This design comes from an exercise in tuning for small area on the open sky130 flow, not from production work.
At most, simulation tests tie the RTL to the original design; equivalence was not proved.
The series may have gaps, and a smaller design here may also do less where the tests do not look.
Function not checked in run 2: the RTL went through the layout flow alone.
No activity file was given, so power comes from the tool's default toggle rates.

Figure 1. Wires after detailed routing (run 1).
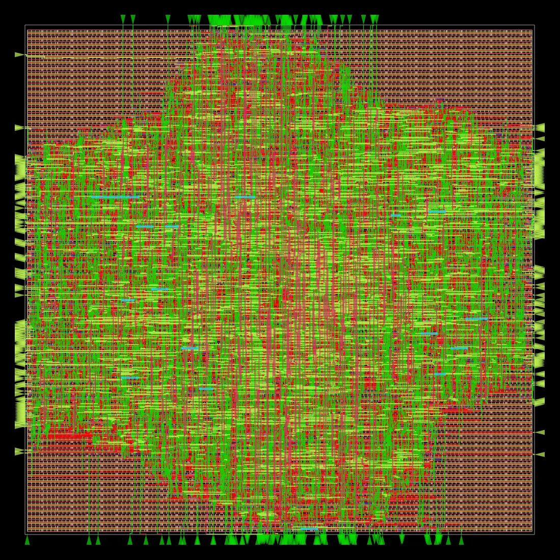
Figure 2. Cells colored by class (run 1).
The bar under the picture is 100 um long.
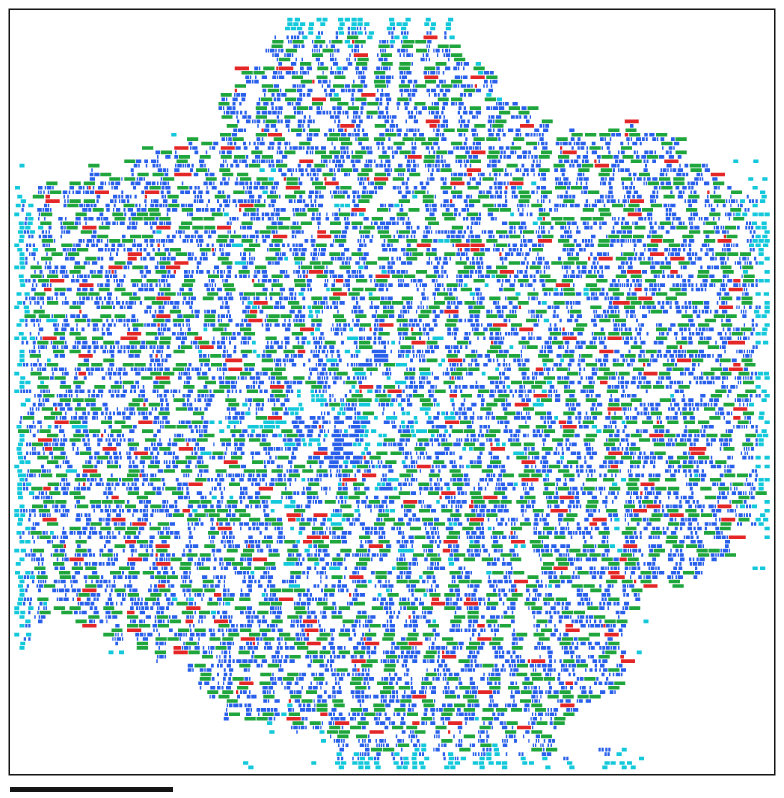
Figure 3. Supply network (run 1).
The bar under the picture is 100 um long. Pins as bars on the die edge. Tap cells in gray.
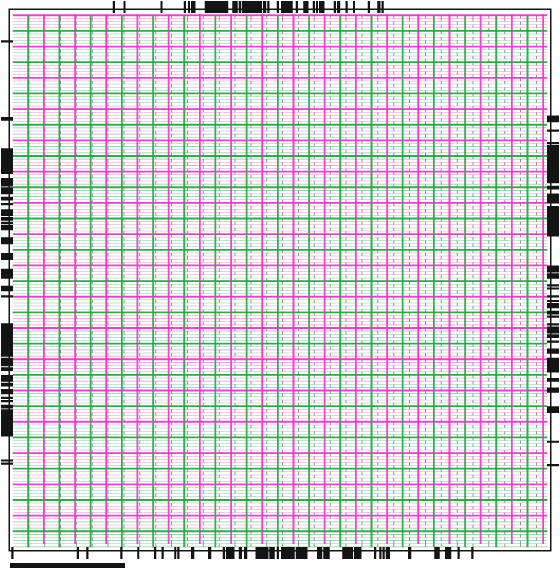
[flow/run.sh]
#!/bin/bash
# synth_recipe.tcl (not shown) runs the flow's synth.tcl, then flattens the netlist and writes it again
# the make line also repeats each setting of config.mk as NAME=value (left out here)
make -C /OpenROAD-flow-scripts/flow DESIGN_CONFIG=/design/flow/config.mk WORK_HOME=/design/flow/orfs CLKGATE_MAP_FILE= SYNTH_SCRIPT=/design/flow/synth_recipe.tcl finish
[flow/design.v]
module Decode_Queue(
  input         clock,
  input         reset,
  input         io_clk,
  input         io_reset,
  input  [95:0] io_decoded_insn1,
  input  [95:0] io_decoded_insn2,
  input         io_wr_en1,
  input         io_wr_en2,
  input  [1:0]  io_pop_count,
  output [95:0] io_entry_out1,
  output [95:0] io_entry_out2,
  output        io_fifo_full,
  output        io_fifo_empty,
  output [3:0]  io_head_ptr,
  output [3:0]  io_tail_ptr,
  output [1:0]  io_out_count
);
  reg [95:0] fifo_0;  
  reg [95:0] fifo_1;  
  reg [95:0] fifo_2;  
  reg [95:0] fifo_3;  
  reg [95:0] fifo_4;  
  reg [95:0] fifo_5;  
  reg [95:0] fifo_6;  
  reg [95:0] fifo_7;  
  reg [95:0] fifo_8;  
  reg [95:0] fifo_9;  
  reg [95:0] fifo_10;  
  reg [95:0] fifo_11;  
  reg [95:0] fifo_12;  
  reg [95:0] fifo_13;  
  reg [95:0] fifo_14;  
  reg [95:0] fifo_15;  
  reg [3:0] head;  
  reg [3:0] tail;  
  reg [4:0] count;  
  wire [4:0] _GEN_2 = io_reset ? 5'h0 : count;  
  wire  _T = ~io_fifo_full;  
  wire [95:0] _GEN_3 = 4'h0 == tail ? io_decoded_insn1 : fifo_0;  
  wire [95:0] _GEN_4 = 4'h1 == tail ? io_decoded_insn1 : fifo_1;  
  wire [95:0] _GEN_5 = 4'h2 == tail ? io_decoded_insn1 : fifo_2;  
  wire [95:0] _GEN_6 = 4'h3 == tail ? io_decoded_insn1 : fifo_3;  
  wire [95:0] _GEN_7 = 4'h4 == tail ? io_decoded_insn1 : fifo_4;  
  wire [95:0] _GEN_8 = 4'h5 == tail ? io_decoded_insn1 : fifo_5;  
  wire [95:0] _GEN_9 = 4'h6 == tail ? io_decoded_insn1 : fifo_6;  
  wire [95:0] _GEN_10 = 4'h7 == tail ? io_decoded_insn1 : fifo_7;  
  wire [95:0] _GEN_11 = 4'h8 == tail ? io_decoded_insn1 : fifo_8;  
  wire [95:0] _GEN_12 = 4'h9 == tail ? io_decoded_insn1 : fifo_9;  
  wire [95:0] _GEN_13 = 4'ha == tail ? io_decoded_insn1 : fifo_10;  
  wire [95:0] _GEN_14 = 4'hb == tail ? io_decoded_insn1 : fifo_11;  
  wire [95:0] _GEN_15 = 4'hc == tail ? io_decoded_insn1 : fifo_12;  
  wire [95:0] _GEN_16 = 4'hd == tail ? io_decoded_insn1 : fifo_13;  
  wire [95:0] _GEN_17 = 4'he == tail ? io_decoded_insn1 : fifo_14;  
  wire [95:0] _GEN_18 = 4'hf == tail ? io_decoded_insn1 : fifo_15;  
  wire [3:0] _tail_T_1 = tail + 4'h1;  
  wire [4:0] _count_T_1 = count + 5'h1;  
  wire [95:0] _GEN_19 = io_wr_en1 & ~io_fifo_full ? _GEN_3 : fifo_0;  
  wire [95:0] _GEN_20 = io_wr_en1 & ~io_fifo_full ? _GEN_4 : fifo_1;  
  wire [95:0] _GEN_21 = io_wr_en1 & ~io_fifo_full ? _GEN_5 : fifo_2;  
  wire [95:0] _GEN_22 = io_wr_en1 & ~io_fifo_full ? _GEN_6 : fifo_3;  
  wire [95:0] _GEN_23 = io_wr_en1 & ~io_fifo_full ? _GEN_7 : fifo_4;  
  wire [95:0] _GEN_24 = io_wr_en1 & ~io_fifo_full ? _GEN_8 : fifo_5;  
  wire [95:0] _GEN_25 = io_wr_en1 & ~io_fifo_full ? _GEN_9 : fifo_6;  
  wire [95:0] _GEN_26 = io_wr_en1 & ~io_fifo_full ? _GEN_10 : fifo_7;  
  wire [95:0] _GEN_27 = io_wr_en1 & ~io_fifo_full ? _GEN_11 : fifo_8;  
  wire [95:0] _GEN_28 = io_wr_en1 & ~io_fifo_full ? _GEN_12 : fifo_9;  
  wire [95:0] _GEN_29 = io_wr_en1 & ~io_fifo_full ? _GEN_13 : fifo_10;  
  wire [95:0] _GEN_30 = io_wr_en1 & ~io_fifo_full ? _GEN_14 : fifo_11;  
  wire [95:0] _GEN_31 = io_wr_en1 & ~io_fifo_full ? _GEN_15 : fifo_12;  
  wire [95:0] _GEN_32 = io_wr_en1 & ~io_fifo_full ? _GEN_16 : fifo_13;  
  wire [95:0] _GEN_33 = io_wr_en1 & ~io_fifo_full ? _GEN_17 : fifo_14;  
  wire [95:0] _GEN_34 = io_wr_en1 & ~io_fifo_full ? _GEN_18 : fifo_15;  
  wire [4:0] _GEN_36 = io_wr_en1 & ~io_fifo_full ? _count_T_1 : _GEN_2;  
  wire  _T_5 = ~io_fifo_empty;  
  wire [95:0] _GEN_72 = 4'h1 == head ? fifo_1 : fifo_0;  
  wire [95:0] _GEN_73 = 4'h2 == head ? fifo_2 : _GEN_72;  
  wire [95:0] _GEN_74 = 4'h3 == head ? fifo_3 : _GEN_73;  
  wire [95:0] _GEN_75 = 4'h4 == head ? fifo_4 : _GEN_74;  
  wire [95:0] _GEN_76 = 4'h5 == head ? fifo_5 : _GEN_75;  
  wire [95:0] _GEN_77 = 4'h6 == head ? fifo_6 : _GEN_76;  
  wire [95:0] _GEN_78 = 4'h7 == head ? fifo_7 : _GEN_77;  
  wire [95:0] _GEN_79 = 4'h8 == head ? fifo_8 : _GEN_78;  
  wire [95:0] _GEN_80 = 4'h9 == head ? fifo_9 : _GEN_79;  
  wire [95:0] _GEN_81 = 4'ha == head ? fifo_10 : _GEN_80;  
  wire [95:0] _GEN_82 = 4'hb == head ? fifo_11 : _GEN_81;  
  wire [95:0] _GEN_83 = 4'hc == head ? fifo_12 : _GEN_82;  
  wire [95:0] _GEN_84 = 4'hd == head ? fifo_13 : _GEN_83;  
  wire [95:0] _GEN_85 = 4'he == head ? fifo_14 : _GEN_84;  
  wire [95:0] _GEN_86 = 4'hf == head ? fifo_15 : _GEN_85;  
  wire [3:0] _head_T_1 = head + 4'h1;  
  wire [4:0] _count_T_5 = count - 5'h1;  
  wire [4:0] _GEN_93 = {{3'd0}, io_pop_count};  
  wire [4:0] _io_out_count_T_1 = _GEN_93 > count ? count : {{3'd0}, io_pop_count};  
  assign io_entry_out1 = io_pop_count >= 2'h1 & ~io_fifo_empty ? _GEN_86 : 96'h0;  
  assign io_entry_out2 = io_pop_count == 2'h2 & _T_5 ? _GEN_86 : 96'h0;  
  assign io_fifo_full = count == 5'h10;  
  assign io_fifo_empty = count == 5'h0;  
  assign io_head_ptr = head;  
  assign io_tail_ptr = tail;  
  assign io_out_count = _io_out_count_T_1[1:0];  
  always @(posedge clock) begin
    if (reset) begin  
      fifo_0 <= 96'h0;  
    end else if (io_wr_en2 & _T) begin  
      if (4'h0 == tail) begin  
        fifo_0 <= io_decoded_insn2;  
      end else begin
        fifo_0 <= _GEN_19;
      end
    end else begin
      fifo_0 <= _GEN_19;
    end
    if (reset) begin  
      fifo_1 <= 96'h0;  
    end else if (io_wr_en2 & _T) begin  
      if (4'h1 == tail) begin  
        fifo_1 <= io_decoded_insn2;  
      end else begin
        fifo_1 <= _GEN_20;
      end
    end else begin
      fifo_1 <= _GEN_20;
    end
    if (reset) begin  
      fifo_2 <= 96'h0;  
    end else if (io_wr_en2 & _T) begin  
      if (4'h2 == tail) begin  
        fifo_2 <= io_decoded_insn2;  
      end else begin
        fifo_2 <= _GEN_21;
      end
    end else begin
      fifo_2 <= _GEN_21;
    end
    if (reset) begin  
      fifo_3 <= 96'h0;  
    end else if (io_wr_en2 & _T) begin  
      if (4'h3 == tail) begin  
        fifo_3 <= io_decoded_insn2;  
      end else begin
        fifo_3 <= _GEN_22;
      end
    end else begin
      fifo_3 <= _GEN_22;
    end
    if (reset) begin  
      fifo_4 <= 96'h0;  
    end else if (io_wr_en2 & _T) begin  
      if (4'h4 == tail) begin  
        fifo_4 <= io_decoded_insn2;  
      end else begin
        fifo_4 <= _GEN_23;
      end
    end else begin
      fifo_4 <= _GEN_23;
    end
    if (reset) begin  
      fifo_5 <= 96'h0;  
    end else if (io_wr_en2 & _T) begin  
      if (4'h5 == tail) begin  
        fifo_5 <= io_decoded_insn2;  
      end else begin
        fifo_5 <= _GEN_24;
      end
    end else begin
      fifo_5 <= _GEN_24;
    end
    if (reset) begin  
      fifo_6 <= 96'h0;  
    end else if (io_wr_en2 & _T) begin  
      if (4'h6 == tail) begin  
        fifo_6 <= io_decoded_insn2;  
      end else begin
        fifo_6 <= _GEN_25;
      end
    end else begin
      fifo_6 <= _GEN_25;
    end
    if (reset) begin  
      fifo_7 <= 96'h0;  
    end else if (io_wr_en2 & _T) begin  
      if (4'h7 == tail) begin  
        fifo_7 <= io_decoded_insn2;  
      end else begin
        fifo_7 <= _GEN_26;
      end
    end else begin
      fifo_7 <= _GEN_26;
    end
    if (reset) begin  
      fifo_8 <= 96'h0;  
    end else if (io_wr_en2 & _T) begin  
      if (4'h8 == tail) begin  
        fifo_8 <= io_decoded_insn2;  
      end else begin
        fifo_8 <= _GEN_27;
      end
    end else begin
      fifo_8 <= _GEN_27;
    end
    if (reset) begin  
      fifo_9 <= 96'h0;  
    end else if (io_wr_en2 & _T) begin  
      if (4'h9 == tail) begin  
        fifo_9 <= io_decoded_insn2;  
      end else begin
        fifo_9 <= _GEN_28;
      end
    end else begin
      fifo_9 <= _GEN_28;
    end
    if (reset) begin  
      fifo_10 <= 96'h0;  
    end else if (io_wr_en2 & _T) begin  
      if (4'ha == tail) begin  
        fifo_10 <= io_decoded_insn2;  
      end else begin
        fifo_10 <= _GEN_29;
      end
    end else begin
      fifo_10 <= _GEN_29;
    end
    if (reset) begin  
      fifo_11 <= 96'h0;  
    end else if (io_wr_en2 & _T) begin  
      if (4'hb == tail) begin  
        fifo_11 <= io_decoded_insn2;  
      end else begin
        fifo_11 <= _GEN_30;
      end
    end else begin
      fifo_11 <= _GEN_30;
    end
    if (reset) begin  
      fifo_12 <= 96'h0;  
    end else if (io_wr_en2 & _T) begin  
      if (4'hc == tail) begin  
        fifo_12 <= io_decoded_insn2;  
      end else begin
        fifo_12 <= _GEN_31;
      end
    end else begin
      fifo_12 <= _GEN_31;
    end
    if (reset) begin  
      fifo_13 <= 96'h0;  
    end else if (io_wr_en2 & _T) begin  
      if (4'hd == tail) begin  
        fifo_13 <= io_decoded_insn2;  
      end else begin
        fifo_13 <= _GEN_32;
      end
    end else begin
      fifo_13 <= _GEN_32;
    end
    if (reset) begin  
      fifo_14 <= 96'h0;  
    end else if (io_wr_en2 & _T) begin  
      if (4'he == tail) begin  
        fifo_14 <= io_decoded_insn2;  
      end else begin
        fifo_14 <= _GEN_33;
      end
    end else begin
      fifo_14 <= _GEN_33;
    end
    if (reset) begin  
      fifo_15 <= 96'h0;  
    end else if (io_wr_en2 & _T) begin  
      if (4'hf == tail) begin  
        fifo_15 <= io_decoded_insn2;  
      end else begin
        fifo_15 <= _GEN_34;
      end
    end else begin
      fifo_15 <= _GEN_34;
    end
    if (reset) begin  
      head <= 4'h0;  
    end else if (io_pop_count == 2'h2 & _T_5) begin  
      head <= _head_T_1;  
    end else if (io_pop_count >= 2'h1 & ~io_fifo_empty) begin  
      head <= _head_T_1;  
    end else if (io_reset) begin  
      head <= 4'h0;  
    end
    if (reset) begin  
      tail <= 4'h0;  
    end else if (io_wr_en2 & _T) begin  
      tail <= _tail_T_1;  
    end else if (io_wr_en1 & ~io_fifo_full) begin  
      tail <= _tail_T_1;  
    end else if (io_reset) begin  
      tail <= 4'h0;  
    end
    if (reset) begin  
      count <= 5'h0;  
    end else if (io_pop_count == 2'h2 & _T_5) begin  
      count <= _count_T_5;  
    end else if (io_pop_count >= 2'h1 & ~io_fifo_empty) begin  
      count <= _count_T_5;  
    end else if (io_wr_en2 & _T) begin  
      count <= _count_T_1;  
    end else begin
      count <= _GEN_36;
    end
  end
endmodule
[flow/constraint.sdc]
create_clock -name core_clock -period 8.0 [get_ports {clock}]
set_input_delay 1.6000 -clock core_clock [delete_from_list [all_inputs] [get_ports {clock}]]
set_output_delay 1.6000 -clock core_clock [all_outputs]
set_load 0.01 [all_outputs]
[flow/config.mk]
export PLATFORM = sky130hd
export DESIGN_NAME = Decode_Queue
export DESIGN_NICKNAME = Decode_Queue
export VERILOG_FILES = /design/flow/design.v
export SDC_FILE = /design/flow/constraint.sdc
export NUM_CORES = 4
export LEC_CHECK = 0
export CAP_MARGIN = 20
export CORE_MARGIN = 2
export CORE_UTILIZATION = 40
export SETUP_SLACK_MARGIN = 0.2
export SLEW_MARGIN = 20
==> flow_summary.toml, run 1 <==
[outcome]
outcome = "finished clean"

[worst_hold_path]
hold_class = "reg -> reg"

[clocking]
htreeDepth = 4
cts_root_buffer = "clkbuf_16"
clk_path_buf_depth = 3
cts_resized = 0
cts_setup_buffers = 0
cts_tree = "built"
cts_buffers = 176
cts_sinks = 1549
hold_buffers = 0
cts.clk_slew.worst_paths_ns = 0.06
worst_skew_pair.late_latency_ns = 0.86

[routing]
ant_nets = 0
wl_per_cell_um = 28.9
routed_wirelength_um = 382000
drc_errors = 0
drt-initial-drc-count = 11300
viasPerCell = 6.55
firstDrtPassIters = 6
via_count = 86500

[timing]
max_freq_mhz = 137
fin_crit_sh_pct = 91.0
setup_viol = 0
post-route-min-period_ns = 7.28
timing.max_slew.rel_slack_pct = 16.2
worstMarginPinSlew_ns = 1.26
skew_ns = 0.0302
slew_viol_final = 0
finalHoldViolations = 0
tns_ns = 0
rsz0062_at_grt = "no"

[final_layout]
drive_above_1_share_pct = 5.11
fin_cells = 13200
area_growth_pct = 11.7
final_common_cell = "nor2_1"
layout.nets = 10400
fillerInstances = 20700
layout_common_cells = "nor2_1, dfxtp_1, mux2i_1"

[yosys]
syn-mean-instance-area_um2 = 8.00
synth_nets = 11100
ys.flop_type = "dfxtp_1"
synth_area_leaders = "dfxtp_1, mux2i_1, a211oi_1"
yosysWarnings = 1
syn_area_mm2 = 0.0868
seq_area_frac_synth_pct = 35.7
syn_inst = 10900
synthDistinctLibCells = 64
synth_top_area_cell = "dfxtp_1"
synth-edff-count = 0
synth_seq_cells = 1549
synth-async-reset-ratio_pct = 0
yosys.area.top_type_share_pct = 35.7

[critical_path]
cp_max_fo = 60
crit_required_ns = 6.40
endpoint_kind = "primary output"
max_stage_delay_ns = 0.69
worstSetupStartpointType = "register"
crit_chain = "inv_1, ha_4, buf_4, nor4b_4, buf_12, a32oi_1, a31oi_1, a21oi_1, o22ai_1, and2_1, clkdlybuf4s50_1"
critPathSlowestCell = "ha_4"
cp.arrival_ns = 5.68
crit_type = "reg -> out"

[pwr]
switching_share_pct = 34.5
power-per-cell-area_mw_per_mm2 = 232
seqPwrFrac_pct = 35.7
p_clk_share_pct = 37.0
p_comb_share_pct = 27.3
leakage_uw = 0.0299
totalPowerFinal_uw = 22400
p_int_uw = 14700
switching_power_uw = 7750

[die]
initial_utilization_pct = 40.3
num_io_pins = 404
dieArea_mm2 = 0.221

[global_routing]
grt_use_total_pct = 33.0
gr-total-overflow = 0
grt_start_max_net_pins = 205
grt_first_pass_wirelength_um = 558000
grt_pass1_vias = 82200
antenna_found_initial = 49

[place]
post-place-cells = 12900
dp.final_hpwl_um = 206000
io_buffers = 402
gp_congestion = 0.873

[job]
max_cap_viol_count = 0
About Figure 1:
met2 routed WL: 164000 um
Highest Signal Layer: met5

About Figure 2:
class	color	cells
all other logic	blue	7902
clock drivers and dummy loads	red	314
other buffers and delay cells	cyan	587
flip-flops	green	1549
Final Cell Area: 0.0969 mm^2
Core Region: 0.215 mm^2
fin util: 45.0%
Rows: 170
sequential share of cell area: 32.0%

About Figure 3:
net	color
VSS	green
VDD	magenta
met5 straps	34
signal pins	404
rows	170
Max VDD drop: 0.000251 V
DIE WIDTH: 470 um

## run 1: synth_stat cells, types with 28 or more instances
cell / count
buf_2: 166
o21a_1: 81
a21o_1: 79
nor3_1: 159
nor3b_1: 81
mux2i_1: 1259
nor2b_1: 311
a221o_1: 29
o22ai_1: 99
o21ai_0: 493
nand2_1: 682
inv_1: 96
a31oi_1: 83
nand3_1: 31
nand2b_1: 84
a311oi_1: 290
o221ai_1: 160
dfxtp_1: 1549
nor2_1: 1848
o21ai_1: 33
a211oi_1: 1259
a221oi_1: 107
clkbuf_1: 1064
buf_1: 127
o2111ai_1: 74
buf_4: 28
a21oi_1: 404
## run 1: metal layers
layer / vias to the layer above / track usage [%] / share of wire (%)
met3: 1277 / 7.41 / 11
li1: 38100 / - / -
met4: 32 / 19.3 / 6.3
met5: - / 0 / 0.061
met1: 41700 / 42.8 / 39
met2: 5432 / 50.1 / 43
## run 1: cells by family (layout without fill, tap and decap cells)
family	Yosys count	count (layout)	share of synthesized area, %
buffers and inverters	1498	999	7.01
and+or+nand+nor	3264	3264	16.2
AOI/OAI and AO/OA	3269	3269	26.4
DFF	1549	1549	35.7
adders and majority gates	12	12	0.173
muxes	1259	1259	14.5
other	0	28	0
## run 1: per-stage QoR
step                cell area [um^2]  setup WS [ns]  hold slack [ns]
floorplan                      86800           3.71            0.450
global placement               90900           1.53            0.464
detailed placement             91000           1.76            0.468
CTS                            96700          0.848            0.481
global route                   96900          0.752            0.495
finish                         96900          0.718            0.480
## run 1: final cells by class
cell class              count  area [um^2]  area share [%]
clock buffers             266         5180            5.34
flip-flops and latches   1549        31000            32.0
well taps                2838         3550            3.67
diodes                     28         70.1          0.0723
clock inverters            48          578           0.597
multi-input cells        7804        50200            51.8
inverters                  98          383           0.395
repair buffers            587         5920            6.11
## run 1: path summary, 6_finish.rpt
path / startpoint / end / slack, ns / depth (start not counted)
worst max register to register: count[0] / fifo_12[94] / 3.98 / 9
worst min-delay path: fifo_1[64] / fifo_1[64] / 0.48 / 2
worst max-delay path: head[1] / io_entry_out2[62] / 0.72 / 11
worst min register to register: fifo_1[64] / fifo_1[64] / 0.48 / 2
## run 1: critical path, delay by kind of cell (launching register included)
kind,cells,cell delay [ns]
buffers and inverters,4,1.97
AND/OR/NAND/NOR,2,1.04
adder cells (fa/ha/maj),1,0.69
AO/OA/AOI/OAI,4,0.65
flip-flops,1,0.39
## run 1: power by group through the flow
stage	sequential, uW	clock, uW	combinational, uW
after floorplan	8140	0	3330
after global placement	8170	0	5870
after CTS	8010	8340	5920
final	8010	8310	6120
after detailed placement	8180	0	5900
after global routing	8030	8670	6360
==> run 1 -> run 2 <==
==> flow/design.v (replaced) <==
module Decode_Queue(
  input         clock,
  input         reset,
  input         io_clk,
  input         io_reset,
  input  [95:0] io_decoded_insn1,
  input  [95:0] io_decoded_insn2,
  input         io_wr_en1,
  input         io_wr_en2,
  input  [1:0]  io_pop_count,
  output [95:0] io_entry_out1,
  output [95:0] io_entry_out2,
  output        io_fifo_full,
  output        io_fifo_empty,
  output [3:0]  io_head_ptr,
  output [3:0]  io_tail_ptr,
  output [1:0]  io_out_count
);
  wire [95:0] fifo [0:15];
  reg [15:0] vld;
  reg [3:0]  head;
  reg [3:0]  tail;
  reg [4:0]  count;
  wire full  = count[4];
  wire empty = count == 5'h0;
  wire pop   = (io_pop_count != 2'h0) & ~empty;
  wire wr    = (io_wr_en1 | io_wr_en2) & ~full;
  wire [95:0] wdata = io_wr_en2 ? io_decoded_insn2 : io_decoded_insn1;
  genvar i;
  generate
    for (i = 0; i < 16; i = i + 1) begin : g_ent
      wire we  = wr & (tail == i);
      wire nwe = ~wr | (tail != i);
      dq_entry u_ent (.clock(clock), .we(we), .nwe(nwe), .d(wdata), .q(fifo[i]));
    end
  endgenerate
  always @(posedge clock) begin
    if (reset)
      vld <= 16'h0;
    else if (wr)
      vld <= vld | (16'h1 << tail);
  end
  wire [15:0] hsel = (16'h1 << head) & vld & {16{pop}};
  reg  [95:0] rd;
  integer k;
  always @(*) begin
    rd = 96'h0;
    for (k = 0; k < 16; k = k + 1)
      rd = rd | (fifo[k] & {96{hsel[k]}});
  end
  assign io_entry_out1 = rd;
  assign io_entry_out2 = rd & {96{io_pop_count == 2'h2}};
  assign io_fifo_full  = full;
  assign io_fifo_empty = empty;
  assign io_head_ptr   = head;
  assign io_tail_ptr   = tail;
  assign io_out_count  = (count[4:2] != 3'h0) ? io_pop_count :
                         ({3'h0, io_pop_count} > count) ? count[1:0] : io_pop_count;
  always @(posedge clock) begin
    if (reset) begin
      head  <= 4'h0;
      tail  <= 4'h0;
      count <= 5'h0;
    end else begin
      if (pop)
        head <= head + 4'h1;
      else if (io_reset)
        head <= 4'h0;
      if (wr)
        tail <= tail + 4'h1;
      else if (io_reset)
        tail <= 4'h0;
      if (pop)
        count <= count - 5'h1;
      else if (wr)
        count <= count + 5'h1;
      else if (io_reset)
        count <= 5'h0;
    end
  end
endmodule
module dq_entry(
  input         clock,
  input         we,
  input         nwe,
  input  [95:0] d,
  output [95:0] q
);
  reg [95:0] r;
  always @(posedge clock)
    r <= (r & {96{nwe}}) | (d & {96{we}});
  assign q = r;
endmodule
--- a/flow/config.mk
+++ b/flow/config.mk
@@ -8,5 +8,7 @@
 export CAP_MARGIN = 20
 export CORE_MARGIN = 2
-export CORE_UTILIZATION = 40
+export CORE_UTILIZATION = 60
+export CTS_BUF_LIST = sky130_fd_sc_hd__clkbuf_4 sky130_fd_sc_hd__clkbuf_8
 export SETUP_SLACK_MARGIN = 0.2
 export SLEW_MARGIN = 20
+export SYNTH_HIERARCHICAL = 1
==> flow_summary.toml, run 2 <==
[yosys]
synth-edff-count = 0
synth_area_leaders = "dfxtp_1, a22o_1, a221oi_1"
synth_nets = 5678
syn_area_mm2 = 0.0616
synth.most_common_cell = "dfxtp_1"
synthDistinctLibCells = 54
syn_inst = 5461
yosysWarnings = 8
seq_area_frac_synth_pct = 50.9
syn-mean-instance-area_um2 = 11.3
synth-async-reset-ratio_pct = 0
synth_top_area_cell = "dfxtp_1"
yosys.area.top_type_share_pct = 50.9

[pwr]
irDropWorstVdd_v = 0.000217
totalPowerFinal_uw = 21900

[place]
post-place-cells = 6694
place_area_mm2 = 0.0639
dp.final_hpwl_um = 113000
io_buffers = 402

[final_layout]
layout.nets = 5782
area_growth_pct = 12.1
fillerInstances = 7879
fin_cells = 7128

[global_routing]
grt_use_total_pct = 39.5
grt_start_max_net_pins = 98
grt_pass1_vias = 49900
antenna_found_initial = 2
gr-total-overflow = 0
grt_first_pass_wirelength_um = 322000

[clocking]
htreeDepth = 4
cts_sinks = 1565
worst_skew_pair.late_latency_ns = 0.97
cts_buffers = 237
cts_root_buffer = "clkbuf_8"
clk_path_buf_depth = 3
cts.clk_slew.worst_paths_ns = 0.07
cts_tree = "built"

[timing]
fin_crit_sh_pct = 88.1
max_freq_mhz = 142
slew_viol_final = 0
finalHoldViolations = 0
skew_ns = 0.0309
post-route-min-period_ns = 7.04

[critical_path]
crit_chain = "buf_4, and4b_4, buf_4, a22oi_1, nand2_1, nor4_2, nor2_1, clkdlybuf4s50_1"
worstSetupStartpointType = "register"
max_stage_delay_ns = 1.23
critPathSlowestCell = "and4b_4"
crit_type = "reg -> out"
cp.arrival_ns = 5.44
endpoint_kind = "primary output"

[routing]
drc_errors = 0
ant_nets = 0
viasPerCell = 7.25
top_layer_used = "met4"
firstDrtPassIters = 6
dr_wl_met2_um = 95700
drt-initial-drc-count = 6050

[outcome]
outcome = "finished clean"

[worst_hold_path]
hold_class = "reg -> reg"

[die]
die_x_um = 324
dieArea_mm2 = 0.105
initial_utilization_pct = 60.5
==> run 2: layer usage <==
| layer | up-vias | track usage, % |
|---|---|---|
| met5 | - | 0 |
| met4 | 0 | 17.4 |
| met3 | 648 | 8.84 |
| met2 | 3339 | 61.0 |
| met1 | 25800 | 52.9 |
| li1 | 21800 | - |
==> run 2: Yosys stat by module, one instance, submodules excluded <==
module | cells inside | cell area [um^2] | flip-flops and latches | copies in the design
dq_entry | 214 | 2940 | 96 | 16
Decode_Queue | 2037 | 14500 | 29 | 1
==> run 2: metrics by stage <==
step | util [%] | hold WS, ns
finish | 67.8 | 0.477
global route | 67.8 | 0.492
CTS | 67.8 | 0.478
detailed placement | 62.8 | 0.463
global placement | 62.8 | 0.451
floorplan | - | 0.431
==> run 2: path summary, 6_finish.rpt <==
path,from,end,slack [ns],cells past startpoint
worst max-delay path,head[2],io_entry_out2[43],0.96,8
worst min-delay path,vld[12],vld[12],0.48,2
worst max register to register,count[4],g_ent[6].u_ent.r[22],3.56,6
worst min register to register,vld[12],vld[12],0.48,2
==> run 2: area by class of cell <==
class	count	area (um^2)	area share [%]
multi-input combinational	3244	26000	37.6
tap	1368	1710	2.48
inverter	28	153	0.221
sequential	1565	31300	45.4
clock buffer	380	4770	6.92
antenna	4	10.0	0.0145
timing repair buffer	489	4700	6.82
clock inverter	50	362	0.524
==> run 2: critical path: cells and delay by family, from the launching register on <==
family                 cells  cell delay (ns)
buffers and inverters      3             1.96
AOI/OAI and AO/OA          1             0.14
and+or+nand+nor            4             1.56
DFF                        1             0.77
==> run 2: kinds of logic (layout without fill, tap and decap cells) <==
logic type | Yosys count | in the layout | share of synthesized area [%]
AO/OA/AOI/OAI | 2440 | 2440 | 33.8
adder cells (fa/ha/maj) | 17 | 17 | 0.346
buffers and inverters | 652 | 947 | 7.24
flip-flops | 1565 | 1565 | 50.9
multiplexers | 96 | 96 | 1.76
other | 0 | 4 | 0
AND/OR/NAND/NOR | 691 | 691 | 6.01
==> run 2: where the power goes <==
group | total, uW | switching, uW | internal [uW]
sequential | 10400 | 921 | 9450
combinational | 4520 | 2240 | 2280
clock | 7030 | 3190 | 3840
Figure 4. Wiring by layer (run 2).
Only two layers are drawn.
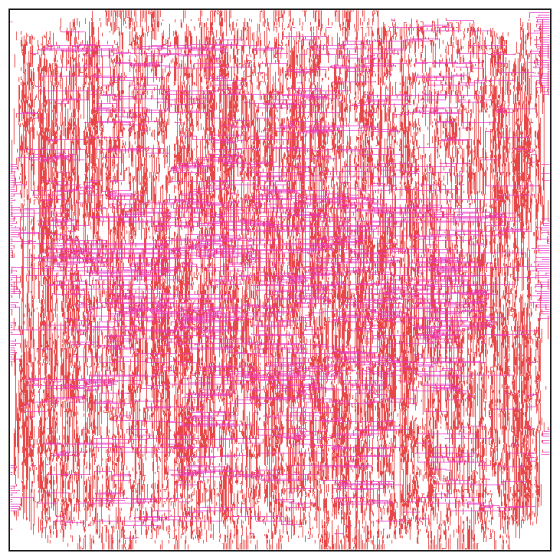
layer	color	wire length
met2	red	95.7 mm
met3	magenta	24.5 mm
routed len/inst: 30.4 um
DR vias: 51.7k

Figure 5. Wires after detailed routing (run 2).
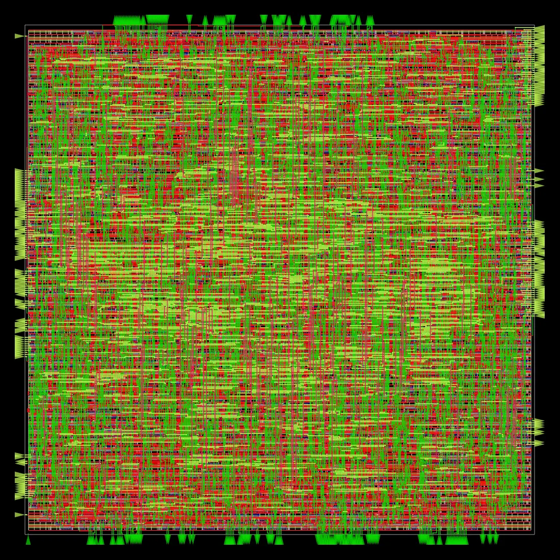
DRT Wirelength: 217000 um
met3 routed WL: 24500 um
metal1 wirelength: 87600 um

Figure 6. Cells colored by class (run 2).
The bar under the picture is 100 um long.
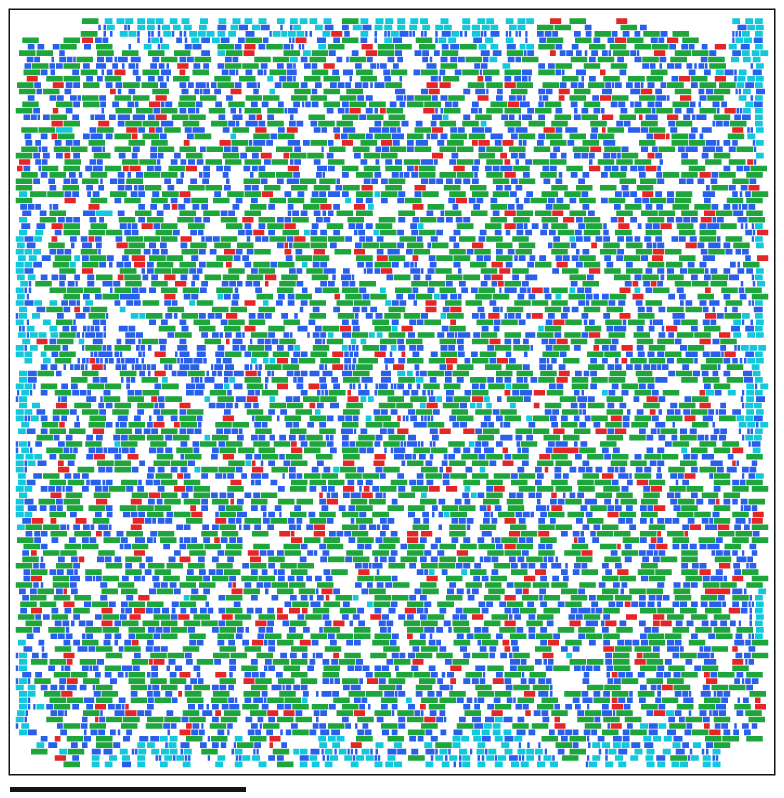
Final Cell Area: 0.0690 mm^2
sequential share of cell area: 45.4%
Core Region: 0.102 mm^2
Rows: 117

==> run 2 -> run 3 <==
--- a/flow/design.v
+++ b/flow/design.v
@@ -17,5 +17,4 @@
   output [1:0]  io_out_count
 );
-  wire [95:0] fifo [0:15];
   reg [15:0] vld;
   reg [3:0]  head;
@@ -26,11 +25,17 @@
   wire pop   = (io_pop_count != 2'h0) & ~empty;
   wire wr    = (io_wr_en1 | io_wr_en2) & ~full;
-  wire [95:0] wdata = io_wr_en2 ? io_decoded_insn2 : io_decoded_insn1;
-  genvar i;
+  wire [95:0] wdata;
+  genvar i, j;
+  generate
+    for (j = 0; j < 96; j = j + 1) begin : g_wd
+      dq_ao22 u_wd (.a1(io_decoded_insn2[j]), .a2(io_wr_en2),
+                    .b1(io_decoded_insn1[j]), .b2(~io_wr_en2), .y(wdata[j]));
+    end
+  endgenerate
+  wire [95:0] fifo [0:15];
   generate
     for (i = 0; i < 16; i = i + 1) begin : g_ent
       wire we  = wr & (tail == i);
-      wire nwe = ~wr | (tail != i);
-      dq_entry u_ent (.clock(clock), .we(we), .nwe(nwe), .d(wdata), .q(fifo[i]));
+      dq_entry u_ent (.clock(clock), .we(we), .nwe(~we), .d(wdata), .q(fifo[i]));
     end
   endgenerate
@@ -42,13 +47,25 @@
   end
   wire [15:0] hsel = (16'h1 << head) & vld & {16{pop}};
-  reg  [95:0] rd;
-  integer k;
-  always @(*) begin
-    rd = 96'h0;
-    for (k = 0; k < 16; k = k + 1)
-      rd = rd | (fifo[k] & {96{hsel[k]}});
-  end
-  assign io_entry_out1 = rd;
-  assign io_entry_out2 = rd & {96{io_pop_count == 2'h2}};
+  wire        p2   = io_pop_count == 2'h2;
+  generate
+    for (j = 0; j < 96; j = j + 1) begin : g_rd
+      wire [5:0] t;
+      wire       a;
+      dq_aoi222 u_t0 (.a1(hsel[0]),  .a2(fifo[0][j]),  .b1(hsel[1]),  .b2(fifo[1][j]),
+                      .c1(hsel[2]),  .c2(fifo[2][j]),  .y(t[0]));
+      dq_aoi222 u_t1 (.a1(hsel[3]),  .a2(fifo[3][j]),  .b1(hsel[4]),  .b2(fifo[4][j]),
+                      .c1(hsel[5]),  .c2(fifo[5][j]),  .y(t[1]));
+      dq_aoi222 u_t2 (.a1(hsel[6]),  .a2(fifo[6][j]),  .b1(hsel[7]),  .b2(fifo[7][j]),
+                      .c1(hsel[8]),  .c2(fifo[8][j]),  .y(t[2]));
+      dq_aoi222 u_t3 (.a1(hsel[9]),  .a2(fifo[9][j]),  .b1(hsel[10]), .b2(fifo[10][j]),
+                      .c1(hsel[11]), .c2(fifo[11][j]), .y(t[3]));
+      dq_aoi222 u_t4 (.a1(hsel[12]), .a2(fifo[12][j]), .b1(hsel[13]), .b2(fifo[13][j]),
+                      .c1(hsel[14]), .c2(fifo[14][j]), .y(t[4]));
+      dq_nand2  u_t5 (.a(hsel[15]), .b(fifo[15][j]), .y(t[5]));
+      dq_and3   u_a  (.a(t[0]), .b(t[1]), .c(t[2]), .y(a));
+      dq_nand4  u_o1 (.a(a), .b(t[3]), .c(t[4]), .d(t[5]), .y(io_entry_out1[j]));
+      dq_and2   u_o2 (.a(io_entry_out1[j]), .b(p2), .y(io_entry_out2[j]));
+    end
+  endgenerate
   assign io_fifo_full  = full;
   assign io_fifo_empty = empty;
@@ -92,2 +109,20 @@
   assign q = r;
 endmodule
+module dq_ao22(input a1, input a2, input b1, input b2, output y);
+  assign y = (a1 & a2) | (b1 & b2);
+endmodule
+module dq_aoi222(input a1, input a2, input b1, input b2, input c1, input c2, output y);
+  assign y = ~((a1 & a2) | (b1 & b2) | (c1 & c2));
+endmodule
+module dq_nand2(input a, input b, output y);
+  assign y = ~(a & b);
+endmodule
+module dq_and2(input a, input b, output y);
+  assign y = a & b;
+endmodule
+module dq_and3(input a, input b, input c, output y);
+  assign y = a & b & c;
+endmodule
+module dq_nand4(input a, input b, input c, input d, output y);
+  assign y = ~(a & b & c & d);
+endmodule
==> flow_summary.toml, run 3 <==
[yosys]
syn-mean-instance-area_um2 = 12.3
syn_inst = 4613
synth.most_common_cell = "a22o_1"
synth-edff-count = 0
synth_nets = 4830
seq_area_frac_synth_pct = 55.3
yosysWarnings = 8
synth_area_leaders = "dfxtp_1, a22o_1, a222oi_1"

[final_layout]
fillerInstances = 6837
layout.nets = 5209

[critical_path]
worstSetupStartpointType = "input pin"
cp.arrival_ns = 5.37
crit_buf_inv = 3
critPathSlowestCell = "and3_4"
crit_type = "in -> out"
path_depth = 11
endpoint_kind = "primary output"
crit_family = "simple AND/OR/NAND/NOR gates"

[routing]
viasPerCell = 7.41
firstDrtPassIters = 8
ant_nets = 0
drc_errors = 0

[clocking]
cts_root_buffer = "clkbuf_8"
cts.clk_slew.worst_paths_ns = 0.06
cts_buffers = 233
cts_sinks = 1565
cts_tree = "built"

[place]
dp.final_hpwl_um = 104000

[global_routing]
gr-total-overflow = 0
grt_start_max_net_pins = 97
grt_first_pass_wirelength_um = 295000
grt_pass1_vias = 46600
antenna_found_initial = 3

[outcome]
outcome = "finished clean"

[worst_hold_path]
hold_class = "reg -> reg"

[timing]
post-route-min-period_ns = 6.97
max_freq_mhz = 143
fin_crit_sh_pct = 87.1

[pwr]
totalPowerFinal_uw = 20800

[die]
core.rowCount = 112
## run 3: modules after synthesis, one instance, submodules excluded
module / flops+latches / area, um^2 / times used
dq_ao22: 0 / 8.76 / 96
dq_aoi222: 0 / 10.0 / 480
dq_nand4: 0 / 6.26 / 96
dq_and3: 0 / 6.26 / 96
dq_entry: 96 / 2940 / 16
dq_and2: 0 / 6.26 / 96
dq_nand2: 0 / 3.75 / 96
Decode_Queue: 29 / 1770 / 1
## run 3: final cells by class
| cell class | instances | area [um^2] | share of cell area, % |
|---|---|---|---|
| repair buffers | 508 | 5070 | 7.71 |
| inverters | 40 | 193 | 0.293 |
| multi-input cells | 2644 | 22500 | 34.1 |
| clock buffers | 376 | 4780 | 7.26 |
| flip-flops and latches | 1565 | 31300 | 47.6 |
| diodes | 3 | 7.51 | 0.0114 |
| clock inverters | 49 | 422 | 0.640 |
| well taps | 1254 | 1570 | 2.38 |
## run 3: worst min-delay path, stage by stage, from the launching register on
cell	delay (ns)
dfxtp_1	0.31
inv_1	0.05
a21oi_1	0.05
## run 3: path summary, 6_finish.rpt
kind / from / endpoint
setup reg to reg: count[4] / g_ent[5].u_ent.r[95]
hold reg to reg: vld[14] / vld[14]
hold / removal: vld[14] / vld[14]
setup / recovery: io_pop_count[0] / io_entry_out2[39]
## run 3: cells by family (layout without fill, tap and decap cells)
logic type / Yosys count / count (layout) / share of synthesized area, %
other: 0 / 3 / 0
multiplexers: 1 / 1 / 0.0177
AO/OA/AOI/OAI: 2156 / 2156 / 34.2
flip-flops: 1565 / 1565 / 55.3
AND/OR/NAND/NOR: 468 / 468 / 4.62
XOR/XNOR: 2 / 2 / 0.0309
buffers and inverters: 404 / 973 / 5.43
adder cells (fa/ha/maj): 17 / 17 / 0.376
## run 3: per-layer routing
metal  global-route usage (%)  part of all wire (%)  wire (um)  vias to the layer above
li1                         -                     -          -                    20100
met1                     53.6                    40      79200                    23600
met2                     60.0                    44      86400                     3426
met3                     8.95                    13      25200                      567
met4                     16.0                   3.9       7780                        0
met5                        0                     0          0                        -
## run 3: per-stage QoR
step                      utilization, %  hold slack, ns  cell area (um^2)  setup slack [ns]
after floorplan                        -           0.421             56600             0.384
after global placement              64.9           0.439             60600              1.19
after detailed placement            64.9           0.441             60600              1.12
after CTS                           70.4           0.450             65800              1.13
after global routing                70.4           0.474             65800             0.956
final                               70.4           0.451             65800              1.03
## run 3: power breakdown
group | switching (uW) | internal, uW | total, uW
clock network | 3120 | 3960 | 7080
logic | 1720 | 1910 | 3630
registers | 819 | 9310 | 10100
total | 5660 | 15200 | 20800
Figure 7. Wires after detailed routing (run 3).
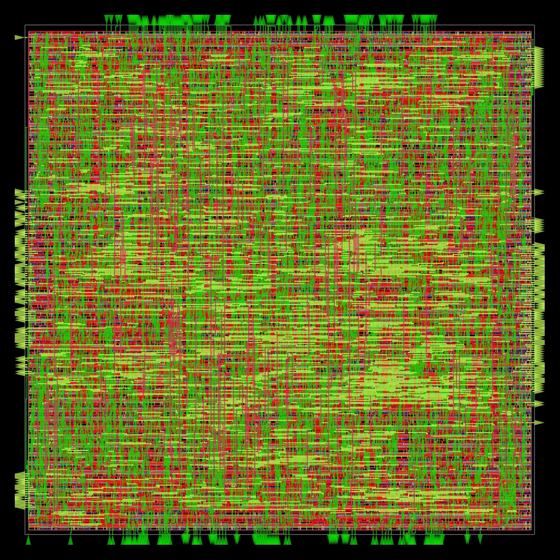
Tot GR Track Use: 39.2%
DR vias: 47.7k
DRT Wirelength: 199000 um
Highest Signal Layer: met4
metal1 wirelength: 79200 um

Figure 8. Supply network (run 3).
The bar under the picture is 100 um long. Pins as bars on the die edge. Tap cells in gray.
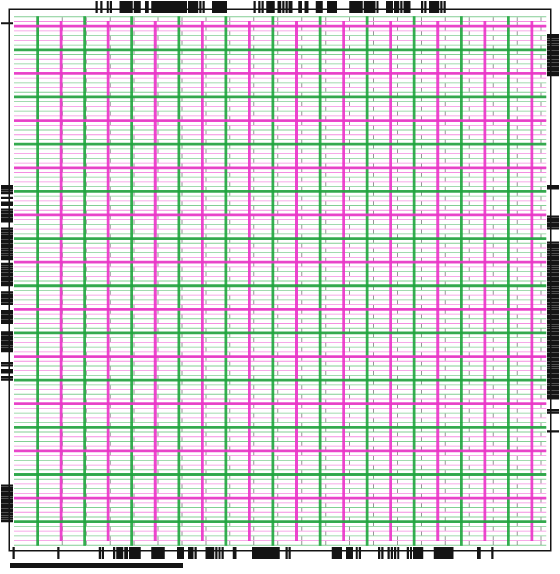
net	color
VSS	green
VDD	magenta
signal pins	404
met4 straps	22
DIE WIDTH: 311 um
Core Region: 0.0935 mm^2

Figure 9. Routed clock nets over the placement (run 3).
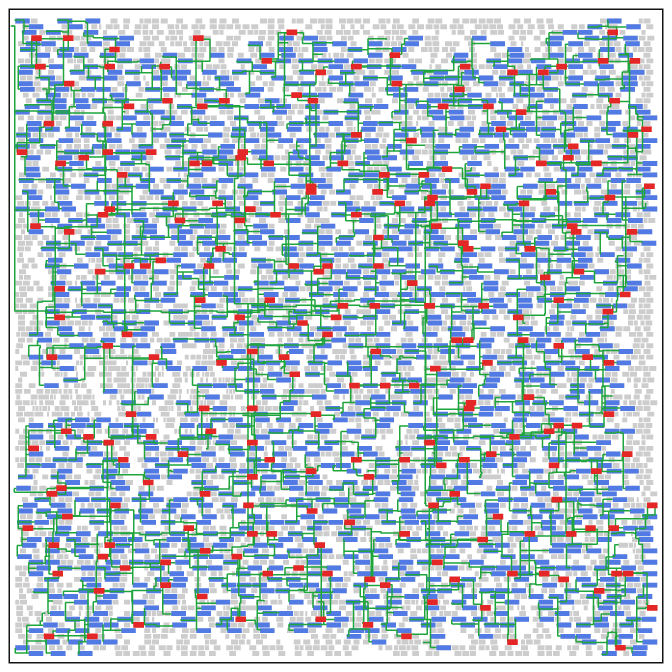
[flip-flops] blue | count: 1565
[cells driving clock nets] red | count: 233
[clock wires] green | length: 17900 um
routed clock nets	234
Fin Clk Skew: 0.0314 ns
clk pwr: 7080 uW
clock share of power: 34.0%

==> run 3 -> run 4 <==
==> flow/flow/run.sh (new file) <==
#!/bin/bash
# Standard layout, with smaller port buffers and a clock tree without dummy loads.
set -euo pipefail
CTS="-sink_clustering_enable -repair_clock_nets -dont_use_dummy_load -buf_list {sky130_fd_sc_hd__clkbuf_4 sky130_fd_sc_hd__clkbuf_8}"
bash standard.sh "BUFFER_PORTS_ARGS=-buffer_cell sky130_fd_sc_hd__buf_1" "CTS_ARGS=$CTS" finish > make_finish.log 2>&1
==> flow/standard.sh (new file) <==
#!/bin/bash
# synth_recipe.tcl (not shown) runs the flow's synth.tcl, then flattens the netlist and writes it again
# the make line also repeats each setting of config.mk as NAME=value (left out here)
make -C /OpenROAD-flow-scripts/flow DESIGN_CONFIG=/design/flow/config.mk WORK_HOME=/design/flow/orfs CLKGATE_MAP_FILE= SYNTH_SCRIPT=/design/flow/synth_recipe.tcl "${@:-finish}"
removed: flow/run.sh
==> flow_summary.toml, run 4 <==
[global_routing]
grt_start_max_net_pins = 85
use_met1_pct = 53.9
top_usage_layer = "met2"
grt_first_pass_wirelength_um = 293000
gr-total-overflow = 0
grt_use_total_pct = 39.0
grt_pass1_vias = 45600
antenna_found_initial = 5
met3_usage_pct = 8.98

[worst_hold_path]
hold_class = "reg -> reg"
hold_end = "vld[1]"

[die]
core_mm2 = 0.0935

[pwr]
leakage_uw = 0.0229

[place]
dp.final_hpwl_um = 101000
place_ws_ns = 1.51

[routing]
routed_wirelength_um = 197000
ant_nets = 0
drc_errors = 0
via_count = 47000
firstDrtPassIters = 11
viasPerCell = 7.53

[timing]
timing.final.ws_setup_ns = 1.39
max_freq_mhz = 151
post-route-min-period_ns = 6.61
worstMarginPinSlew_ns = 1.25
fin_crit_sh_pct = 82.6

[clocking]
cts_buffers = 237
cts_root_buffer = "clkbuf_8"
cts_tree = "built"
cts.clk_slew.worst_paths_ns = 0.05
cts_sinks = 1565

[yosys]
synth-edff-count = 0
yosysWarnings = 8
syn_inst = 4613
synth_nets = 4830
synth_area_leaders = "dfxtp_1, a22o_1, a222oi_1"
syn-mean-instance-area_um2 = 12.3

[critical_path]
worstSetupStartpointType = "input pin"
endpoint_kind = "primary output"
critPathSlowestCell = "and3_4"

[final_layout]
drive_above_1_share_pct = 7.79
layout.nets = 5202

[outcome]
outcome = "finished clean"
==> run 4: cell counts after synthesis <==
No cell type changed its count.
==> run 4: worst max-delay path: cells and delay by family <==
kind / cells / cell delay, ns
buffers and inverters: 3 / 0.78
AND/OR/NAND/NOR: 6 / 1.90
AO/OA/AOI/OAI: 2 / 0.70
==> run 4: area by class of cell <==
type,count,area (um^2)
fillers,7320,32200
flip-flops and latches,1565,31300
clock buffers,237,3260
diodes,3,7.51
multi-input cells,2644,22500
inverters,40,195
well taps,1254,1570
repair buffers,497,2440
==> run 4: layer usage <==
layer | share of wire, % | routed length [um]
met2 | 43 | 85500
met5 | 0.012 | 24
met1 | 41 | 80000
met4 | 3.5 | 6880
met3 | 12 | 24100
==> run 4: through the flow <==
| stage | utilization [%] | hold WS (ns) | power [uW] | cell area (um^2) |
|---|---|---|---|---|
| floorplan | - | 0.421 | 12600 | 56600 |
| global route | 65.5 | 0.458 | 19600 | 61300 |
| global placement | 62.0 | 0.433 | 13400 | 57900 |
| CTS | 65.5 | 0.446 | 18800 | 61200 |
| finish | 65.6 | 0.445 | 18900 | 61300 |
| detailed placement | 62.0 | 0.438 | 13600 | 58000 |
==> run 4: how the worst max path moves through the flow <==
stage	start	to	depth (start not counted)	slack (ns)
floorplan	io_pop_count[0]	io_entry_out2[0]	8	0.38
global placement	io_pop_count[0]	io_entry_out2[59]	11	1.56
detailed placement	io_pop_count[0]	io_entry_out2[59]	11	1.51
CTS	io_pop_count[0]	io_entry_out2[59]	11	1.51
global route	io_pop_count[0]	io_entry_out2[61]	11	1.34
finish	io_pop_count[0]	io_entry_out2[59]	11	1.39
==> run 4: per-module statistics from Yosys (local to each module, per instance) <==
module        cell area (um^2)  flops+latches
Decode_Queue              1770             29
dq_entry                  2940             96
dq_ao22                   8.76              0
dq_and3                   6.26              0
dq_nand2                  3.75              0
dq_and2                   6.26              0
dq_aoi222                 10.0              0
dq_nand4                  6.26              0
==> run 4: kinds of logic after synthesis <==
kind of cell | count (synthesis) | share of synthesized area (%)
compound gates | 2156 | 34.2
xor+xnor | 2 | 0.0309
mux | 1 | 0.0177
buf+inv | 404 | 5.43
fa+ha+maj | 17 | 0.376
flops | 1565 | 55.3
simple gates | 468 | 4.62
==> run 4: power by group <==
part           internal, uW  switching, uW
sequential             9310            810
combinational          1670           1730
clock                  2590           2770
Figure 10. Wires after detailed routing (run 4).
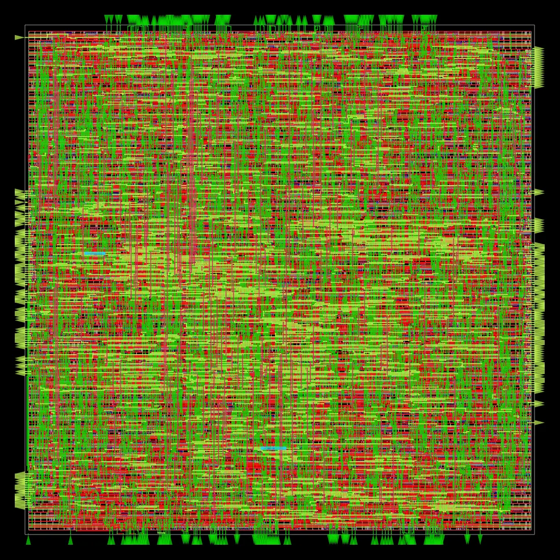
routed len/inst: 31.5 um
met2 routed WL: 85500 um

Figure 11. Routed clock nets over the placement (run 4).
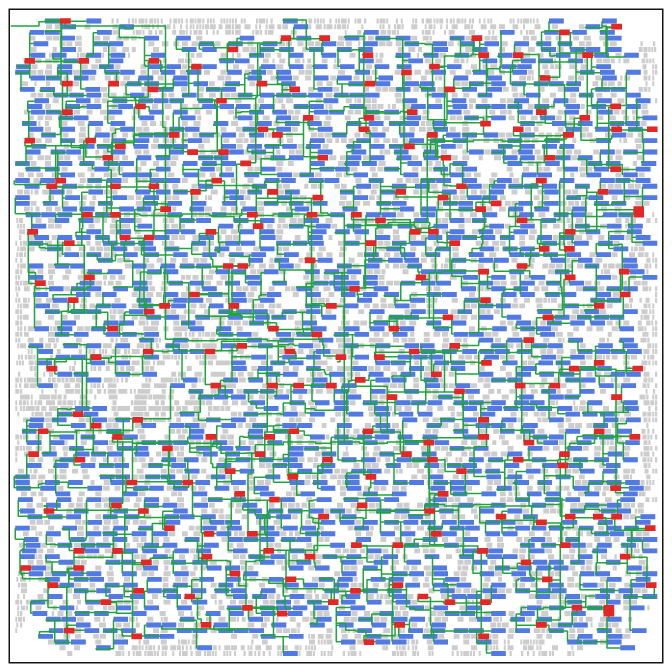
Worst-Skew Late Latency: 0.91 ns
clock share of power: 28.4%
clk pwr: 5350 uW
Fin Clk Skew: 0.0551 ns

Figure 12. Cells colored by class (run 4).
The bar under the picture is 100 um long.
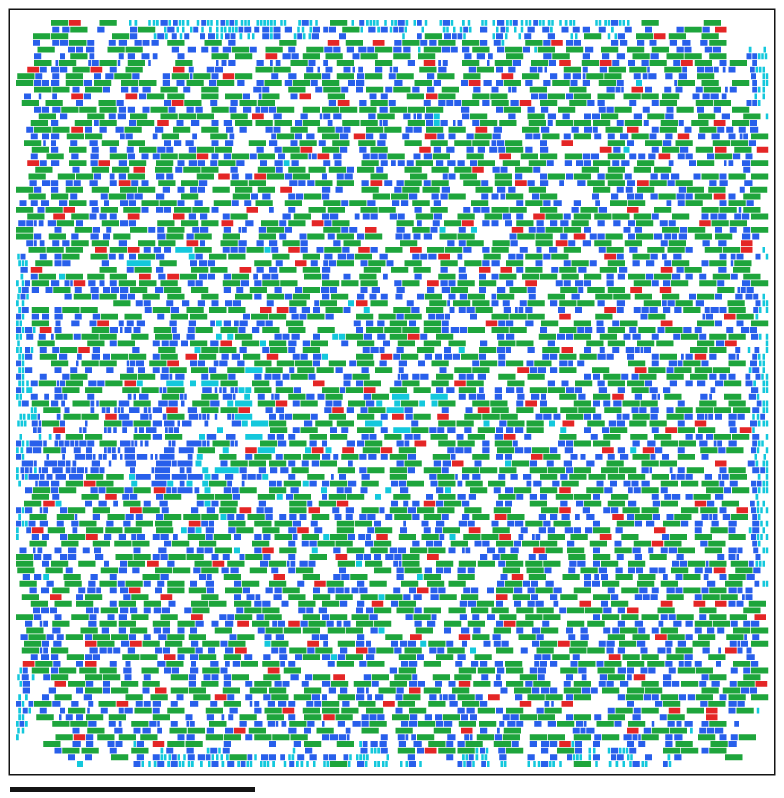
class	color	cells
all other logic	blue	2684
cells driving clock nets	red	237
other buffers and delay cells	cyan	497
flip-flops	green	1565
Rows: 112
fin util: 65.6%
sequential share of cell area: 51.1%

==> run 4 -> run 5 <==
==> flow/flow/run.sh (replaced) <==
#!/bin/bash
# Standard layout, with the smallest buffer on the ports and a clock tree
# without dummy loads, built from clkbuf_8 leaves over clusters of up to 16 sinks.
set -euo pipefail
CTS="-sink_clustering_enable -repair_clock_nets -dont_use_dummy_load -buf_list {sky130_fd_sc_hd__clkbuf_8} -sink_clustering_size 16 -sink_clustering_max_diameter 50"
bash standard.sh "BUFFER_PORTS_ARGS=-buffer_cell sky130_fd_sc_hd__buf_1" "CTS_ARGS=$CTS" finish > make_finish.log 2>&1
--- a/flow/config.mk
+++ b/flow/config.mk
@@ -8,6 +8,5 @@
 export CAP_MARGIN = 20
 export CORE_MARGIN = 2
-export CORE_UTILIZATION = 60
-export CTS_BUF_LIST = sky130_fd_sc_hd__clkbuf_4 sky130_fd_sc_hd__clkbuf_8
+export CORE_UTILIZATION = 70
 export SETUP_SLACK_MARGIN = 0.2
 export SLEW_MARGIN = 20
==> flow_summary.toml, run 5 <==
[yosys]
syn-mean-instance-area_um2 = 12.3
synthDistinctLibCells = 40
seq_area_frac_synth_pct = 55.3
synth-async-reset-ratio_pct = 0
synth_nets = 4830
syn_inst = 4613
synth_top_area_cell = "dfxtp_1"
yosys.area.top_type_share_pct = 55.3
ys.flop_type = "dfxtp_1"
synth_commonest_cells = "a22o_1, dfxtp_1, a222oi_1"
synth.most_common_cell = "a22o_1"
synth-edff-count = 0
syn_area_mm2 = 0.0566
synth_seq_cells = 1565
synth_area_leaders = "dfxtp_1, a22o_1, a222oi_1"
yosysWarnings = 8

[clocking]
cts_resized = 0
htreeDepth = 4
cts_buffers = 132
cts_setup_buffers = 0
cts_root_buffer = "clkbuf_8"
cts_tree = "built"
cts_sinks = 1565
worst_skew_pair.late_latency_ns = 0.84
hold_buffers = 0
cts.clk_slew.worst_paths_ns = 0.10
clk_path_buf_depth = 3

[final_layout]
fillerInstances = 5640
reg_top3 = "g_ent.u_ent.r x1536, vld x16, count x5"
final_common_cell = "a22o_1"
multiInputGateArea_mm2 = 0.0225
largest_register_ff_count = 1536
layout_common_cells = "a22o_1, dfxtp_1, a222oi_1"
largest_register = "g_ent.u_ent.r"
area_growth_pct = 5.21
layout.nets = 5102
fin_cells = 5944
seqCellArea_mm2 = 0.0313
drive_above_1_share_pct = 5.90

[timing]
finalHoldViolations = 0
post-route-min-period_ns = 6.46
rsz0062_at_grt = "no"
fin_crit_sh_pct = 80.8
max_freq_mhz = 155
worstMarginPinSlew_ns = 1.21
timing.hold.ws_ns = 0.454
timing.max_slew.rel_slack_pct = 19.6
setup_viol = 0
skew_ns = 0.0713
tns_ns = 0
slew_viol_final = 0

[job]
max_cap_viol_count = 0

[routing]
drc_errors = 0
viasPerCell = 7.90
ant_nets = 0
drt-initial-drc-count = 7706
firstDrtPassIters = 9

[die]
initial_utilization_pct = 70.6
dieArea_mm2 = 0.0832
num_io_pins = 404

[global_routing]
gr-total-overflow = 0
grt_pass1_vias = 44700
grt_start_max_net_pins = 98
grt_first_pass_wirelength_um = 276000
antenna_found_initial = 3

[pwr]
totalPowerFinal_uw = 17400
power-per-cell-area_mw_per_mm2 = 292
leakage_uw = 0.0222

[worst_hold_path]
hold_class = "reg -> reg"

[critical_path]
crit_type = "in -> out"
cp.arrival_ns = 4.86
max_stage_delay_ns = 1.00
cp_max_fo = 53
endpoint_kind = "primary output"
crit_chain = "buf_1, nor2_1, a21o_4, nor2_1, and4_4, buf_4, a222oi_1, and3_1, nand4_1, and2_1, buf_1"
crit_family = "simple AND/OR/NAND/NOR gates"
crit_required_ns = 6.40
crit_buf_inv = 3
worstSetupStartpointType = "input pin"
critPathSlowestCell = "and4_4"

[place]
io_buffers = 402
gp_congestion = 0.825
post-place-cells = 5809
dp.final_hpwl_um = 97100
place_area_mm2 = 0.0577

[outcome]
outcome = "finished clean"
==> run 5: metrics by stage <==
stage / worst slack [ns] / utilization [%]
after floorplan: 0.384 / -
after global placement: 1.76 / 71.9
after detailed placement: 1.74 / 71.9
after CTS: 1.75 / 74.1
after global routing: 1.49 / 74.2
final: 1.54 / 74.2
==> run 5: tightest hold or removal path, cell delays in order, from the launching register on <==
cell and delay (ns):
dfxtp_1 0.32, inv_1 0.05, a21oi_1 0.05
==> run 5: path summary, 6_finish.rpt <==
| check | startpoint | to | slack, ns | cells past startpoint |
|---|---|---|---|---|
| max | io_pop_count[0] | io_entry_out2[89] | 1.54 | 11 |
| min | vld[0] | vld[0] | 0.45 | 2 |
| max reg2reg | count[4] | g_ent[7].u_ent.r[37] | 3.99 | 5 |
| min reg2reg | vld[0] | vld[0] | 0.45 | 2 |
==> run 5: per-layer routing <==
metal,routed length [um],up-vias,track usage [%]
li1,-,19700,-
met1,71500,23000,59.8
met2,79600,3691,63.8
met3,27400,625,10.8
met4,7920,2,18.8
met5,13,-,0
==> run 5: final cells by class <==
class	instances	share of cell area, %
diodes	1	0.00420
inverters	40	0.332
well taps	1060	2.23
multi-input cells	2644	37.7
clock buffers	132	3.05
repair buffers	502	4.12
flip-flops and latches	1565	52.6
==> run 5: power breakdown <==
part	switching (uW)	total [uW]	leakage [uW]	internal, uW
logic	1690	3360	0.00845	1670
registers	815	10100	0.0128	9290
clock network	2440	3920	0.000949	1480
total	4950	17400	0.0222	12400
==> run 5: cells by family after synthesis <==
logic type | synth area share (%)
AOI/OAI and AO/OA | 34.2
xor gates and xnor gates | 0.0309
adders and majority gates | 0.376
buffers and inverters | 5.43
DFF | 55.3
muxes | 0.0177
and+or+nand+nor | 4.62
==> run 5: modules after synthesis (local to each module, per instance) <==
module / times used / cells / flops+latches
dq_and2: 96 / 1 / 0
Decode_Queue: 1 / 229 / 29
dq_nand2: 96 / 1 / 0
dq_aoi222: 480 / 1 / 0
dq_and3: 96 / 1 / 0
dq_entry: 16 / 214 / 96
dq_nand4: 96 / 1 / 0
dq_ao22: 96 / 1 / 0
Figure 13. Wiring by layer (run 5).
Only two layers are drawn.
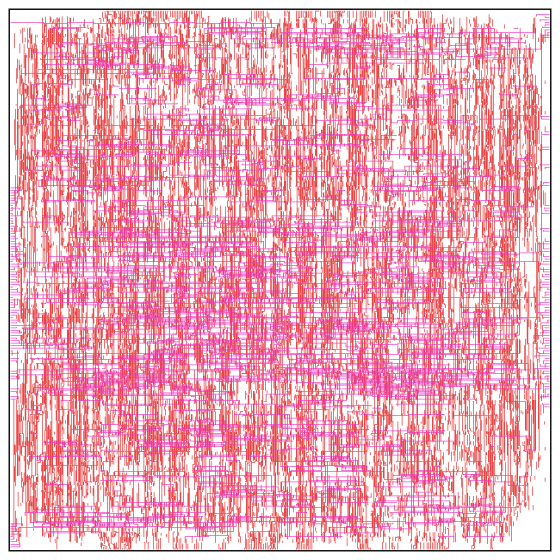
layer	color	wire length
met2	red	79.6 mm
met3	magenta	27.4 mm
routed len/inst: 31.4 um
DR vias: 47.0k
Tot GR Track Use: 43.0%
DRT Wirelength: 186000 um

Figure 14. Supply network (run 5).
The bar under the picture is 100 um long. Pins as bars on the die edge. Tap cells in gray.
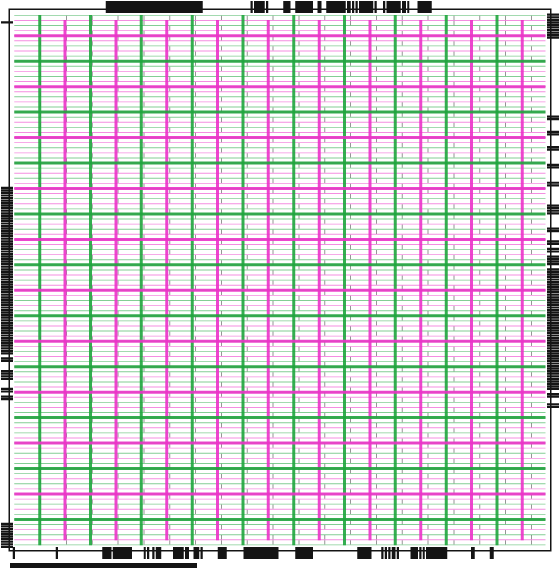
net	color
VSS	green
VDD	magenta
met5 straps	20
tap cells	1060
Max VDD drop: 0.000273 V
DIE WIDTH: 288 um
Core Region: 0.0803 mm^2

Figure 15. Cells colored by class (run 5).
The bar under the picture is 100 um long.
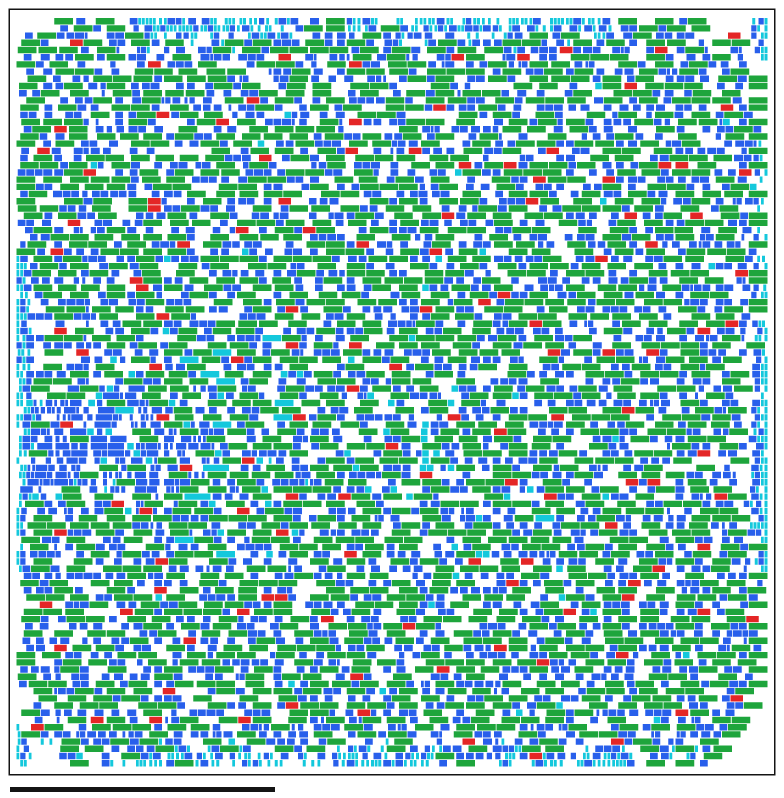
class	color	cells
all other logic	blue	2684
other buffers and delay cells	cyan	502
cells driving clock nets	red	132
flip-flops	green	1565
Rows: 104
fin util: 74.2%
sequential share of cell area: 52.6%
Final Cell Area: 0.0596 mm^2

==> run 5 -> run 6 <==
--- a/flow/design.v
+++ b/flow/design.v
@@ -17,5 +17,5 @@
   output [1:0]  io_out_count
 );
-  reg [15:0] vld;
+  reg [4:0]  nwr;
   reg [3:0]  head;
   reg [3:0]  tail;
@@ -42,9 +42,10 @@
   always @(posedge clock) begin
     if (reset)
-      vld <= 16'h0;
-    else if (wr)
-      vld <= vld | (16'h1 << tail);
+      nwr <= 5'h0;
+    else if (wr && {1'b0, tail} == nwr)
+      nwr <= nwr + 5'h1;
   end
-  wire [15:0] hsel = (16'h1 << head) & vld & {16{pop}};
+  wire        ren  = pop & ({1'b0, head} < nwr);
+  wire [15:0] hsel = (16'h1 << head) & {16{ren}};
   wire        p2   = io_pop_count == 2'h2;
   generate
==> flow_summary.toml, run 6 <==
[critical_path]
max_stage_delay_ns = 0.98
endpoint_kind = "primary output"
worstSetupStartpointType = "input pin"
path_depth = 11
crit_buf_inv = 3
r2r_cells = 5
critPathSlowestCell = "nor2_4"
cp.arrival_ns = 5.08
crit_required_ns = 6.40
crit_chain = "buf_1, nor2_4, nor2_4, o2111ai_2, nor2_4, buf_12, a222oi_1, and3_1, nand4_1, and2_1, buf_1"

[place]
io_buffers = 402
dp.final_hpwl_um = 94000

[clocking]
cts_sinks = 1554
cts.clk_slew.worst_paths_ns = 0.06
cts_setup_buffers = 0
cts_tree = "built"
cts_root_buffer = "clkbuf_8"
hold_buffers = 0
htreeDepth = 4
cts_buffers = 132
worst_skew_pair.late_latency_ns = 0.81

[yosys]
seq_area_frac_synth_pct = 55.1
yosysWarnings = 8
synth.most_common_cell = "a22o_1"
syn-mean-instance-area_um2 = 12.2
synth-edff-count = 0
synthDistinctLibCells = 43
synth_top_area_cell = "dfxtp_1"
syn_inst = 4617
synth_commonest_cells = "a22o_1, dfxtp_1, a222oi_1"
yosys.area.top_type_share_pct = 55.1
synth-async-reset-ratio_pct = 0
synth_nets = 4836
synth_area_leaders = "dfxtp_1, a22o_1, a222oi_1"

[die]
dieArea_mm2 = 0.0830
initial_utilization_pct = 70.4
core.rowCount = 104
core_mm2 = 0.0803

[pwr]
leakage_uw = 0.0221

[timing]
post-route-min-period_ns = 6.68
setup_viol = 0
max_freq_mhz = 150
fin_crit_sh_pct = 83.5
tns_ns = 0
timing.max_slew.rel_slack_pct = 17.8
slew_viol_final = 0
rsz0062_at_grt = "no"
worstMarginPinSlew_ns = 1.23
finalHoldViolations = 0

[global_routing]
use_met2_pct = 66.6
grt_first_pass_wirelength_um = 278000
gr-total-overflow = 0
met3_usage_pct = 10.2
grt_use_total_pct = 43.4
antenna_found_initial = 2
top_usage_layer = "met2"
grt_pass1_vias = 44500

[final_layout]
layout_common_cells = "a22o_1, dfxtp_1, a222oi_1"
final_common_cell = "a22o_1"
largest_register_ff_count = 1536
largest_register = "g_ent.u_ent.r"
drive_above_1_share_pct = 5.58
reg_top3 = "g_ent.u_ent.r x1536, count x5, nwr x5"

[routing]
routed_wirelength_um = 187000
via_count = 46900
viasPerCell = 7.91
wl_per_cell_um = 31.5
firstDrtPassIters = 10
ant_nets = 0
drt-initial-drc-count = 7391
drc_errors = 0

[outcome]
outcome = "finished clean"

[job]
max_cap_viol_count = 0

[worst_hold_path]
hold_class = "reg -> reg"
worstHoldPathCells = 1
[run 6: changes by cell type after synthesis, moves of 5 or more]
cell,delta
nor3_1,+5
dfxtp_1,-11
nor2_1,+13
a31oi_1,-5
and4_1,-5
and3_1,-9
a21oi_1,-9
inv_1,-6
nand2_1,+10
nand3_1,-6
nor2b_1,+5
[run 6: Yosys stat by module, one instance, submodules excluded]
module,cells,times used
dq_entry,214,16
dq_aoi222,1,480
dq_nand2,1,96
dq_and3,1,96
dq_and2,1,96
dq_nand4,1,96
dq_ao22,1,96
Decode_Queue,233,1
[run 6: power breakdown]
part	leakage (uW)	internal, uW	total [uW]	switching, uW
Combinational	0.00842	1880	3920	2040
Sequential	0.0127	9270	10100	843
Clock	0.000949	1480	3910	2430
Total	0.0221	12600	17900	5310
[run 6: metal layers]
metal	share of wire, %	vias to the layer above
li1	-	19700
met1	38	22900
met2	44	3586
met3	13	751
met4	4.9	4
met5	0.027	-
[run 6: cells by family after synthesis]
| kind of cell | synth area share [%] |
|---|---|
| AO/OA/AOI/OAI | 34.2 |
| XOR/XNOR | 0.0155 |
| adder cells (fa/ha/maj) | 0.421 |
| buffers and inverters | 5.39 |
| flip-flops | 55.1 |
| multiplexers | 0.0775 |
| AND/OR/NAND/NOR | 4.81 |
[run 6: through the flow]
step / instance area, um^2 / power (uW) / worst slack [ns] / std cells / hold WS, ns
after floorplan: 56500 / 12900 / 0.269 / 4617 / 0.448
after global placement: 57600 / 13900 / 1.54 / 5800 / 0.461
after detailed placement: 57600 / 14100 / 1.54 / 5800 / 0.465
after CTS: 59400 / 17800 / 1.52 / 5932 / 0.485
after global routing: 59400 / 18600 / 1.25 / 5933 / 0.499
final: 59400 / 17900 / 1.32 / 5933 / 0.485
[run 6: path summary, 6_finish.rpt]
| kind | from | to | slack (ns) |
|---|---|---|---|
| setup reg to reg | tail[3] | g_ent[10].u_ent.r[58] | 3.51 |
| hold reg to reg | g_ent[13].u_ent.r[19] | g_ent[13].u_ent.r[19] | 0.49 |
| hold / removal | g_ent[13].u_ent.r[19] | g_ent[13].u_ent.r[19] | 0.49 |
| setup / recovery | io_pop_count[0] | io_entry_out2[1] | 1.32 |
[run 6: layout make-up]
type                    instances  area (um^2)  area share (%)
inverters                      35          181           0.305
well taps                    1060         1330            2.23
flip-flops and latches       1554        31100            52.3
multi-input cells            2667        22600            38.1
repair buffers                484         2370            3.98
clock buffers                 132         1820            3.06
diodes                          1         2.50         0.00421
Figure 16. Cells colored by class (run 6).
The bar under the picture is 100 um long.
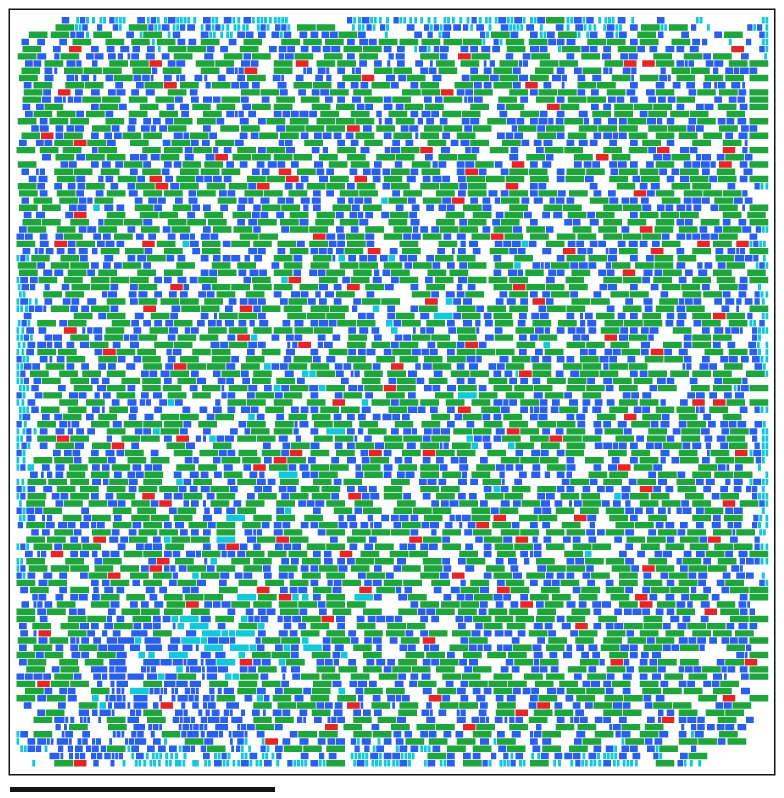
class	color	cells
cells driving clock nets	red	132
flip-flops	green	1554
all other logic	blue	2702
other buffers and delay cells	cyan	484
Final Cell Area: 0.0594 mm^2
fin util: 74.0%
sequential share of cell area: 52.3%

Figure 17. Routed clock nets over the placement (run 6).
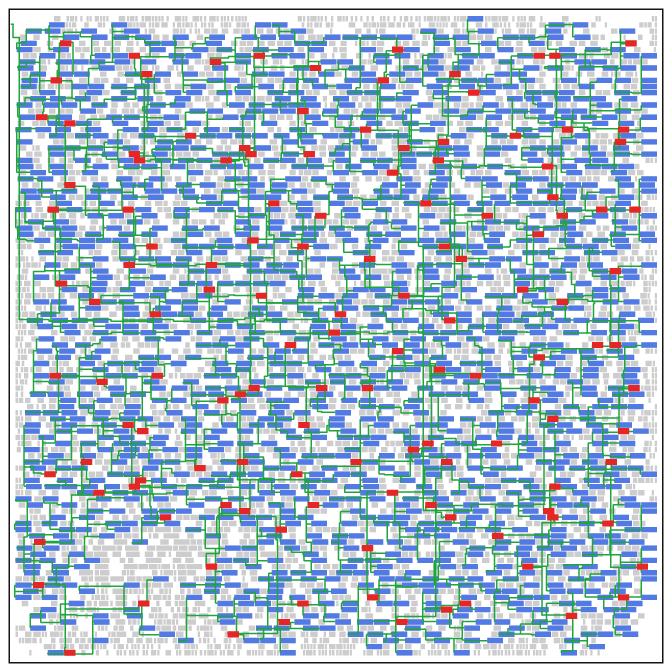
Fin Clk Skew: 0.0424 ns
clock share of power: 21.8%
clk pwr: 3910 uW

Figure 18. Supply network (run 6).
The bar under the picture is 100 um long. Pins as bars on the die edge. Tap cells in gray.
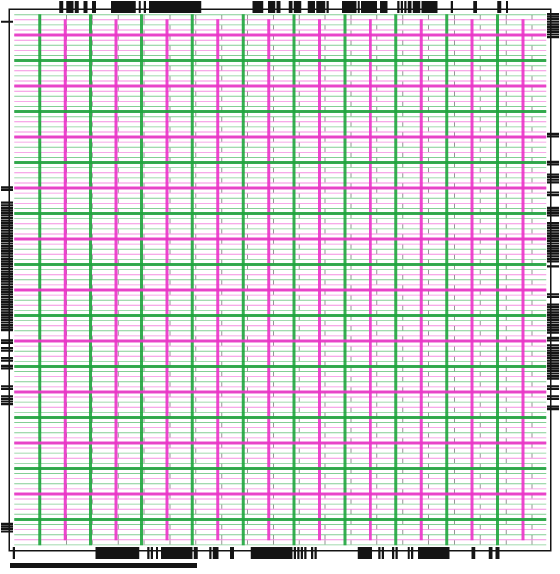
net	color
VSS	green
VDD	magenta
met1 rails	105
tap cells	1060
signal pins	404
met5 straps	20
die height: 288 um
Max VDD drop: 0.000237 V
DIE WIDTH: 288 um

==> run 6 -> run 7 <==
--- a/flow/config.mk
+++ b/flow/config.mk
@@ -6,8 +6,8 @@
 export NUM_CORES = 4
 export LEC_CHECK = 0
-export CAP_MARGIN = 20
+export CAP_MARGIN = 5
 export CORE_MARGIN = 2
-export CORE_UTILIZATION = 70
+export CORE_UTILIZATION = 85
 export SETUP_SLACK_MARGIN = 0.2
-export SLEW_MARGIN = 20
+export SLEW_MARGIN = 5
 export SYNTH_HIERARCHICAL = 1
==> flow_summary.toml, run 7 <==
[yosys]
yosys.area.top_type_share_pct = 55.1
ys.flop_type = "dfxtp_1"
synth_top_family_by_area = "compound AO/OA/AOI/OAI gates"
synth_fa_ha_area_share_pct = 0.421
synth_seq_cells = 1554
seq_area_frac_synth_pct = 55.1
muxShareOfSynthArea_pct = 0.0775
synth_area_leaders = "dfxtp_1, a22o_1, a222oi_1"
synth-edff-count = 0
synthXorXnorAreaFrac_pct = 0.0155
synth-async-reset-ratio_pct = 0
synth_compound_area_share_pct = 34.2
synthSimpleGateAreaFrac_pct = 4.81
synthDistinctLibCells = 43
syn_inst = 4617
yosysWarnings = 8
synth_nets = 4836
synth_top_area_cell = "dfxtp_1"
syn-mean-instance-area_um2 = 12.2
synth_commonest_cells = "a22o_1, dfxtp_1, a222oi_1"
synth.most_common_cell = "a22o_1"

[final_layout]
fin_cells = 5745
area_growth_pct = 4.60
layout_common_cells = "a22o_1, dfxtp_1, a222oi_1"
final_common_cell = "a22o_1"
fillerInstances = 2824
largest_register = "g_ent.u_ent.r"
reg_top3 = "g_ent.u_ent.r x1536, count x5, nwr x5"
drive_above_1_share_pct = 5.68
final_design_area_no_fill_mm2 = 0.0591
largest_register_ff_count = 1536
final_util_pct = 89.9

[die]
dieArea_mm2 = 0.0686
initial_utilization_pct = 85.9
core.rowCount = 94

[routing]
ant_nets = 0
dr_wl_met2_um = 80300
viasPerCell = 8.75
met1_length_um = 61800
firstDrtPassIters = 14
met3WireLength_um = 36400
drc_errors = 0
drt-initial-drc-count = 11700
top_layer_used = "met4"

[critical_path]
r2r_cells = 5
r2r-end = "g_ent[10].u_ent.r[92]"
endpoint = "io_entry_out2[89]"
r2r-start = "tail[3]"
critPathSlowestCell = "nor2_4"
worstSetupStartpointType = "register"
endpoint_kind = "primary output"
crit_buf_inv = 4
r2r_slack_ns = 3.49
crit_start = "count[0]"
crit_required_ns = 6.40
max_stage_delay_ns = 1.15
path_depth = 13
crit_chain = "inv_1, ha_1, or4b_4, clkinv_4, nor2_4, o2111ai_2, nor2_4, buf_4, a222oi_1, and3_1, nand4_1, and2_1, buf_1"
cp.arrival_ns = 5.41

[timing]
post-route-min-period_ns = 7.01
worstMarginPinSlew_ns = 1.46
timing.max_slew.rel_slack_pct = 2.15
max_freq_mhz = 143
slew_viol_final = 0
fin_crit_sh_pct = 87.6
setup_viol = 0
timing.final.ws_setup_ns = 0.991
tns_ns = 0
rsz0062_at_grt = "no"
finalHoldViolations = 0

[clocking]
clk_path_buf_depth = 3
cts_buffers = 115
cts_tree = "built"
cts_sinks = 1554
cts_root_buffer = "clkbuf_8"
cts.clk_slew.worst_paths_ns = 0.08
hold_buffers = 0
cts_setup_buffers = 0
htreeDepth = 3

[global_routing]
antenna_found_initial = 2
gr-total-overflow = 0
grt_pass1_vias = 50100
grt_start_max_net_pins = 97
grt_first_pass_wirelength_um = 289000

[worst_hold_path]
min-delay-start = "g_ent[7].u_ent.r[42]"
hold_class = "reg -> reg"

[job]
max_cap_viol_count = 0

[place]
io_buffers = 402
post-place-cells = 5626
place_area_mm2 = 0.0575
place_ws_ns = 1.38
dp.final_hpwl_um = 101000

[outcome]
outcome = "finished clean"

[pwr]
leakage_uw = 0.0221
-- run 7: cell type report --
type                            instances  area (um^2)  area share (%)
Sequential cell                      1554        31100            52.6
Multi-Input combinational cell       2667        22600            38.3
Timing Repair Buffer                  506         2510            4.24
Clock buffer                          115         1580            2.68
Tap cell                              864         1080            1.83
Inverter                               35          179           0.303
Antenna cell                            4         10.0          0.0169
-- run 7: power by group --
| part | switching (uW) | total [uW] | internal (uW) |
|---|---|---|---|
| Clock | 2390 | 3670 | 1280 |
| Sequential | 932 | 10200 | 9270 |
| Combinational | 2210 | 4110 | 1900 |
-- run 7: worst min-delay path by stage --
stage	endpoint	slack, ns	cells after the start
after global placement	g_ent[12].u_ent.r[93]	0.46	1
final	g_ent[7].u_ent.r[42]	0.49	1
after floorplan	g_ent[0].u_ent.r[93]	0.45	1
after CTS	g_ent[10].u_ent.r[40]	0.49	1
after global routing	g_ent[15].u_ent.r[82]	0.50	1
after detailed placement	g_ent[11].u_ent.r[93]	0.47	1
-- run 7: metrics by stage --
step | hold slack [ns] | power, uW
final | 0.488 | 18000
after global routing | 0.499 | 18400
after CTS | 0.488 | 17700
after detailed placement | 0.467 | 14200
after global placement | 0.461 | 13900
after floorplan | 0.448 | 12900
-- run 7: layer usage --
layer | global-route usage (%) | vias up
met5 | 0 | -
met4 | 38.5 | 0
met3 | 19.9 | 1682
met2 | 79.6 | 5593
met1 | 66.9 | 23300
li1 | - | 19700
-- run 7: Yosys stat by module (local to each module, per instance) --
module,copies in the design,flops+latches,area [um^2]
dq_entry,16,96,2940
dq_nand4,96,0,6.26
dq_and3,96,0,6.26
Decode_Queue,1,18,1630
dq_aoi222,480,0,10.0
dq_and2,96,0,6.26
dq_ao22,96,0,8.76
dq_nand2,96,0,3.75
-- run 7: logic make-up (layout without fill, tap and decap cells) --
family / Yosys count / count (layout)
compound gates: 2149 / 2149
flops: 1554 / 1554
simple gates: 494 / 494
buf+inv: 396 / 656
fa+ha+maj: 19 / 19
mux: 4 / 4
xor+xnor: 1 / 1
other cells: 0 / 4
-- run 7: worst register-to-register path: stages, from the launching register on --
cell	delay, ns
dfxtp_1	0.70
nor2b_1	0.69
nand3_4	0.83
inv_4	1.31
buf_4	0.69
a22o_1	0.24
Figure 19. Wiring by layer (run 7).
Only two layers are drawn.
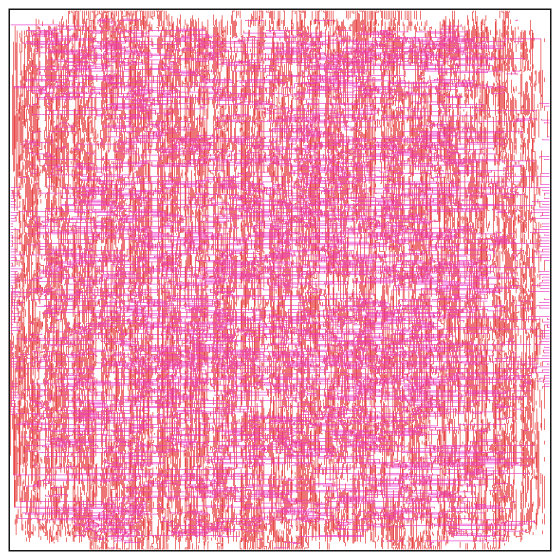
DR vias: 50.3k
routed len/inst: 34.0 um
Tot GR Track Use: 54.5%
DRT Wirelength: 196000 um

Figure 20. Routed clock nets over the placement (run 7).
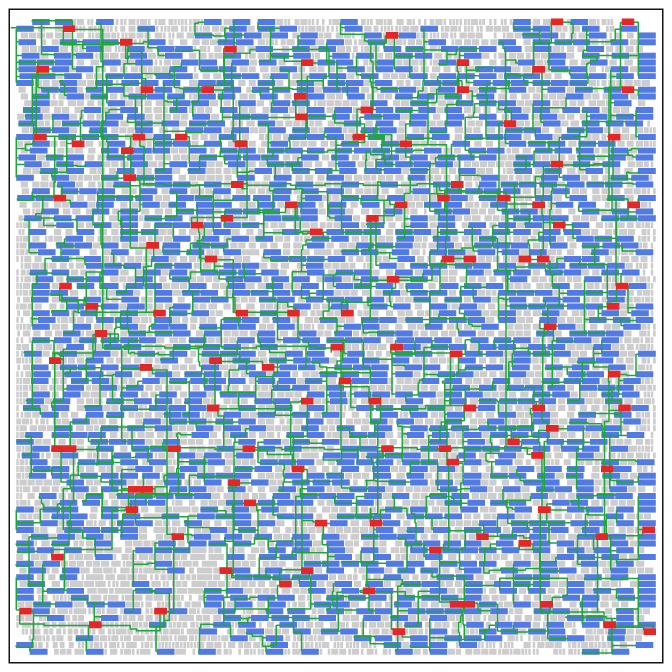
[flip-flops] blue | count: 1554
[cells driving clock nets] red | count: 115
[clock wires] green | length: 14100 um
routed clock nets	116
flops lie	all over the die
clk pwr: 3670 uW
clock share of power: 20.4%
Worst-Skew Late Latency: 0.82 ns
Fin Clk Skew: 0.0834 ns

Figure 21. Supply network (run 7).
The bar under the picture is 100 um long. Pins as bars on the die edge. Tap cells in gray.
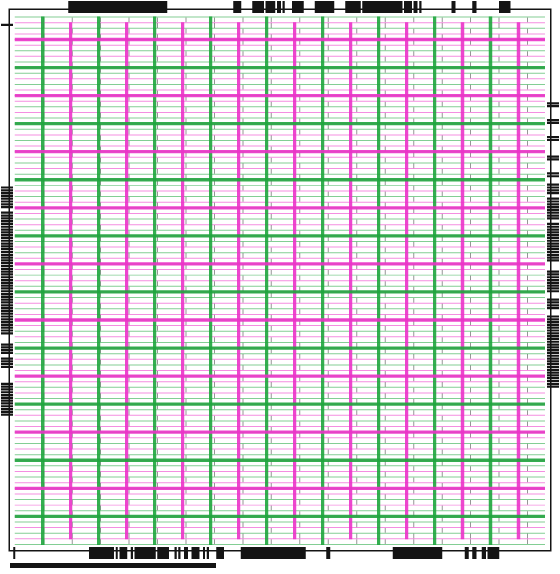
net	color
VDD	magenta
VSS	green
met5 straps	18
met4 straps	18
rows	94
signal pins	404
Max VDD drop: 0.000224 V
DIE WIDTH: 262 um
die height: 262 um
Core Region: 0.0657 mm^2

==> run 7 -> run 8 <==
--- a/flow/config.mk
+++ b/flow/config.mk
@@ -8,5 +8,5 @@
 export CAP_MARGIN = 5
 export CORE_MARGIN = 2
-export CORE_UTILIZATION = 85
+export CORE_UTILIZATION = 75
 export SETUP_SLACK_MARGIN = 0.2
 export SLEW_MARGIN = 5
==> flow_summary.toml, run 8 <==
[yosys]
synth-edff-count = 0
yosysWarnings = 8
synth_commonest_cells = "a22o_1, dfxtp_1, a222oi_1"
ys.flop_type = "dfxtp_1"
synth.most_common_cell = "a22o_1"
synthDistinctLibCells = 43
synth_top_area_cell = "dfxtp_1"
synth_area_leaders = "dfxtp_1, a22o_1, a222oi_1"
syn_inst = 4617
synth-async-reset-ratio_pct = 0
yosys.area.top_type_share_pct = 55.1
syn-mean-instance-area_um2 = 12.2
syn_area_mm2 = 0.0565
synth_nets = 4836
synth_seq_cells = 1554
seq_area_frac_synth_pct = 55.1

[global_routing]
grt_pass1_vias = 46400
grt_first_pass_wirelength_um = 278000
antenna_found_initial = 2
gr-total-overflow = 0
grt_start_max_net_pins = 97

[timing]
fin_crit_sh_pct = 85.0
rsz0062_at_grt = "no"
finalHoldViolations = 0
timing.hold.ws_ns = 0.487
timing.final.ws_setup_ns = 1.20
tns_ns = 0
max_freq_mhz = 147
post-route-min-period_ns = 6.80
slew_viol_final = 0
setup_viol = 0
worstMarginPinSlew_ns = 1.20
timing.max_slew.rel_slack_pct = 20.0

[final_layout]
layout_common_cells = "a22o_1, dfxtp_1, a222oi_1"
largest_register_ff_count = 1536
layout.nets = 5088
drive_above_1_share_pct = 5.49
area_growth_pct = 4.70
largest_register = "g_ent.u_ent.r"
final_common_cell = "a22o_1"
reg_top3 = "g_ent.u_ent.r x1536, count x5, nwr x5"

[critical_path]
r2r-start = "tail[3]"
cp_max_fo = 24
r2r_slack_ns = 3.67
max_stage_delay_ns = 1.07
cp_common_cell = "nor2_4"
r2r_cells = 5
worstSetupStartpointType = "input pin"
crit_type = "in -> out"
crit_required_ns = 6.40
crit_chain = "buf_1, nor2_4, nor2_4, o2111ai_2, nor2_4, buf_4, buf_4, a222oi_1, and3_1, nand4_1, and2_1, buf_1"
r2r-end = "g_ent[1].u_ent.r[12]"
endpoint_kind = "primary output"
critPathSlowestCell = "nor2_4"
cp.arrival_ns = 5.20

[clocking]
cts_root_buffer = "clkbuf_8"
cts_buffers = 120
cts_setup_buffers = 0
cts_tree = "built"
cts.clk_slew.worst_paths_ns = 0.06
cts_resized = 0
cts_sinks = 1554
clk_path_buf_depth = 3
htreeDepth = 3
hold_buffers = 0

[die]
fp.dieH_um = 278
initial_utilization_pct = 75.8
dieArea_mm2 = 0.0776
die_x_um = 278
core.rowCount = 100
core_mm2 = 0.0746
num_io_pins = 404

[routing]
firstDrtPassIters = 9
drt-initial-drc-count = 8037
drc_errors = 0
viasPerCell = 8.12
ant_nets = 0

[worst_hold_path]
hold_end = "g_ent[2].u_ent.r[0]"
hold_class = "reg -> reg"
worstHoldPathCells = 1
min-delay-start = "g_ent[2].u_ent.r[0]"

[outcome]
outcome = "finished clean"

[pwr]
leakage_uw = 0.0220
irDropWorstVdd_v = 0.000235
totalPowerFinal_uw = 17900
power-per-cell-area_mw_per_mm2 = 302

[place]
place_ws_ns = 1.41
io_buffers = 402
dp.final_hpwl_um = 96500
gp_congestion = 0.821

[job]
max_cap_viol_count = 0
-- run 8: cell counts after synthesis --
No cell type changed its count.
-- run 8: cells by family (layout without fill, tap and decap cells) --
family,count (synthesis),in the layout,share of synthesized area (%)
simple gates,494,494,4.81
fa+ha+maj,19,19,0.421
xor+xnor,1,1,0.0155
mux,4,4,0.0775
buf+inv,396,646,5.39
flops,1554,1554,55.1
compound gates,2149,2149,34.2
other cells,0,1,0
-- run 8: metal layers --
layer | wire [um] | GRT usage (%) | part of all wire [%]
met1 | 66000 | 59.8 | 36
met2 | 81200 | 71.3 | 44
met3 | 26500 | 10.5 | 14
met4 | 10200 | 22.8 | 5.6
met5 | 16 | 0 | 0.0087
-- run 8: where the power goes --
| group | internal [uW] | switching [uW] |
|---|---|---|
| clock | 1330 | 2380 |
| combinational | 1900 | 2110 |
| sequential | 9270 | 867 |
| total | 12500 | 5350 |
-- run 8: final cells by class --
cell class	count	area, um^2
timing repair buffer	491	2370
multi-input combinational	2667	22600
antenna	1	2.50
tap	969	1210
inverter	35	179
clock buffer	120	1650
sequential	1554	31100
fill	4890	15400
-- run 8: how the worst max path moves through the flow --
stage | from | endpoint | slack (ns)
2_1_floorplan | io_pop_count[1] | io_entry_out2[0] | 0.27
3_3_place_gp | io_pop_count[0] | io_entry_out2[83] | 1.41
3_5_place_dp | io_pop_count[0] | io_entry_out2[82] | 1.41
4_1_cts | io_pop_count[0] | io_entry_out2[82] | 1.38
5_1_grt | io_pop_count[0] | io_entry_out2[82] | 1.16
6_report | io_pop_count[0] | io_entry_out2[82] | 1.20
-- run 8: modules after synthesis, one instance, submodules excluded, a selection --
module	times used	cells inside	flops+latches	cell area [um^2]
dq_and3	96	1	0	6.26
Decode_Queue	1	233	18	1630
dq_and2	96	1	0	6.26
dq_nand2	96	1	0	3.75
dq_ao22	96	1	0	8.76
dq_entry	16	214	96	2940
dq_aoi222	480	1	0	10.0
-- run 8: critical path: cells and delay by family --
kind	cells	cell delay, ns
simple gates	6	1.90
compound gates	2	0.70
buf+inv	4	0.96
-- run 8: through the flow --
| stage | instances | utilization (%) | area [um^2] |
|---|---|---|---|
| after CTS | 5836 | 79.3 | 59200 |
| after detailed placement | 5716 | 77.1 | 57500 |
| after floorplan | 4617 | - | 56500 |
| final | 5837 | 79.3 | 59200 |
| after global routing | 5837 | 79.3 | 59200 |
| after global placement | 5716 | 77.1 | 57500 |
Figure 22. Routed clock nets over the placement (run 8).
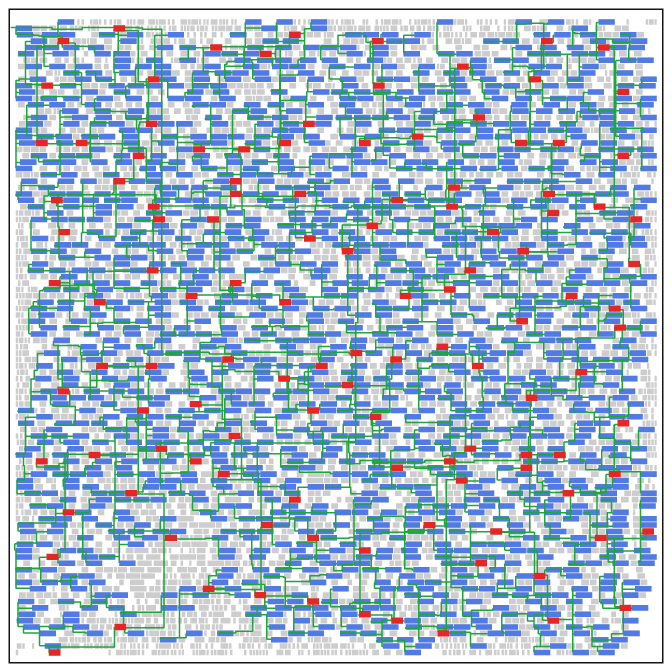
clock share of power: 20.8%
Fin Clk Skew: 0.0554 ns
Worst-Skew Late Latency: 0.79 ns
clk pwr: 3710 uW

Figure 23. Wiring by layer (run 8).
Only two layers are drawn.
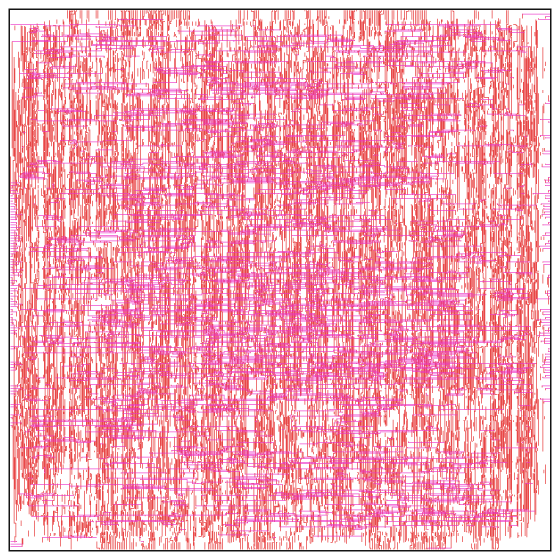
routed len/inst: 31.5 um
DRT Wirelength: 184000 um
DR vias: 47.4k

Figure 24. Wires after detailed routing (run 8).
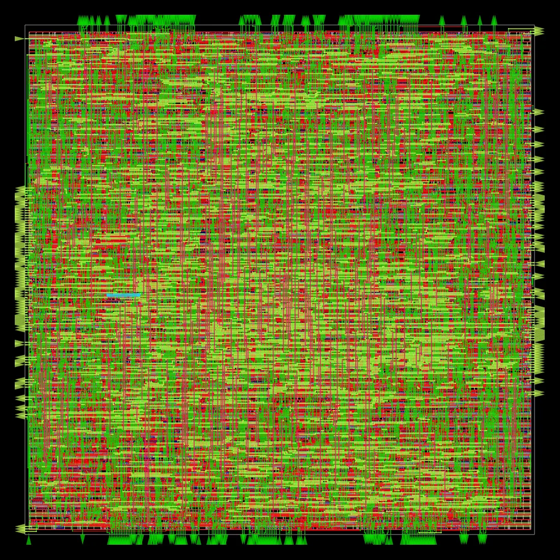
Highest Signal Layer: met5
Tot GR Track Use: 45.6%
metal1 wirelength: 66000 um
met3 routed WL: 26500 um
met2 routed WL: 81200 um

==> run 8 -> run 9 <==
==> flow/flow/run.sh (replaced) <==
#!/bin/bash
# Standard layout, with the smallest buffer on the ports and a clock tree
# without dummy loads, built from clkbuf_4 buffers over clusters of up to 10 sinks.
set -euo pipefail
CTS="-sink_clustering_enable -repair_clock_nets -dont_use_dummy_load -buf_list {sky130_fd_sc_hd__clkbuf_4} -sink_clustering_size 10 -sink_clustering_max_diameter 40"
bash standard.sh "BUFFER_PORTS_ARGS=-buffer_cell sky130_fd_sc_hd__buf_1" "CTS_ARGS=$CTS" finish > make_finish.log 2>&1
==> flow_summary.toml, run 9 <==
[routing]
ant_nets = 0
drt-initial-drc-count = 8014
wl_per_cell_um = 31.2
viasPerCell = 8.08
drc_errors = 0
firstDrtPassIters = 10

[yosys]
synth-edff-count = 0
yosysWarnings = 8
synth_area_leaders = "dfxtp_1, a22o_1, a222oi_1"
yosys.area.top_type_share_pct = 55.1
synth_top_area_cell = "dfxtp_1"
synth.most_common_cell = "a22o_1"
seq_area_frac_synth_pct = 55.1
synth-async-reset-ratio_pct = 0
syn_area_mm2 = 0.0565
ys.flop_type = "dfxtp_1"
syn_inst = 4617
synth_nets = 4836
synthDistinctLibCells = 43
syn-mean-instance-area_um2 = 12.2
synth_commonest_cells = "a22o_1, dfxtp_1, a222oi_1"
synth_seq_cells = 1554

[critical_path]
worstSetupStartpointType = "register"
crit_chain = "inv_1, ha_1, or4b_4, clkinv_4, nor2_4, o2111ai_2, nor2_4, buf_4, buf_4, a222oi_1, and3_1, nand4_1, and2_1, buf_1"
cp.arrival_ns = 5.46
r2r_cells = 5
crit_type = "reg -> out"
path_depth = 14
max_stage_delay_ns = 1.04
critPathSlowestCell = "nor2_4"
crit_family = "simple AND/OR/NAND/NOR gates"
crit_required_ns = 6.40
crit_buf_inv = 5
endpoint_kind = "primary output"
cp_max_fo = 24

[clocking]
worst_skew_pair.late_latency_ns = 1.16
htreeDepth = 4
cts_sinks = 1554
hold_buffers = 0
cts_tree = "built"
cts.clk_slew.worst_paths_ns = 0.08
clk_path_buf_depth = 3
cts_buffers = 181
cts_setup_buffers = 0
cts_root_buffer = "clkbuf_4"
cts_resized = 0

[timing]
finalHoldViolations = 0
max_freq_mhz = 142
rsz0062_at_grt = "no"
post-route-min-period_ns = 7.06
setup_viol = 0
timing.max_slew.rel_slack_pct = 20.8
timing.hold.ws_ns = 0.488
fin_crit_sh_pct = 88.3
worstMarginPinSlew_ns = 1.19
skew_ns = 0.120
tns_ns = 0

[die]
core.rowCount = 100
num_io_pins = 404
dieArea_mm2 = 0.0776
initial_utilization_pct = 75.8

[worst_hold_path]
worstHoldPathCells = 1
hold_class = "reg -> reg"

[pwr]
power-per-cell-area_mw_per_mm2 = 299
leakage_uw = 0.0220
totalPowerFinal_uw = 17600

[place]
post-place-cells = 5716
gp_congestion = 0.821
dp.final_hpwl_um = 96500
io_buffers = 402
place_area_mm2 = 0.0575

[final_layout]
layout_common_cells = "a22o_1, dfxtp_1, a222oi_1"
final_common_cell = "a22o_1"
drive_above_1_share_pct = 6.66
fillerInstances = 4973
fin_cells = 5905
reg_top3 = "g_ent.u_ent.r x1536, count x5, nwr x5"
final_design_area_no_fill_mm2 = 0.0589
seqCellArea_mm2 = 0.0311
multiInputGateArea_mm2 = 0.0226
area_growth_pct = 4.21
largest_register = "g_ent.u_ent.r"

[global_routing]
grt_use_total_pct = 45.7
grt_pass1_vias = 46700
grt_first_pass_wirelength_um = 277000
gr-total-overflow = 0
antenna_found_initial = 5
grt_start_max_net_pins = 97

[job]
max_cap_viol_count = 0

[outcome]
outcome = "finished clean"
[run 9: cell counts after synthesis]
Identical to the previous run, type by type.
[run 9: per-layer routing]
metal | track usage (%) | wire length [um] | vias to the layer above
li1 | - | - | 19900
met1 | 60.0 | 66900 | 23000
met2 | 71.0 | 80900 | 4013
met3 | 10.6 | 25900 | 843
met4 | 23.5 | 10200 | 6
met5 | 0 | 56 | -
[run 9: final timing paths]
path	startpoint	to	slack, ns
worst max register to register	tail[3]	g_ent[1].u_ent.r[53]	3.59
worst min-delay path	g_ent[10].u_ent.r[54]	g_ent[10].u_ent.r[54]	0.49
worst max-delay path	count[0]	io_entry_out2[82]	0.94
worst min register to register	g_ent[10].u_ent.r[54]	g_ent[10].u_ent.r[54]	0.49
[run 9: cell families after synthesis]
| family | synth area share (%) |
|---|---|
| muxes | 0.0775 |
| and+or+nand+nor | 4.81 |
| adders and majority gates | 0.421 |
| AOI/OAI and AO/OA | 34.2 |
| DFF | 55.1 |
| buffers and inverters | 5.39 |
| xor gates and xnor gates | 0.0155 |
[run 9: layout make-up]
class | count | area share [%]
Sequential cell | 1554 | 52.8
Antenna cell | 8 | 0.0340
Timing Repair Buffer | 491 | 4.02
Clock buffer | 181 | 2.31
Inverter | 35 | 0.304
Multi-Input combinational cell | 2667 | 38.4
Tap cell | 969 | 2.06
[run 9: worst register-to-register path, delay by kind of cell (launching register included)]
family / cells / cell delay, ns
AND/OR/NAND/NOR: 2 / 1.61
AO/OA/AOI/OAI: 1 / 0.28
flip-flops: 1 / 0.49
buffers and inverters: 2 / 1.89
[run 9: per-stage QoR]
step | worst slack (ns) | util, %
floorplan | 0.269 | -
global route | 0.846 | 79.0
CTS | 1.09 | 78.9
finish | 0.937 | 79.0
detailed placement | 1.41 | 77.1
global placement | 1.41 | 77.1
[run 9: report_power, final]
part | switching, uW | internal, uW | leakage, uW | total [uW]
clock | 2430 | 1040 | 0.000833 | 3460
sequential | 862 | 9270 | 0.0127 | 10100
combinational | 2110 | 1900 | 0.00845 | 4000
[run 9: Yosys stat by module (local to each module, per instance)]
module | copies in the design | flops+latches | cell area [um^2]
Decode_Queue | 1 | 18 | 1630
dq_ao22 | 96 | 0 | 8.76
dq_nand2 | 96 | 0 | 3.75
dq_and3 | 96 | 0 | 6.26
dq_entry | 16 | 96 | 2940
dq_nand4 | 96 | 0 | 6.26
dq_aoi222 | 480 | 0 | 10.0
dq_and2 | 96 | 0 | 6.26
Figure 25. Supply network (run 9).
The bar under the picture is 100 um long. Pins as bars on the die edge. Tap cells in gray.
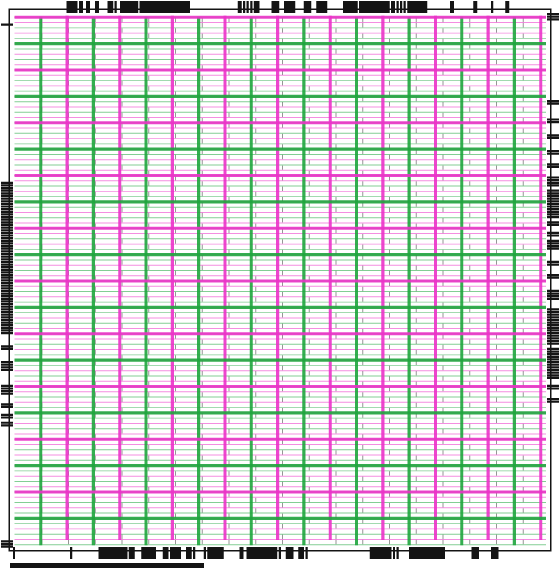
Max VDD drop: 0.000217 V
die height: 278 um
Core Region: 0.0746 mm^2
DIE WIDTH: 278 um

Figure 26. Wiring by layer (run 9).
Only two layers are drawn.
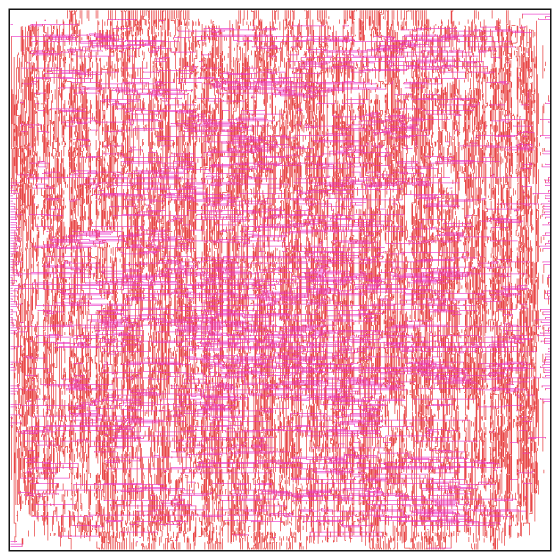
layer	color	wire length
met3	magenta	25.9 mm
met2	red	80.9 mm
DR vias: 47.7k
DRT Wirelength: 184000 um

Figure 27. Routed clock nets over the placement (run 9).
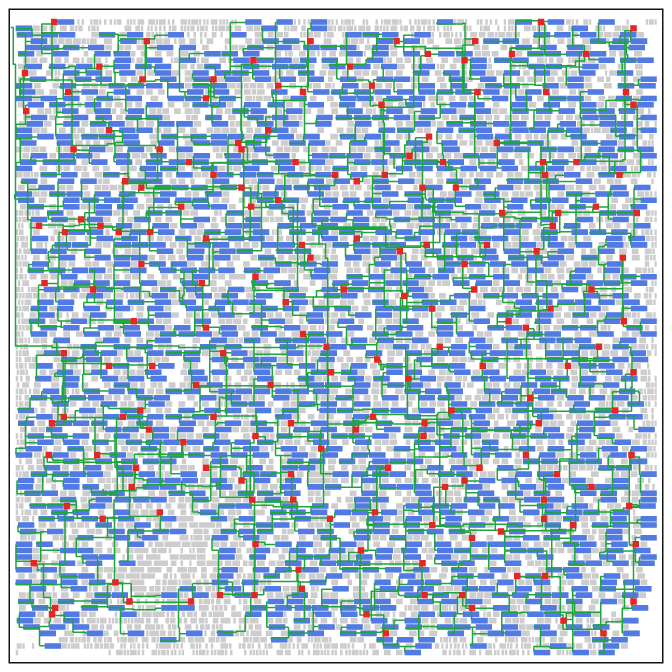
[cells driving clock nets] red | count: 181
[clock wires] green | length: 15400 um
[flip-flops] blue | count: 1554
flops lie	all over the die
clk pwr: 3460 uW
clock share of power: 19.7%

==> run 9 -> run 10 <==
==> flow/flow/run.sh (replaced) <==
#!/bin/bash
# Standard layout, with the smallest buffer on the ports and a clock tree
# without dummy loads, built from clkbuf_4 buffers over clusters of up to 9 sinks.
set -euo pipefail
CTS="-sink_clustering_enable -repair_clock_nets -dont_use_dummy_load -buf_list {sky130_fd_sc_hd__clkbuf_4} -sink_clustering_size 9 -sink_clustering_max_diameter 35"
bash standard.sh "BUFFER_PORTS_ARGS=-buffer_cell sky130_fd_sc_hd__buf_1" "CTS_ARGS=$CTS" finish > make_finish.log 2>&1
--- a/flow/config.mk
+++ b/flow/config.mk
@@ -8,5 +8,5 @@
 export CAP_MARGIN = 5
 export CORE_MARGIN = 2
-export CORE_UTILIZATION = 75
+export CORE_UTILIZATION = 80
 export SETUP_SLACK_MARGIN = 0.2
 export SLEW_MARGIN = 5
==> flow_summary.toml, run 10 <==
[outcome]
outcome = "finished clean"

[critical_path]
cp.arrival_ns = 5.34
endpoint_kind = "primary output"
crit_type = "reg -> out"
cp_max_fo = 24
worstSetupStartpointType = "register"
crit_required_ns = 6.40

[yosys]
synth_seq_cells = 1554
synth-edff-count = 0
syn_area_mm2 = 0.0565
synth.most_common_cell = "a22o_1"
yosys.area.top_type_share_pct = 55.1
synth_commonest_cells = "a22o_1, dfxtp_1, a222oi_1"
synth-async-reset-ratio_pct = 0
syn_inst = 4617
ys.flop_type = "dfxtp_1"
yosysWarnings = 8
seq_area_frac_synth_pct = 55.1

[timing]
tns_ns = 0
finalHoldViolations = 0
rsz0062_at_grt = "no"
post-route-min-period_ns = 6.94
setup_viol = 0
fin_crit_sh_pct = 86.7
timing.max_slew.rel_slack_pct = 12.7

[pwr]
leakage_uw = 0.0221
irDropWorstVdd_v = 0.000203
power-per-cell-area_mw_per_mm2 = 300

[routing]
firstDrtPassIters = 8
routed_wirelength_um = 188000
drc_errors = 0
drt-initial-drc-count = 9214
viasPerCell = 8.31
ant_nets = 0

[global_routing]
grt_start_max_net_pins = 97
gr-total-overflow = 0
antenna_found_initial = 3
grt_first_pass_wirelength_um = 285000
grt_pass1_vias = 48400

[die]
fp.dieH_um = 270
core_mm2 = 0.0700
num_io_pins = 404
dieArea_mm2 = 0.0728
initial_utilization_pct = 80.7
core.rowCount = 97

[clocking]
cts.clk_slew.worst_paths_ns = 0.06
hold_buffers = 0
cts_buffers = 201
cts_setup_buffers = 0
htreeDepth = 4

[worst_hold_path]
hold_class = "reg -> reg"

[final_layout]
fillerInstances = 4089
final_design_area_no_fill_mm2 = 0.0590
area_growth_pct = 4.47
largest_register = "g_ent.u_ent.r"
layout_common_cells = "a22o_1, dfxtp_1, a222oi_1"
reg_top3 = "g_ent.u_ent.r x1536, count x5, nwr x5"
drive_above_1_share_pct = 6.98

[place]
dp.final_hpwl_um = 96200
io_buffers = 402
place_area_mm2 = 0.0575

[job]
max_cap_viol_count = 0
[run 10: cell counts after synthesis]
No cell type changed its count.
[run 10: power breakdown]
part | total [uW] | switching [uW] | internal [uW]
combinational | 3990 | 2120 | 1870
clock | 3600 | 2450 | 1150
sequential | 10200 | 885 | 9270
total | 17700 | 5450 | 12300
[run 10: cell families (layout without fill, tap and decap cells)]
| logic type | count (synthesis) | count (layout) | share of synthesized area [%] |
|---|---|---|---|
| muxes | 4 | 4 | 0.0775 |
| buffers and inverters | 396 | 724 | 5.39 |
| xor gates and xnor gates | 1 | 1 | 0.0155 |
| AOI/OAI and AO/OA | 2149 | 2149 | 34.2 |
| other | 0 | 5 | 0 |
| DFF | 1554 | 1554 | 55.1 |
| adders and majority gates | 19 | 19 | 0.421 |
| and+or+nand+nor | 494 | 494 | 4.81 |
[run 10: worst paths after layout]
path	endpoint	cells after the start	slack, ns	from
max	io_entry_out2[17]	13	1.06	count[0]
min	g_ent[10].u_ent.r[77]	1	0.49	g_ent[10].u_ent.r[77]
max reg2reg	g_ent[11].u_ent.r[60]	6	3.40	count[4]
min reg2reg	g_ent[10].u_ent.r[77]	1	0.49	g_ent[10].u_ent.r[77]
[run 10: worst max-delay path: stages, from the launching register on]
cell and delay [ns]:
dfxtp_1 0.41, inv_1 0.14, ha_1 0.21, or4b_4 0.24, clkinv_4 0.09, nor2_4 0.23, o2111ai_2 0.55, nor2_4 0.94
buf_4 0.52, a222oi_1 0.20, and3_1 0.21, nand4_1 0.20, and2_1 0.16, buf_1 0.16
[run 10: metrics by stage]
| stage | hold slack [ns] | utilization, % | setup WS, ns | total power (uW) | cells |
|---|---|---|---|---|---|
| finish | 0.486 | 84.3 | 1.06 | 17700 | 5890 |
| global route | 0.499 | 84.3 | 0.980 | 18300 | 5889 |
| CTS | 0.486 | 84.3 | 1.24 | 17500 | 5885 |
| detailed placement | 0.464 | 82.1 | 1.45 | 14100 | 5684 |
| global placement | 0.461 | 82.1 | 1.48 | 13900 | 5684 |
| floorplan | 0.448 | - | 0.269 | 12900 | 4617 |
[run 10: layer usage]
metal	part of all wire, %	GRT usage, %	vias up
met1	34	64.0	23100
met3	17	15.2	1126
met4	6.4	27.9	0
met5	0	0	-
met2	43	75.2	4815
li1	-	-	19900
[run 10: area by class of cell]
cell class,instances,area [um^2],share of cell area [%]
diodes,5,12.5,0.0212
clock buffers,201,1510,2.56
inverters,35,179,0.303
multi-input cells,2667,22600,38.3
flip-flops and latches,1554,31100,52.7
well taps,940,1180,1.99
repair buffers,488,2410,4.08
[run 10: per-module statistics from Yosys (local to each module, per instance)]
module        copies in the design  area (um^2)  cells  flip-flops and latches
dq_entry                        16         2940    214                      96
dq_nand4                        96         6.26      1                       0
dq_nand2                        96         3.75      1                       0
dq_ao22                         96         8.76      1                       0
dq_aoi222                      480         10.0      1                       0
dq_and2                         96         6.26      1                       0
dq_and3                         96         6.26      1                       0
Decode_Queue                     1         1630    233                      18
Figure 28. Wiring by layer (run 10).
Only two layers are drawn.
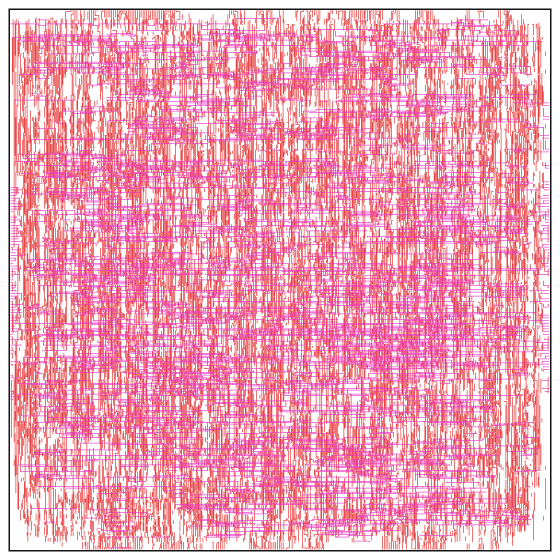
Tot GR Track Use: 49.8%
routed len/inst: 31.9 um

Figure 29. Routed clock nets over the placement (run 10).
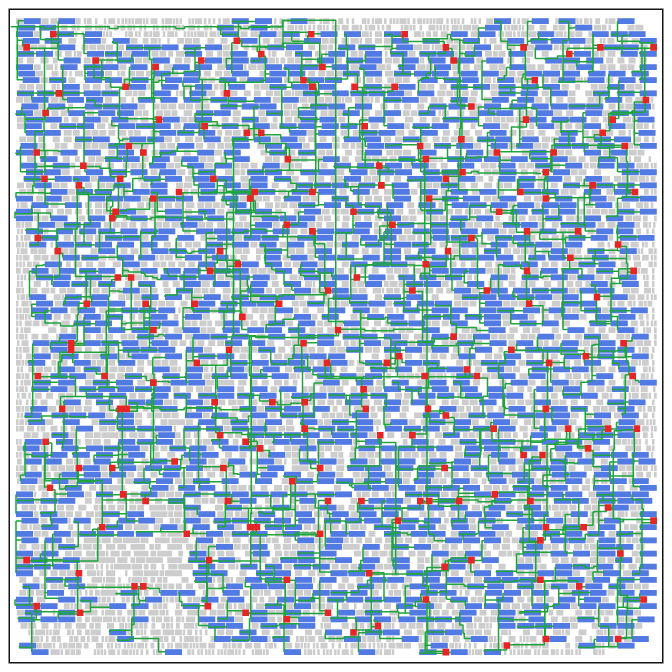
Worst-Skew Late Latency: 1.07 ns
Fin Clk Skew: 0.0873 ns
clk pwr: 3600 uW

Figure 30. Wires after detailed routing (run 10).
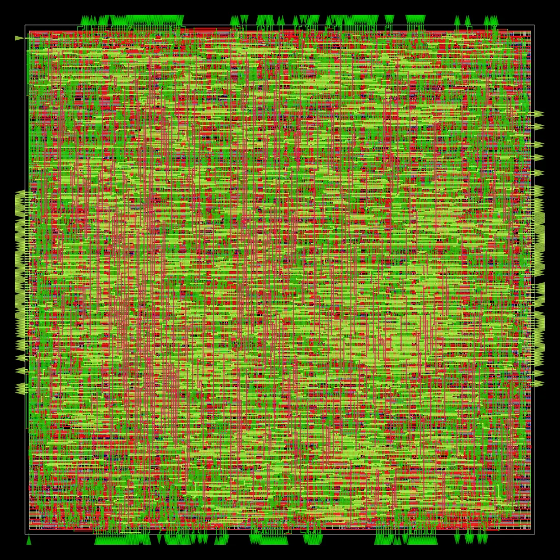
Highest Signal Layer: met4
DR vias: 48.9k
met2 routed WL: 79900 um
metal1 wirelength: 64400 um
met3 routed WL: 31600 um

==> run 10 -> run 11 <==
--- a/flow/config.mk
+++ b/flow/config.mk
@@ -8,5 +8,5 @@
 export CAP_MARGIN = 5
 export CORE_MARGIN = 2
-export CORE_UTILIZATION = 80
+export CORE_UTILIZATION = 75
 export SETUP_SLACK_MARGIN = 0.2
 export SLEW_MARGIN = 5
==> flow_summary.toml, run 11 <==
[outcome]
outcome = "finished clean"

[critical_path]
crit_family = "simple AND/OR/NAND/NOR gates"
r2r-start = "tail[3]"
crit_chain = "inv_1, ha_1, or4b_4, clkinv_4, nor2_4, o2111ai_2, nor2_4, buf_4, buf_4, a222oi_1, and3_1, nand4_1, and2_1, buf_1"
r2r_cells = 5
cp_max_fo = 24
max_stage_delay_ns = 1.05
worstSetupStartpointType = "register"
critPathSlowestCell = "nor2_4"
crit_start = "count[0]"
crit_required_ns = 6.40
endpoint_kind = "primary output"

[timing]
skew_ns = 0.127
tns_ns = 0
fin_crit_sh_pct = 87.8
finalHoldViolations = 0
rsz0062_at_grt = "no"
post-route-min-period_ns = 7.02
timing.max_slew.rel_slack_pct = 20.5

[yosys]
synth_seq_cells = 1554
ys.flop_type = "dfxtp_1"
synth_commonest_cells = "a22o_1, dfxtp_1, a222oi_1"
synth.most_common_cell = "a22o_1"
syn_inst = 4617
yosys.area.top_type_share_pct = 55.1

[final_layout]
reg_top3 = "g_ent.u_ent.r x1536, count x5, nwr x5"
drive_above_1_share_pct = 7.13

[routing]
drt-initial-drc-count = 8046
viasPerCell = 8.07
ant_nets = 0
drc_errors = 0

[pwr]
leakage_uw = 0.0221

[global_routing]
antenna_found_initial = 4
grt_start_max_net_pins = 97
gr-total-overflow = 0

[place]
place_area_mm2 = 0.0575

[clocking]
htreeDepth = 4

[die]
dieArea_mm2 = 0.0776
initial_utilization_pct = 75.8
fp.dieH_um = 278

[job]
max_cap_viol_count = 0
==> run 11: area by class of cell <==
class                           instances  area [um^2]
Inverter                               35          179
Antenna cell                            4         10.0
Tap cell                              969         1210
Sequential cell                      1554        31100
Multi-Input combinational cell       2667        22600
Fill cell                            4948        15500
Clock buffer                          206         1550
Timing Repair Buffer                  491         2370
==> run 11: layer usage <==
metal / routed length, um / vias to the layer above / GRT usage (%)
met5: 11 / - / 0
met4: 9950 / 2 / 23.0
met3: 26700 / 840 / 11.3
met2: 80600 / 4126 / 71.1
met1: 67100 / 23000 / 59.8
li1: - / 19900 / -
==> run 11: modules after synthesis, one instance, submodules excluded <==
module | cells inside | cell area (um^2)
dq_entry | 214 | 2940
dq_nand4 | 1 | 6.26
dq_nand2 | 1 | 3.75
dq_and3 | 1 | 6.26
Decode_Queue | 233 | 1630
dq_aoi222 | 1 | 10.0
dq_and2 | 1 | 6.26
dq_ao22 | 1 | 8.76
==> run 11: worst max-delay path by stage <==
stage / end / cells after the start / slack, ns
final: io_entry_out2[82] / 14 / 0.98
after global routing: io_entry_out2[82] / 14 / 0.86
after CTS: io_entry_out2[82] / 14 / 1.08
after detailed placement: io_entry_out2[82] / 12 / 1.41
after global placement: io_entry_out2[83] / 12 / 1.41
after floorplan: io_entry_out2[0] / 8 / 0.27
==> run 11: report_power, final <==
part	switching [uW]	leakage, uW	internal [uW]
Sequential	864	0.0127	9270
Clock	2440	0.000948	1180
Combinational	2110	0.00845	1900
==> run 11: metrics by stage <==
step           hold WS (ns)  power [uW]
2_1_floorplan         0.448       12900
3_3_place_gp          0.462       13900
3_5_place_dp          0.467       14100
4_1_cts               0.487       17600
5_1_grt               0.496       18400
6_report              0.486       17800
==> run 11: kinds of logic (layout without fill, tap and decap cells) <==
group                    Yosys count  after routing  synth area share, %
AND/OR/NAND/NOR                  494            494                 4.81
other                              0              4                    0
XOR/XNOR                           1              1               0.0155
adder cells (fa/ha/maj)           19             19                0.421
buffers and inverters            396            732                 5.39
multiplexers                       4              4               0.0775
flip-flops                      1554           1554                 55.1
AO/OA/AOI/OAI                   2149           2149                 34.2
Figure 31. Cells colored by class (run 11).
The bar under the picture is 100 um long.
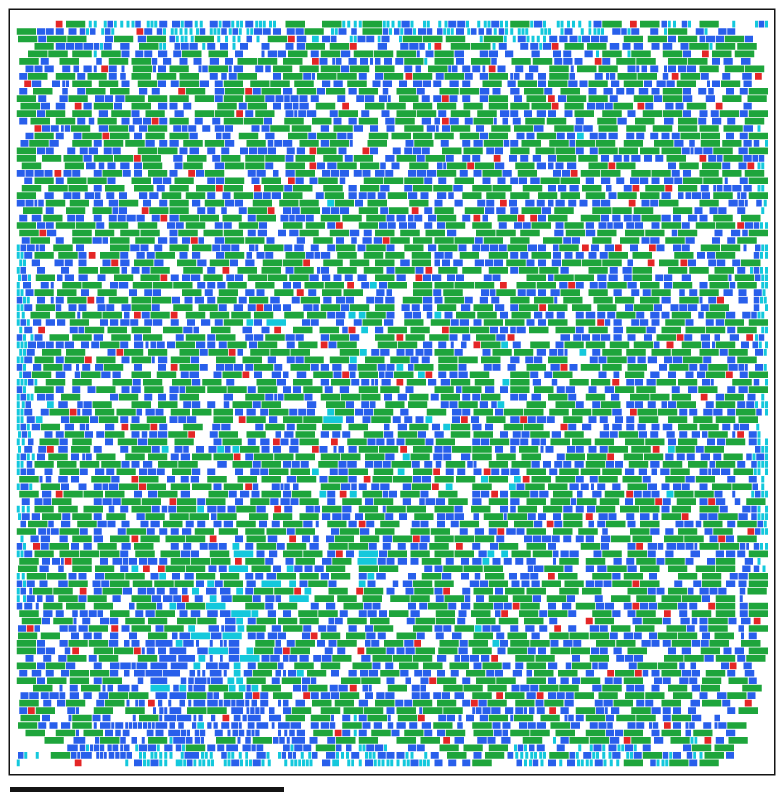
class	color	cells
all other logic	blue	2702
other buffers and delay cells	cyan	491
cells driving clock nets	red	206
flip-flops	green	1554
Final Cell Area: 0.0591 mm^2
sequential share of cell area: 52.7%
fin util: 79.2%
Rows: 100

Figure 32. Wiring by layer (run 11).
Only two layers are drawn.
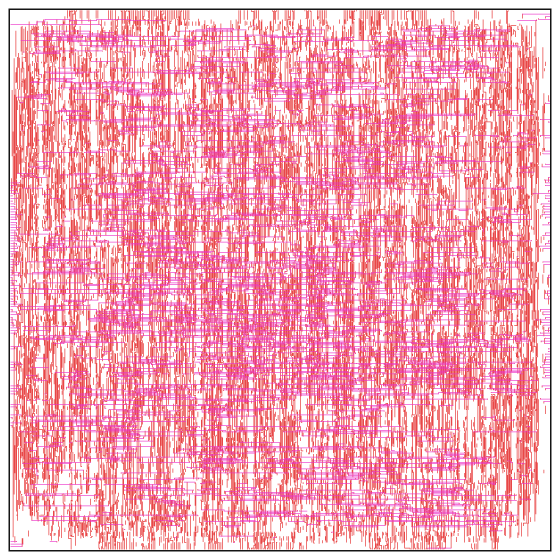
layer	color	wire length
met3	magenta	26.7 mm
met2	red	80.6 mm
DR vias: 47.8k
routed len/inst: 31.1 um
DRT Wirelength: 184000 um
Tot GR Track Use: 45.8%

Figure 33. Wires after detailed routing (run 11).
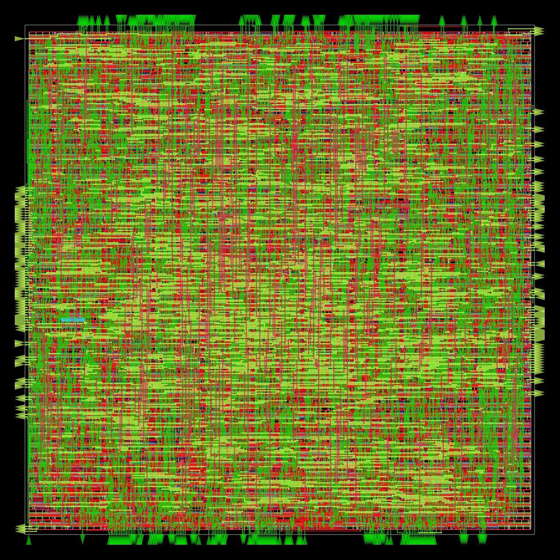
Highest Signal Layer: met5
met2 routed WL: 80600 um

==> run 11 -> run 12 <==
--- a/flow/config.mk
+++ b/flow/config.mk
@@ -6,8 +6,8 @@
 export NUM_CORES = 4
 export LEC_CHECK = 0
-export CAP_MARGIN = 5
+export CAP_MARGIN = 0
 export CORE_MARGIN = 2
 export CORE_UTILIZATION = 75
 export SETUP_SLACK_MARGIN = 0.2
-export SLEW_MARGIN = 5
+export SLEW_MARGIN = 0
 export SYNTH_HIERARCHICAL = 1
==> flow_summary.toml, run 12 <==
[place]
dp.final_hpwl_um = 96500
post-place-cells = 5716
gp_congestion = 0.821

[critical_path]
cp.arrival_ns = 5.42
r2r_cells = 5
cp_max_fo = 24
worstSetupStartpointType = "register"
crit_chain = "inv_1, ha_1, or4b_4, clkinv_4, nor2_4, o2111ai_2, nor2_4, buf_4, buf_4, a222oi_1, and3_1, nand4_1, and2_1, buf_1"
critPathSlowestCell = "nor2_4"
crit_required_ns = 6.40
crit_type = "reg -> out"
endpoint_kind = "primary output"
max_stage_delay_ns = 1.05

[worst_hold_path]
hold_class = "reg -> reg"
worstHoldPathCells = 1

[yosys]
synth_commonest_cells = "a22o_1, dfxtp_1, a222oi_1"
synth_top_area_cell = "dfxtp_1"
yosysWarnings = 8
synth_nets = 4836
synth_area_leaders = "dfxtp_1, a22o_1, a222oi_1"
yosys.area.top_type_share_pct = 55.1
synth-async-reset-ratio_pct = 0
seq_area_frac_synth_pct = 55.1
ys.flop_type = "dfxtp_1"
syn_area_mm2 = 0.0565
synth.most_common_cell = "a22o_1"
syn_inst = 4617
synth_seq_cells = 1554
synthDistinctLibCells = 43

[timing]
setup_viol = 0
post-route-min-period_ns = 7.02
timing.max_slew.rel_slack_pct = 20.5
worstMarginPinSlew_ns = 1.19
timing.hold.ws_ns = 0.486
tns_ns = 0
max_freq_mhz = 142
finalHoldViolations = 0
rsz0062_at_grt = "no"
fin_crit_sh_pct = 87.8

[routing]
drt-initial-drc-count = 8046
ant_nets = 0
viasPerCell = 8.07
routed_wirelength_um = 184000
firstDrtPassIters = 11
via_count = 47800
drc_errors = 0
wl_per_cell_um = 31.1

[final_layout]
fillerInstances = 4948
largest_register = "g_ent.u_ent.r"
layout.nets = 5174
final_common_cell = "a22o_1"
layout_common_cells = "a22o_1, dfxtp_1, a222oi_1"
reg_top3 = "g_ent.u_ent.r x1536, count x5, nwr x5"
area_growth_pct = 4.52
fin_cells = 5926
largest_register_ff_count = 1536
drive_above_1_share_pct = 7.13

[die]
initial_utilization_pct = 75.8
core_mm2 = 0.0746
fp.dieH_um = 278
core.rowCount = 100
die_x_um = 278
dieArea_mm2 = 0.0776

[clocking]
htreeDepth = 4
clk_path_buf_depth = 3
cts_sinks = 1554
cts_resized = 0
cts.clk_slew.worst_paths_ns = 0.08
hold_buffers = 0
cts_buffers = 206

[pwr]
power-per-cell-area_mw_per_mm2 = 301
totalPowerFinal_uw = 17800
leakage_uw = 0.0221

[global_routing]
gr-total-overflow = 0
grt_first_pass_wirelength_um = 278000
grt_start_max_net_pins = 97
grt_use_total_pct = 45.8
antenna_found_initial = 4
grt_pass1_vias = 46800

[outcome]
outcome = "finished clean"

[job]
max_cap_viol_count = 0
[run 12: metal layers]
metal	up-vias	routed length, um	GRT usage [%]
met5	-	11	0
met4	2	9950	23.0
met3	840	26700	11.3
met2	4126	80600	71.1
met1	23000	67100	59.8
li1	19900	-	-
[run 12: final cells by class]
type	instances	area, um^2	share of cell area [%]
Sequential cell	1554	31100	52.7
Multi-Input combinational cell	2667	22600	38.3
Timing Repair Buffer	491	2370	4.01
Clock buffer	206	1550	2.62
Tap cell	969	1210	2.05
Inverter	35	179	0.303
Antenna cell	4	10.0	0.0169
[run 12: critical path: cells and delay by family (launching register included)]
family,cells,cell delay (ns)
AO/OA/AOI/OAI,2,0.69
AND/OR/NAND/NOR,6,2.03
buffers and inverters,5,0.93
adder cells (fa/ha/maj),1,0.23
flip-flops,1,0.42
[run 12: logic make-up after synthesis]
family	synth area share, %
flops	55.1
compound gates	34.2
buf+inv	5.39
simple gates	4.81
fa+ha+maj	0.421
mux	0.0775
xor+xnor	0.0155
[run 12: metrics by stage]
step	setup WS (ns)	util [%]	cell area, um^2
detailed placement	1.41	77.1	57500
finish	0.975	79.2	59100
global placement	1.41	77.1	57500
global route	0.862	79.2	59100
floorplan	0.269	-	56500
CTS	1.08	79.2	59100
[run 12: modules after synthesis (local to each module, per instance), excerpt]
module | flip-flops and latches | cell area [um^2] | times used | cells
dq_entry | 96 | 2940 | 16 | 214
Decode_Queue | 18 | 1630 | 1 | 233
dq_ao22 | 0 | 8.76 | 96 | 1
dq_and2 | 0 | 6.26 | 96 | 1
dq_and3 | 0 | 6.26 | 96 | 1
dq_nand4 | 0 | 6.26 | 96 | 1
[run 12: final timing paths]
check	endpoint	slack [ns]	start
max	io_entry_out2[82]	0.98	count[0]
max reg2reg	g_ent[1].u_ent.r[10]	3.59	tail[3]
min reg2reg	g_ent[1].u_ent.r[37]	0.49	g_ent[1].u_ent.r[37]
min	g_ent[1].u_ent.r[37]	0.49	g_ent[1].u_ent.r[37]
[run 12: power breakdown]
part / internal, uW / switching (uW) / total (uW)
sequential: 9270 / 864 / 10100
combinational: 1900 / 2110 / 4000
clock: 1180 / 2440 / 3620
Figure 34. Routed clock nets over the placement (run 12).
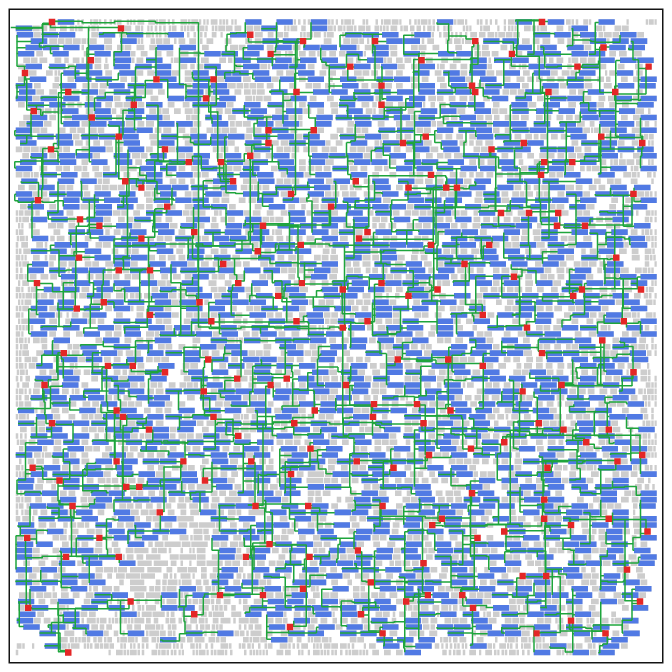
clock share of power: 20.4%
Fin Clk Skew: 0.127 ns
Worst-Skew Late Latency: 1.11 ns
clk pwr: 3620 uW

-- afterwards: timing with drivers on the ports --
In the flow no input, the clock included, has a driving cell. The finished layouts below were timed again as built, in two steps.
Step 1, drivers: a clkbuf_16 drives clock and a buf_2 each remaining input, both assumed.
Step 2 also shifts input and output timing later by t, the mid clock arrival at the registers, as if the neighbouring blocks saw the same clock.
Three values: no drivers, after step 1, after step 2; two values: the first two.
run	t, ns	setup WS [ns]	worst register clock-pin slew, ns	worst slew at a driven data input, ns	pins driven straight from the clock port
run 1	0.931	0.718 / 0.623 / 1.555	0.07 / 0.07	0.22	1
run 2	1.013	0.956 / 0.884 / 1.735	0.07 / 0.07	0.04	1
run 3	0.969	1.030 / 1.007 / 1.007	0.07 / 0.07	0.05	1
run 4	0.953	1.389 / 1.365 / 1.365	0.07 / 0.07	0.04	1
run 5	0.867	1.538 / 1.517 / 1.517	0.10 / 0.10	0.05	1
run 6	0.878	1.319 / 1.289 / 1.289	0.10 / 0.10	0.22	1
run 7	0.853	0.991 / 0.920 / 1.042	0.11 / 0.11	0.06	1
run 8	0.838	1.203 / 1.180 / 1.180	0.10 / 0.10	0.04	1
run 9	1.175	0.937 / 0.864 / 1.233	0.12 / 0.12	0.04	1
run 10	1.122	1.064 / 0.995 / 1.217	0.11 / 0.11	0.04	1
run 11	1.127	0.975 / 0.904 / 1.223	0.11 / 0.11	0.04	1
run 12	1.127	0.975 / 0.904 / 1.223	0.11 / 0.11	0.04	1
After both steps setup and hold are still met in every run listed. The setup slack of run 6, which loses most, moves by -0.030 ns with the drivers and by -0.030 ns with both steps.
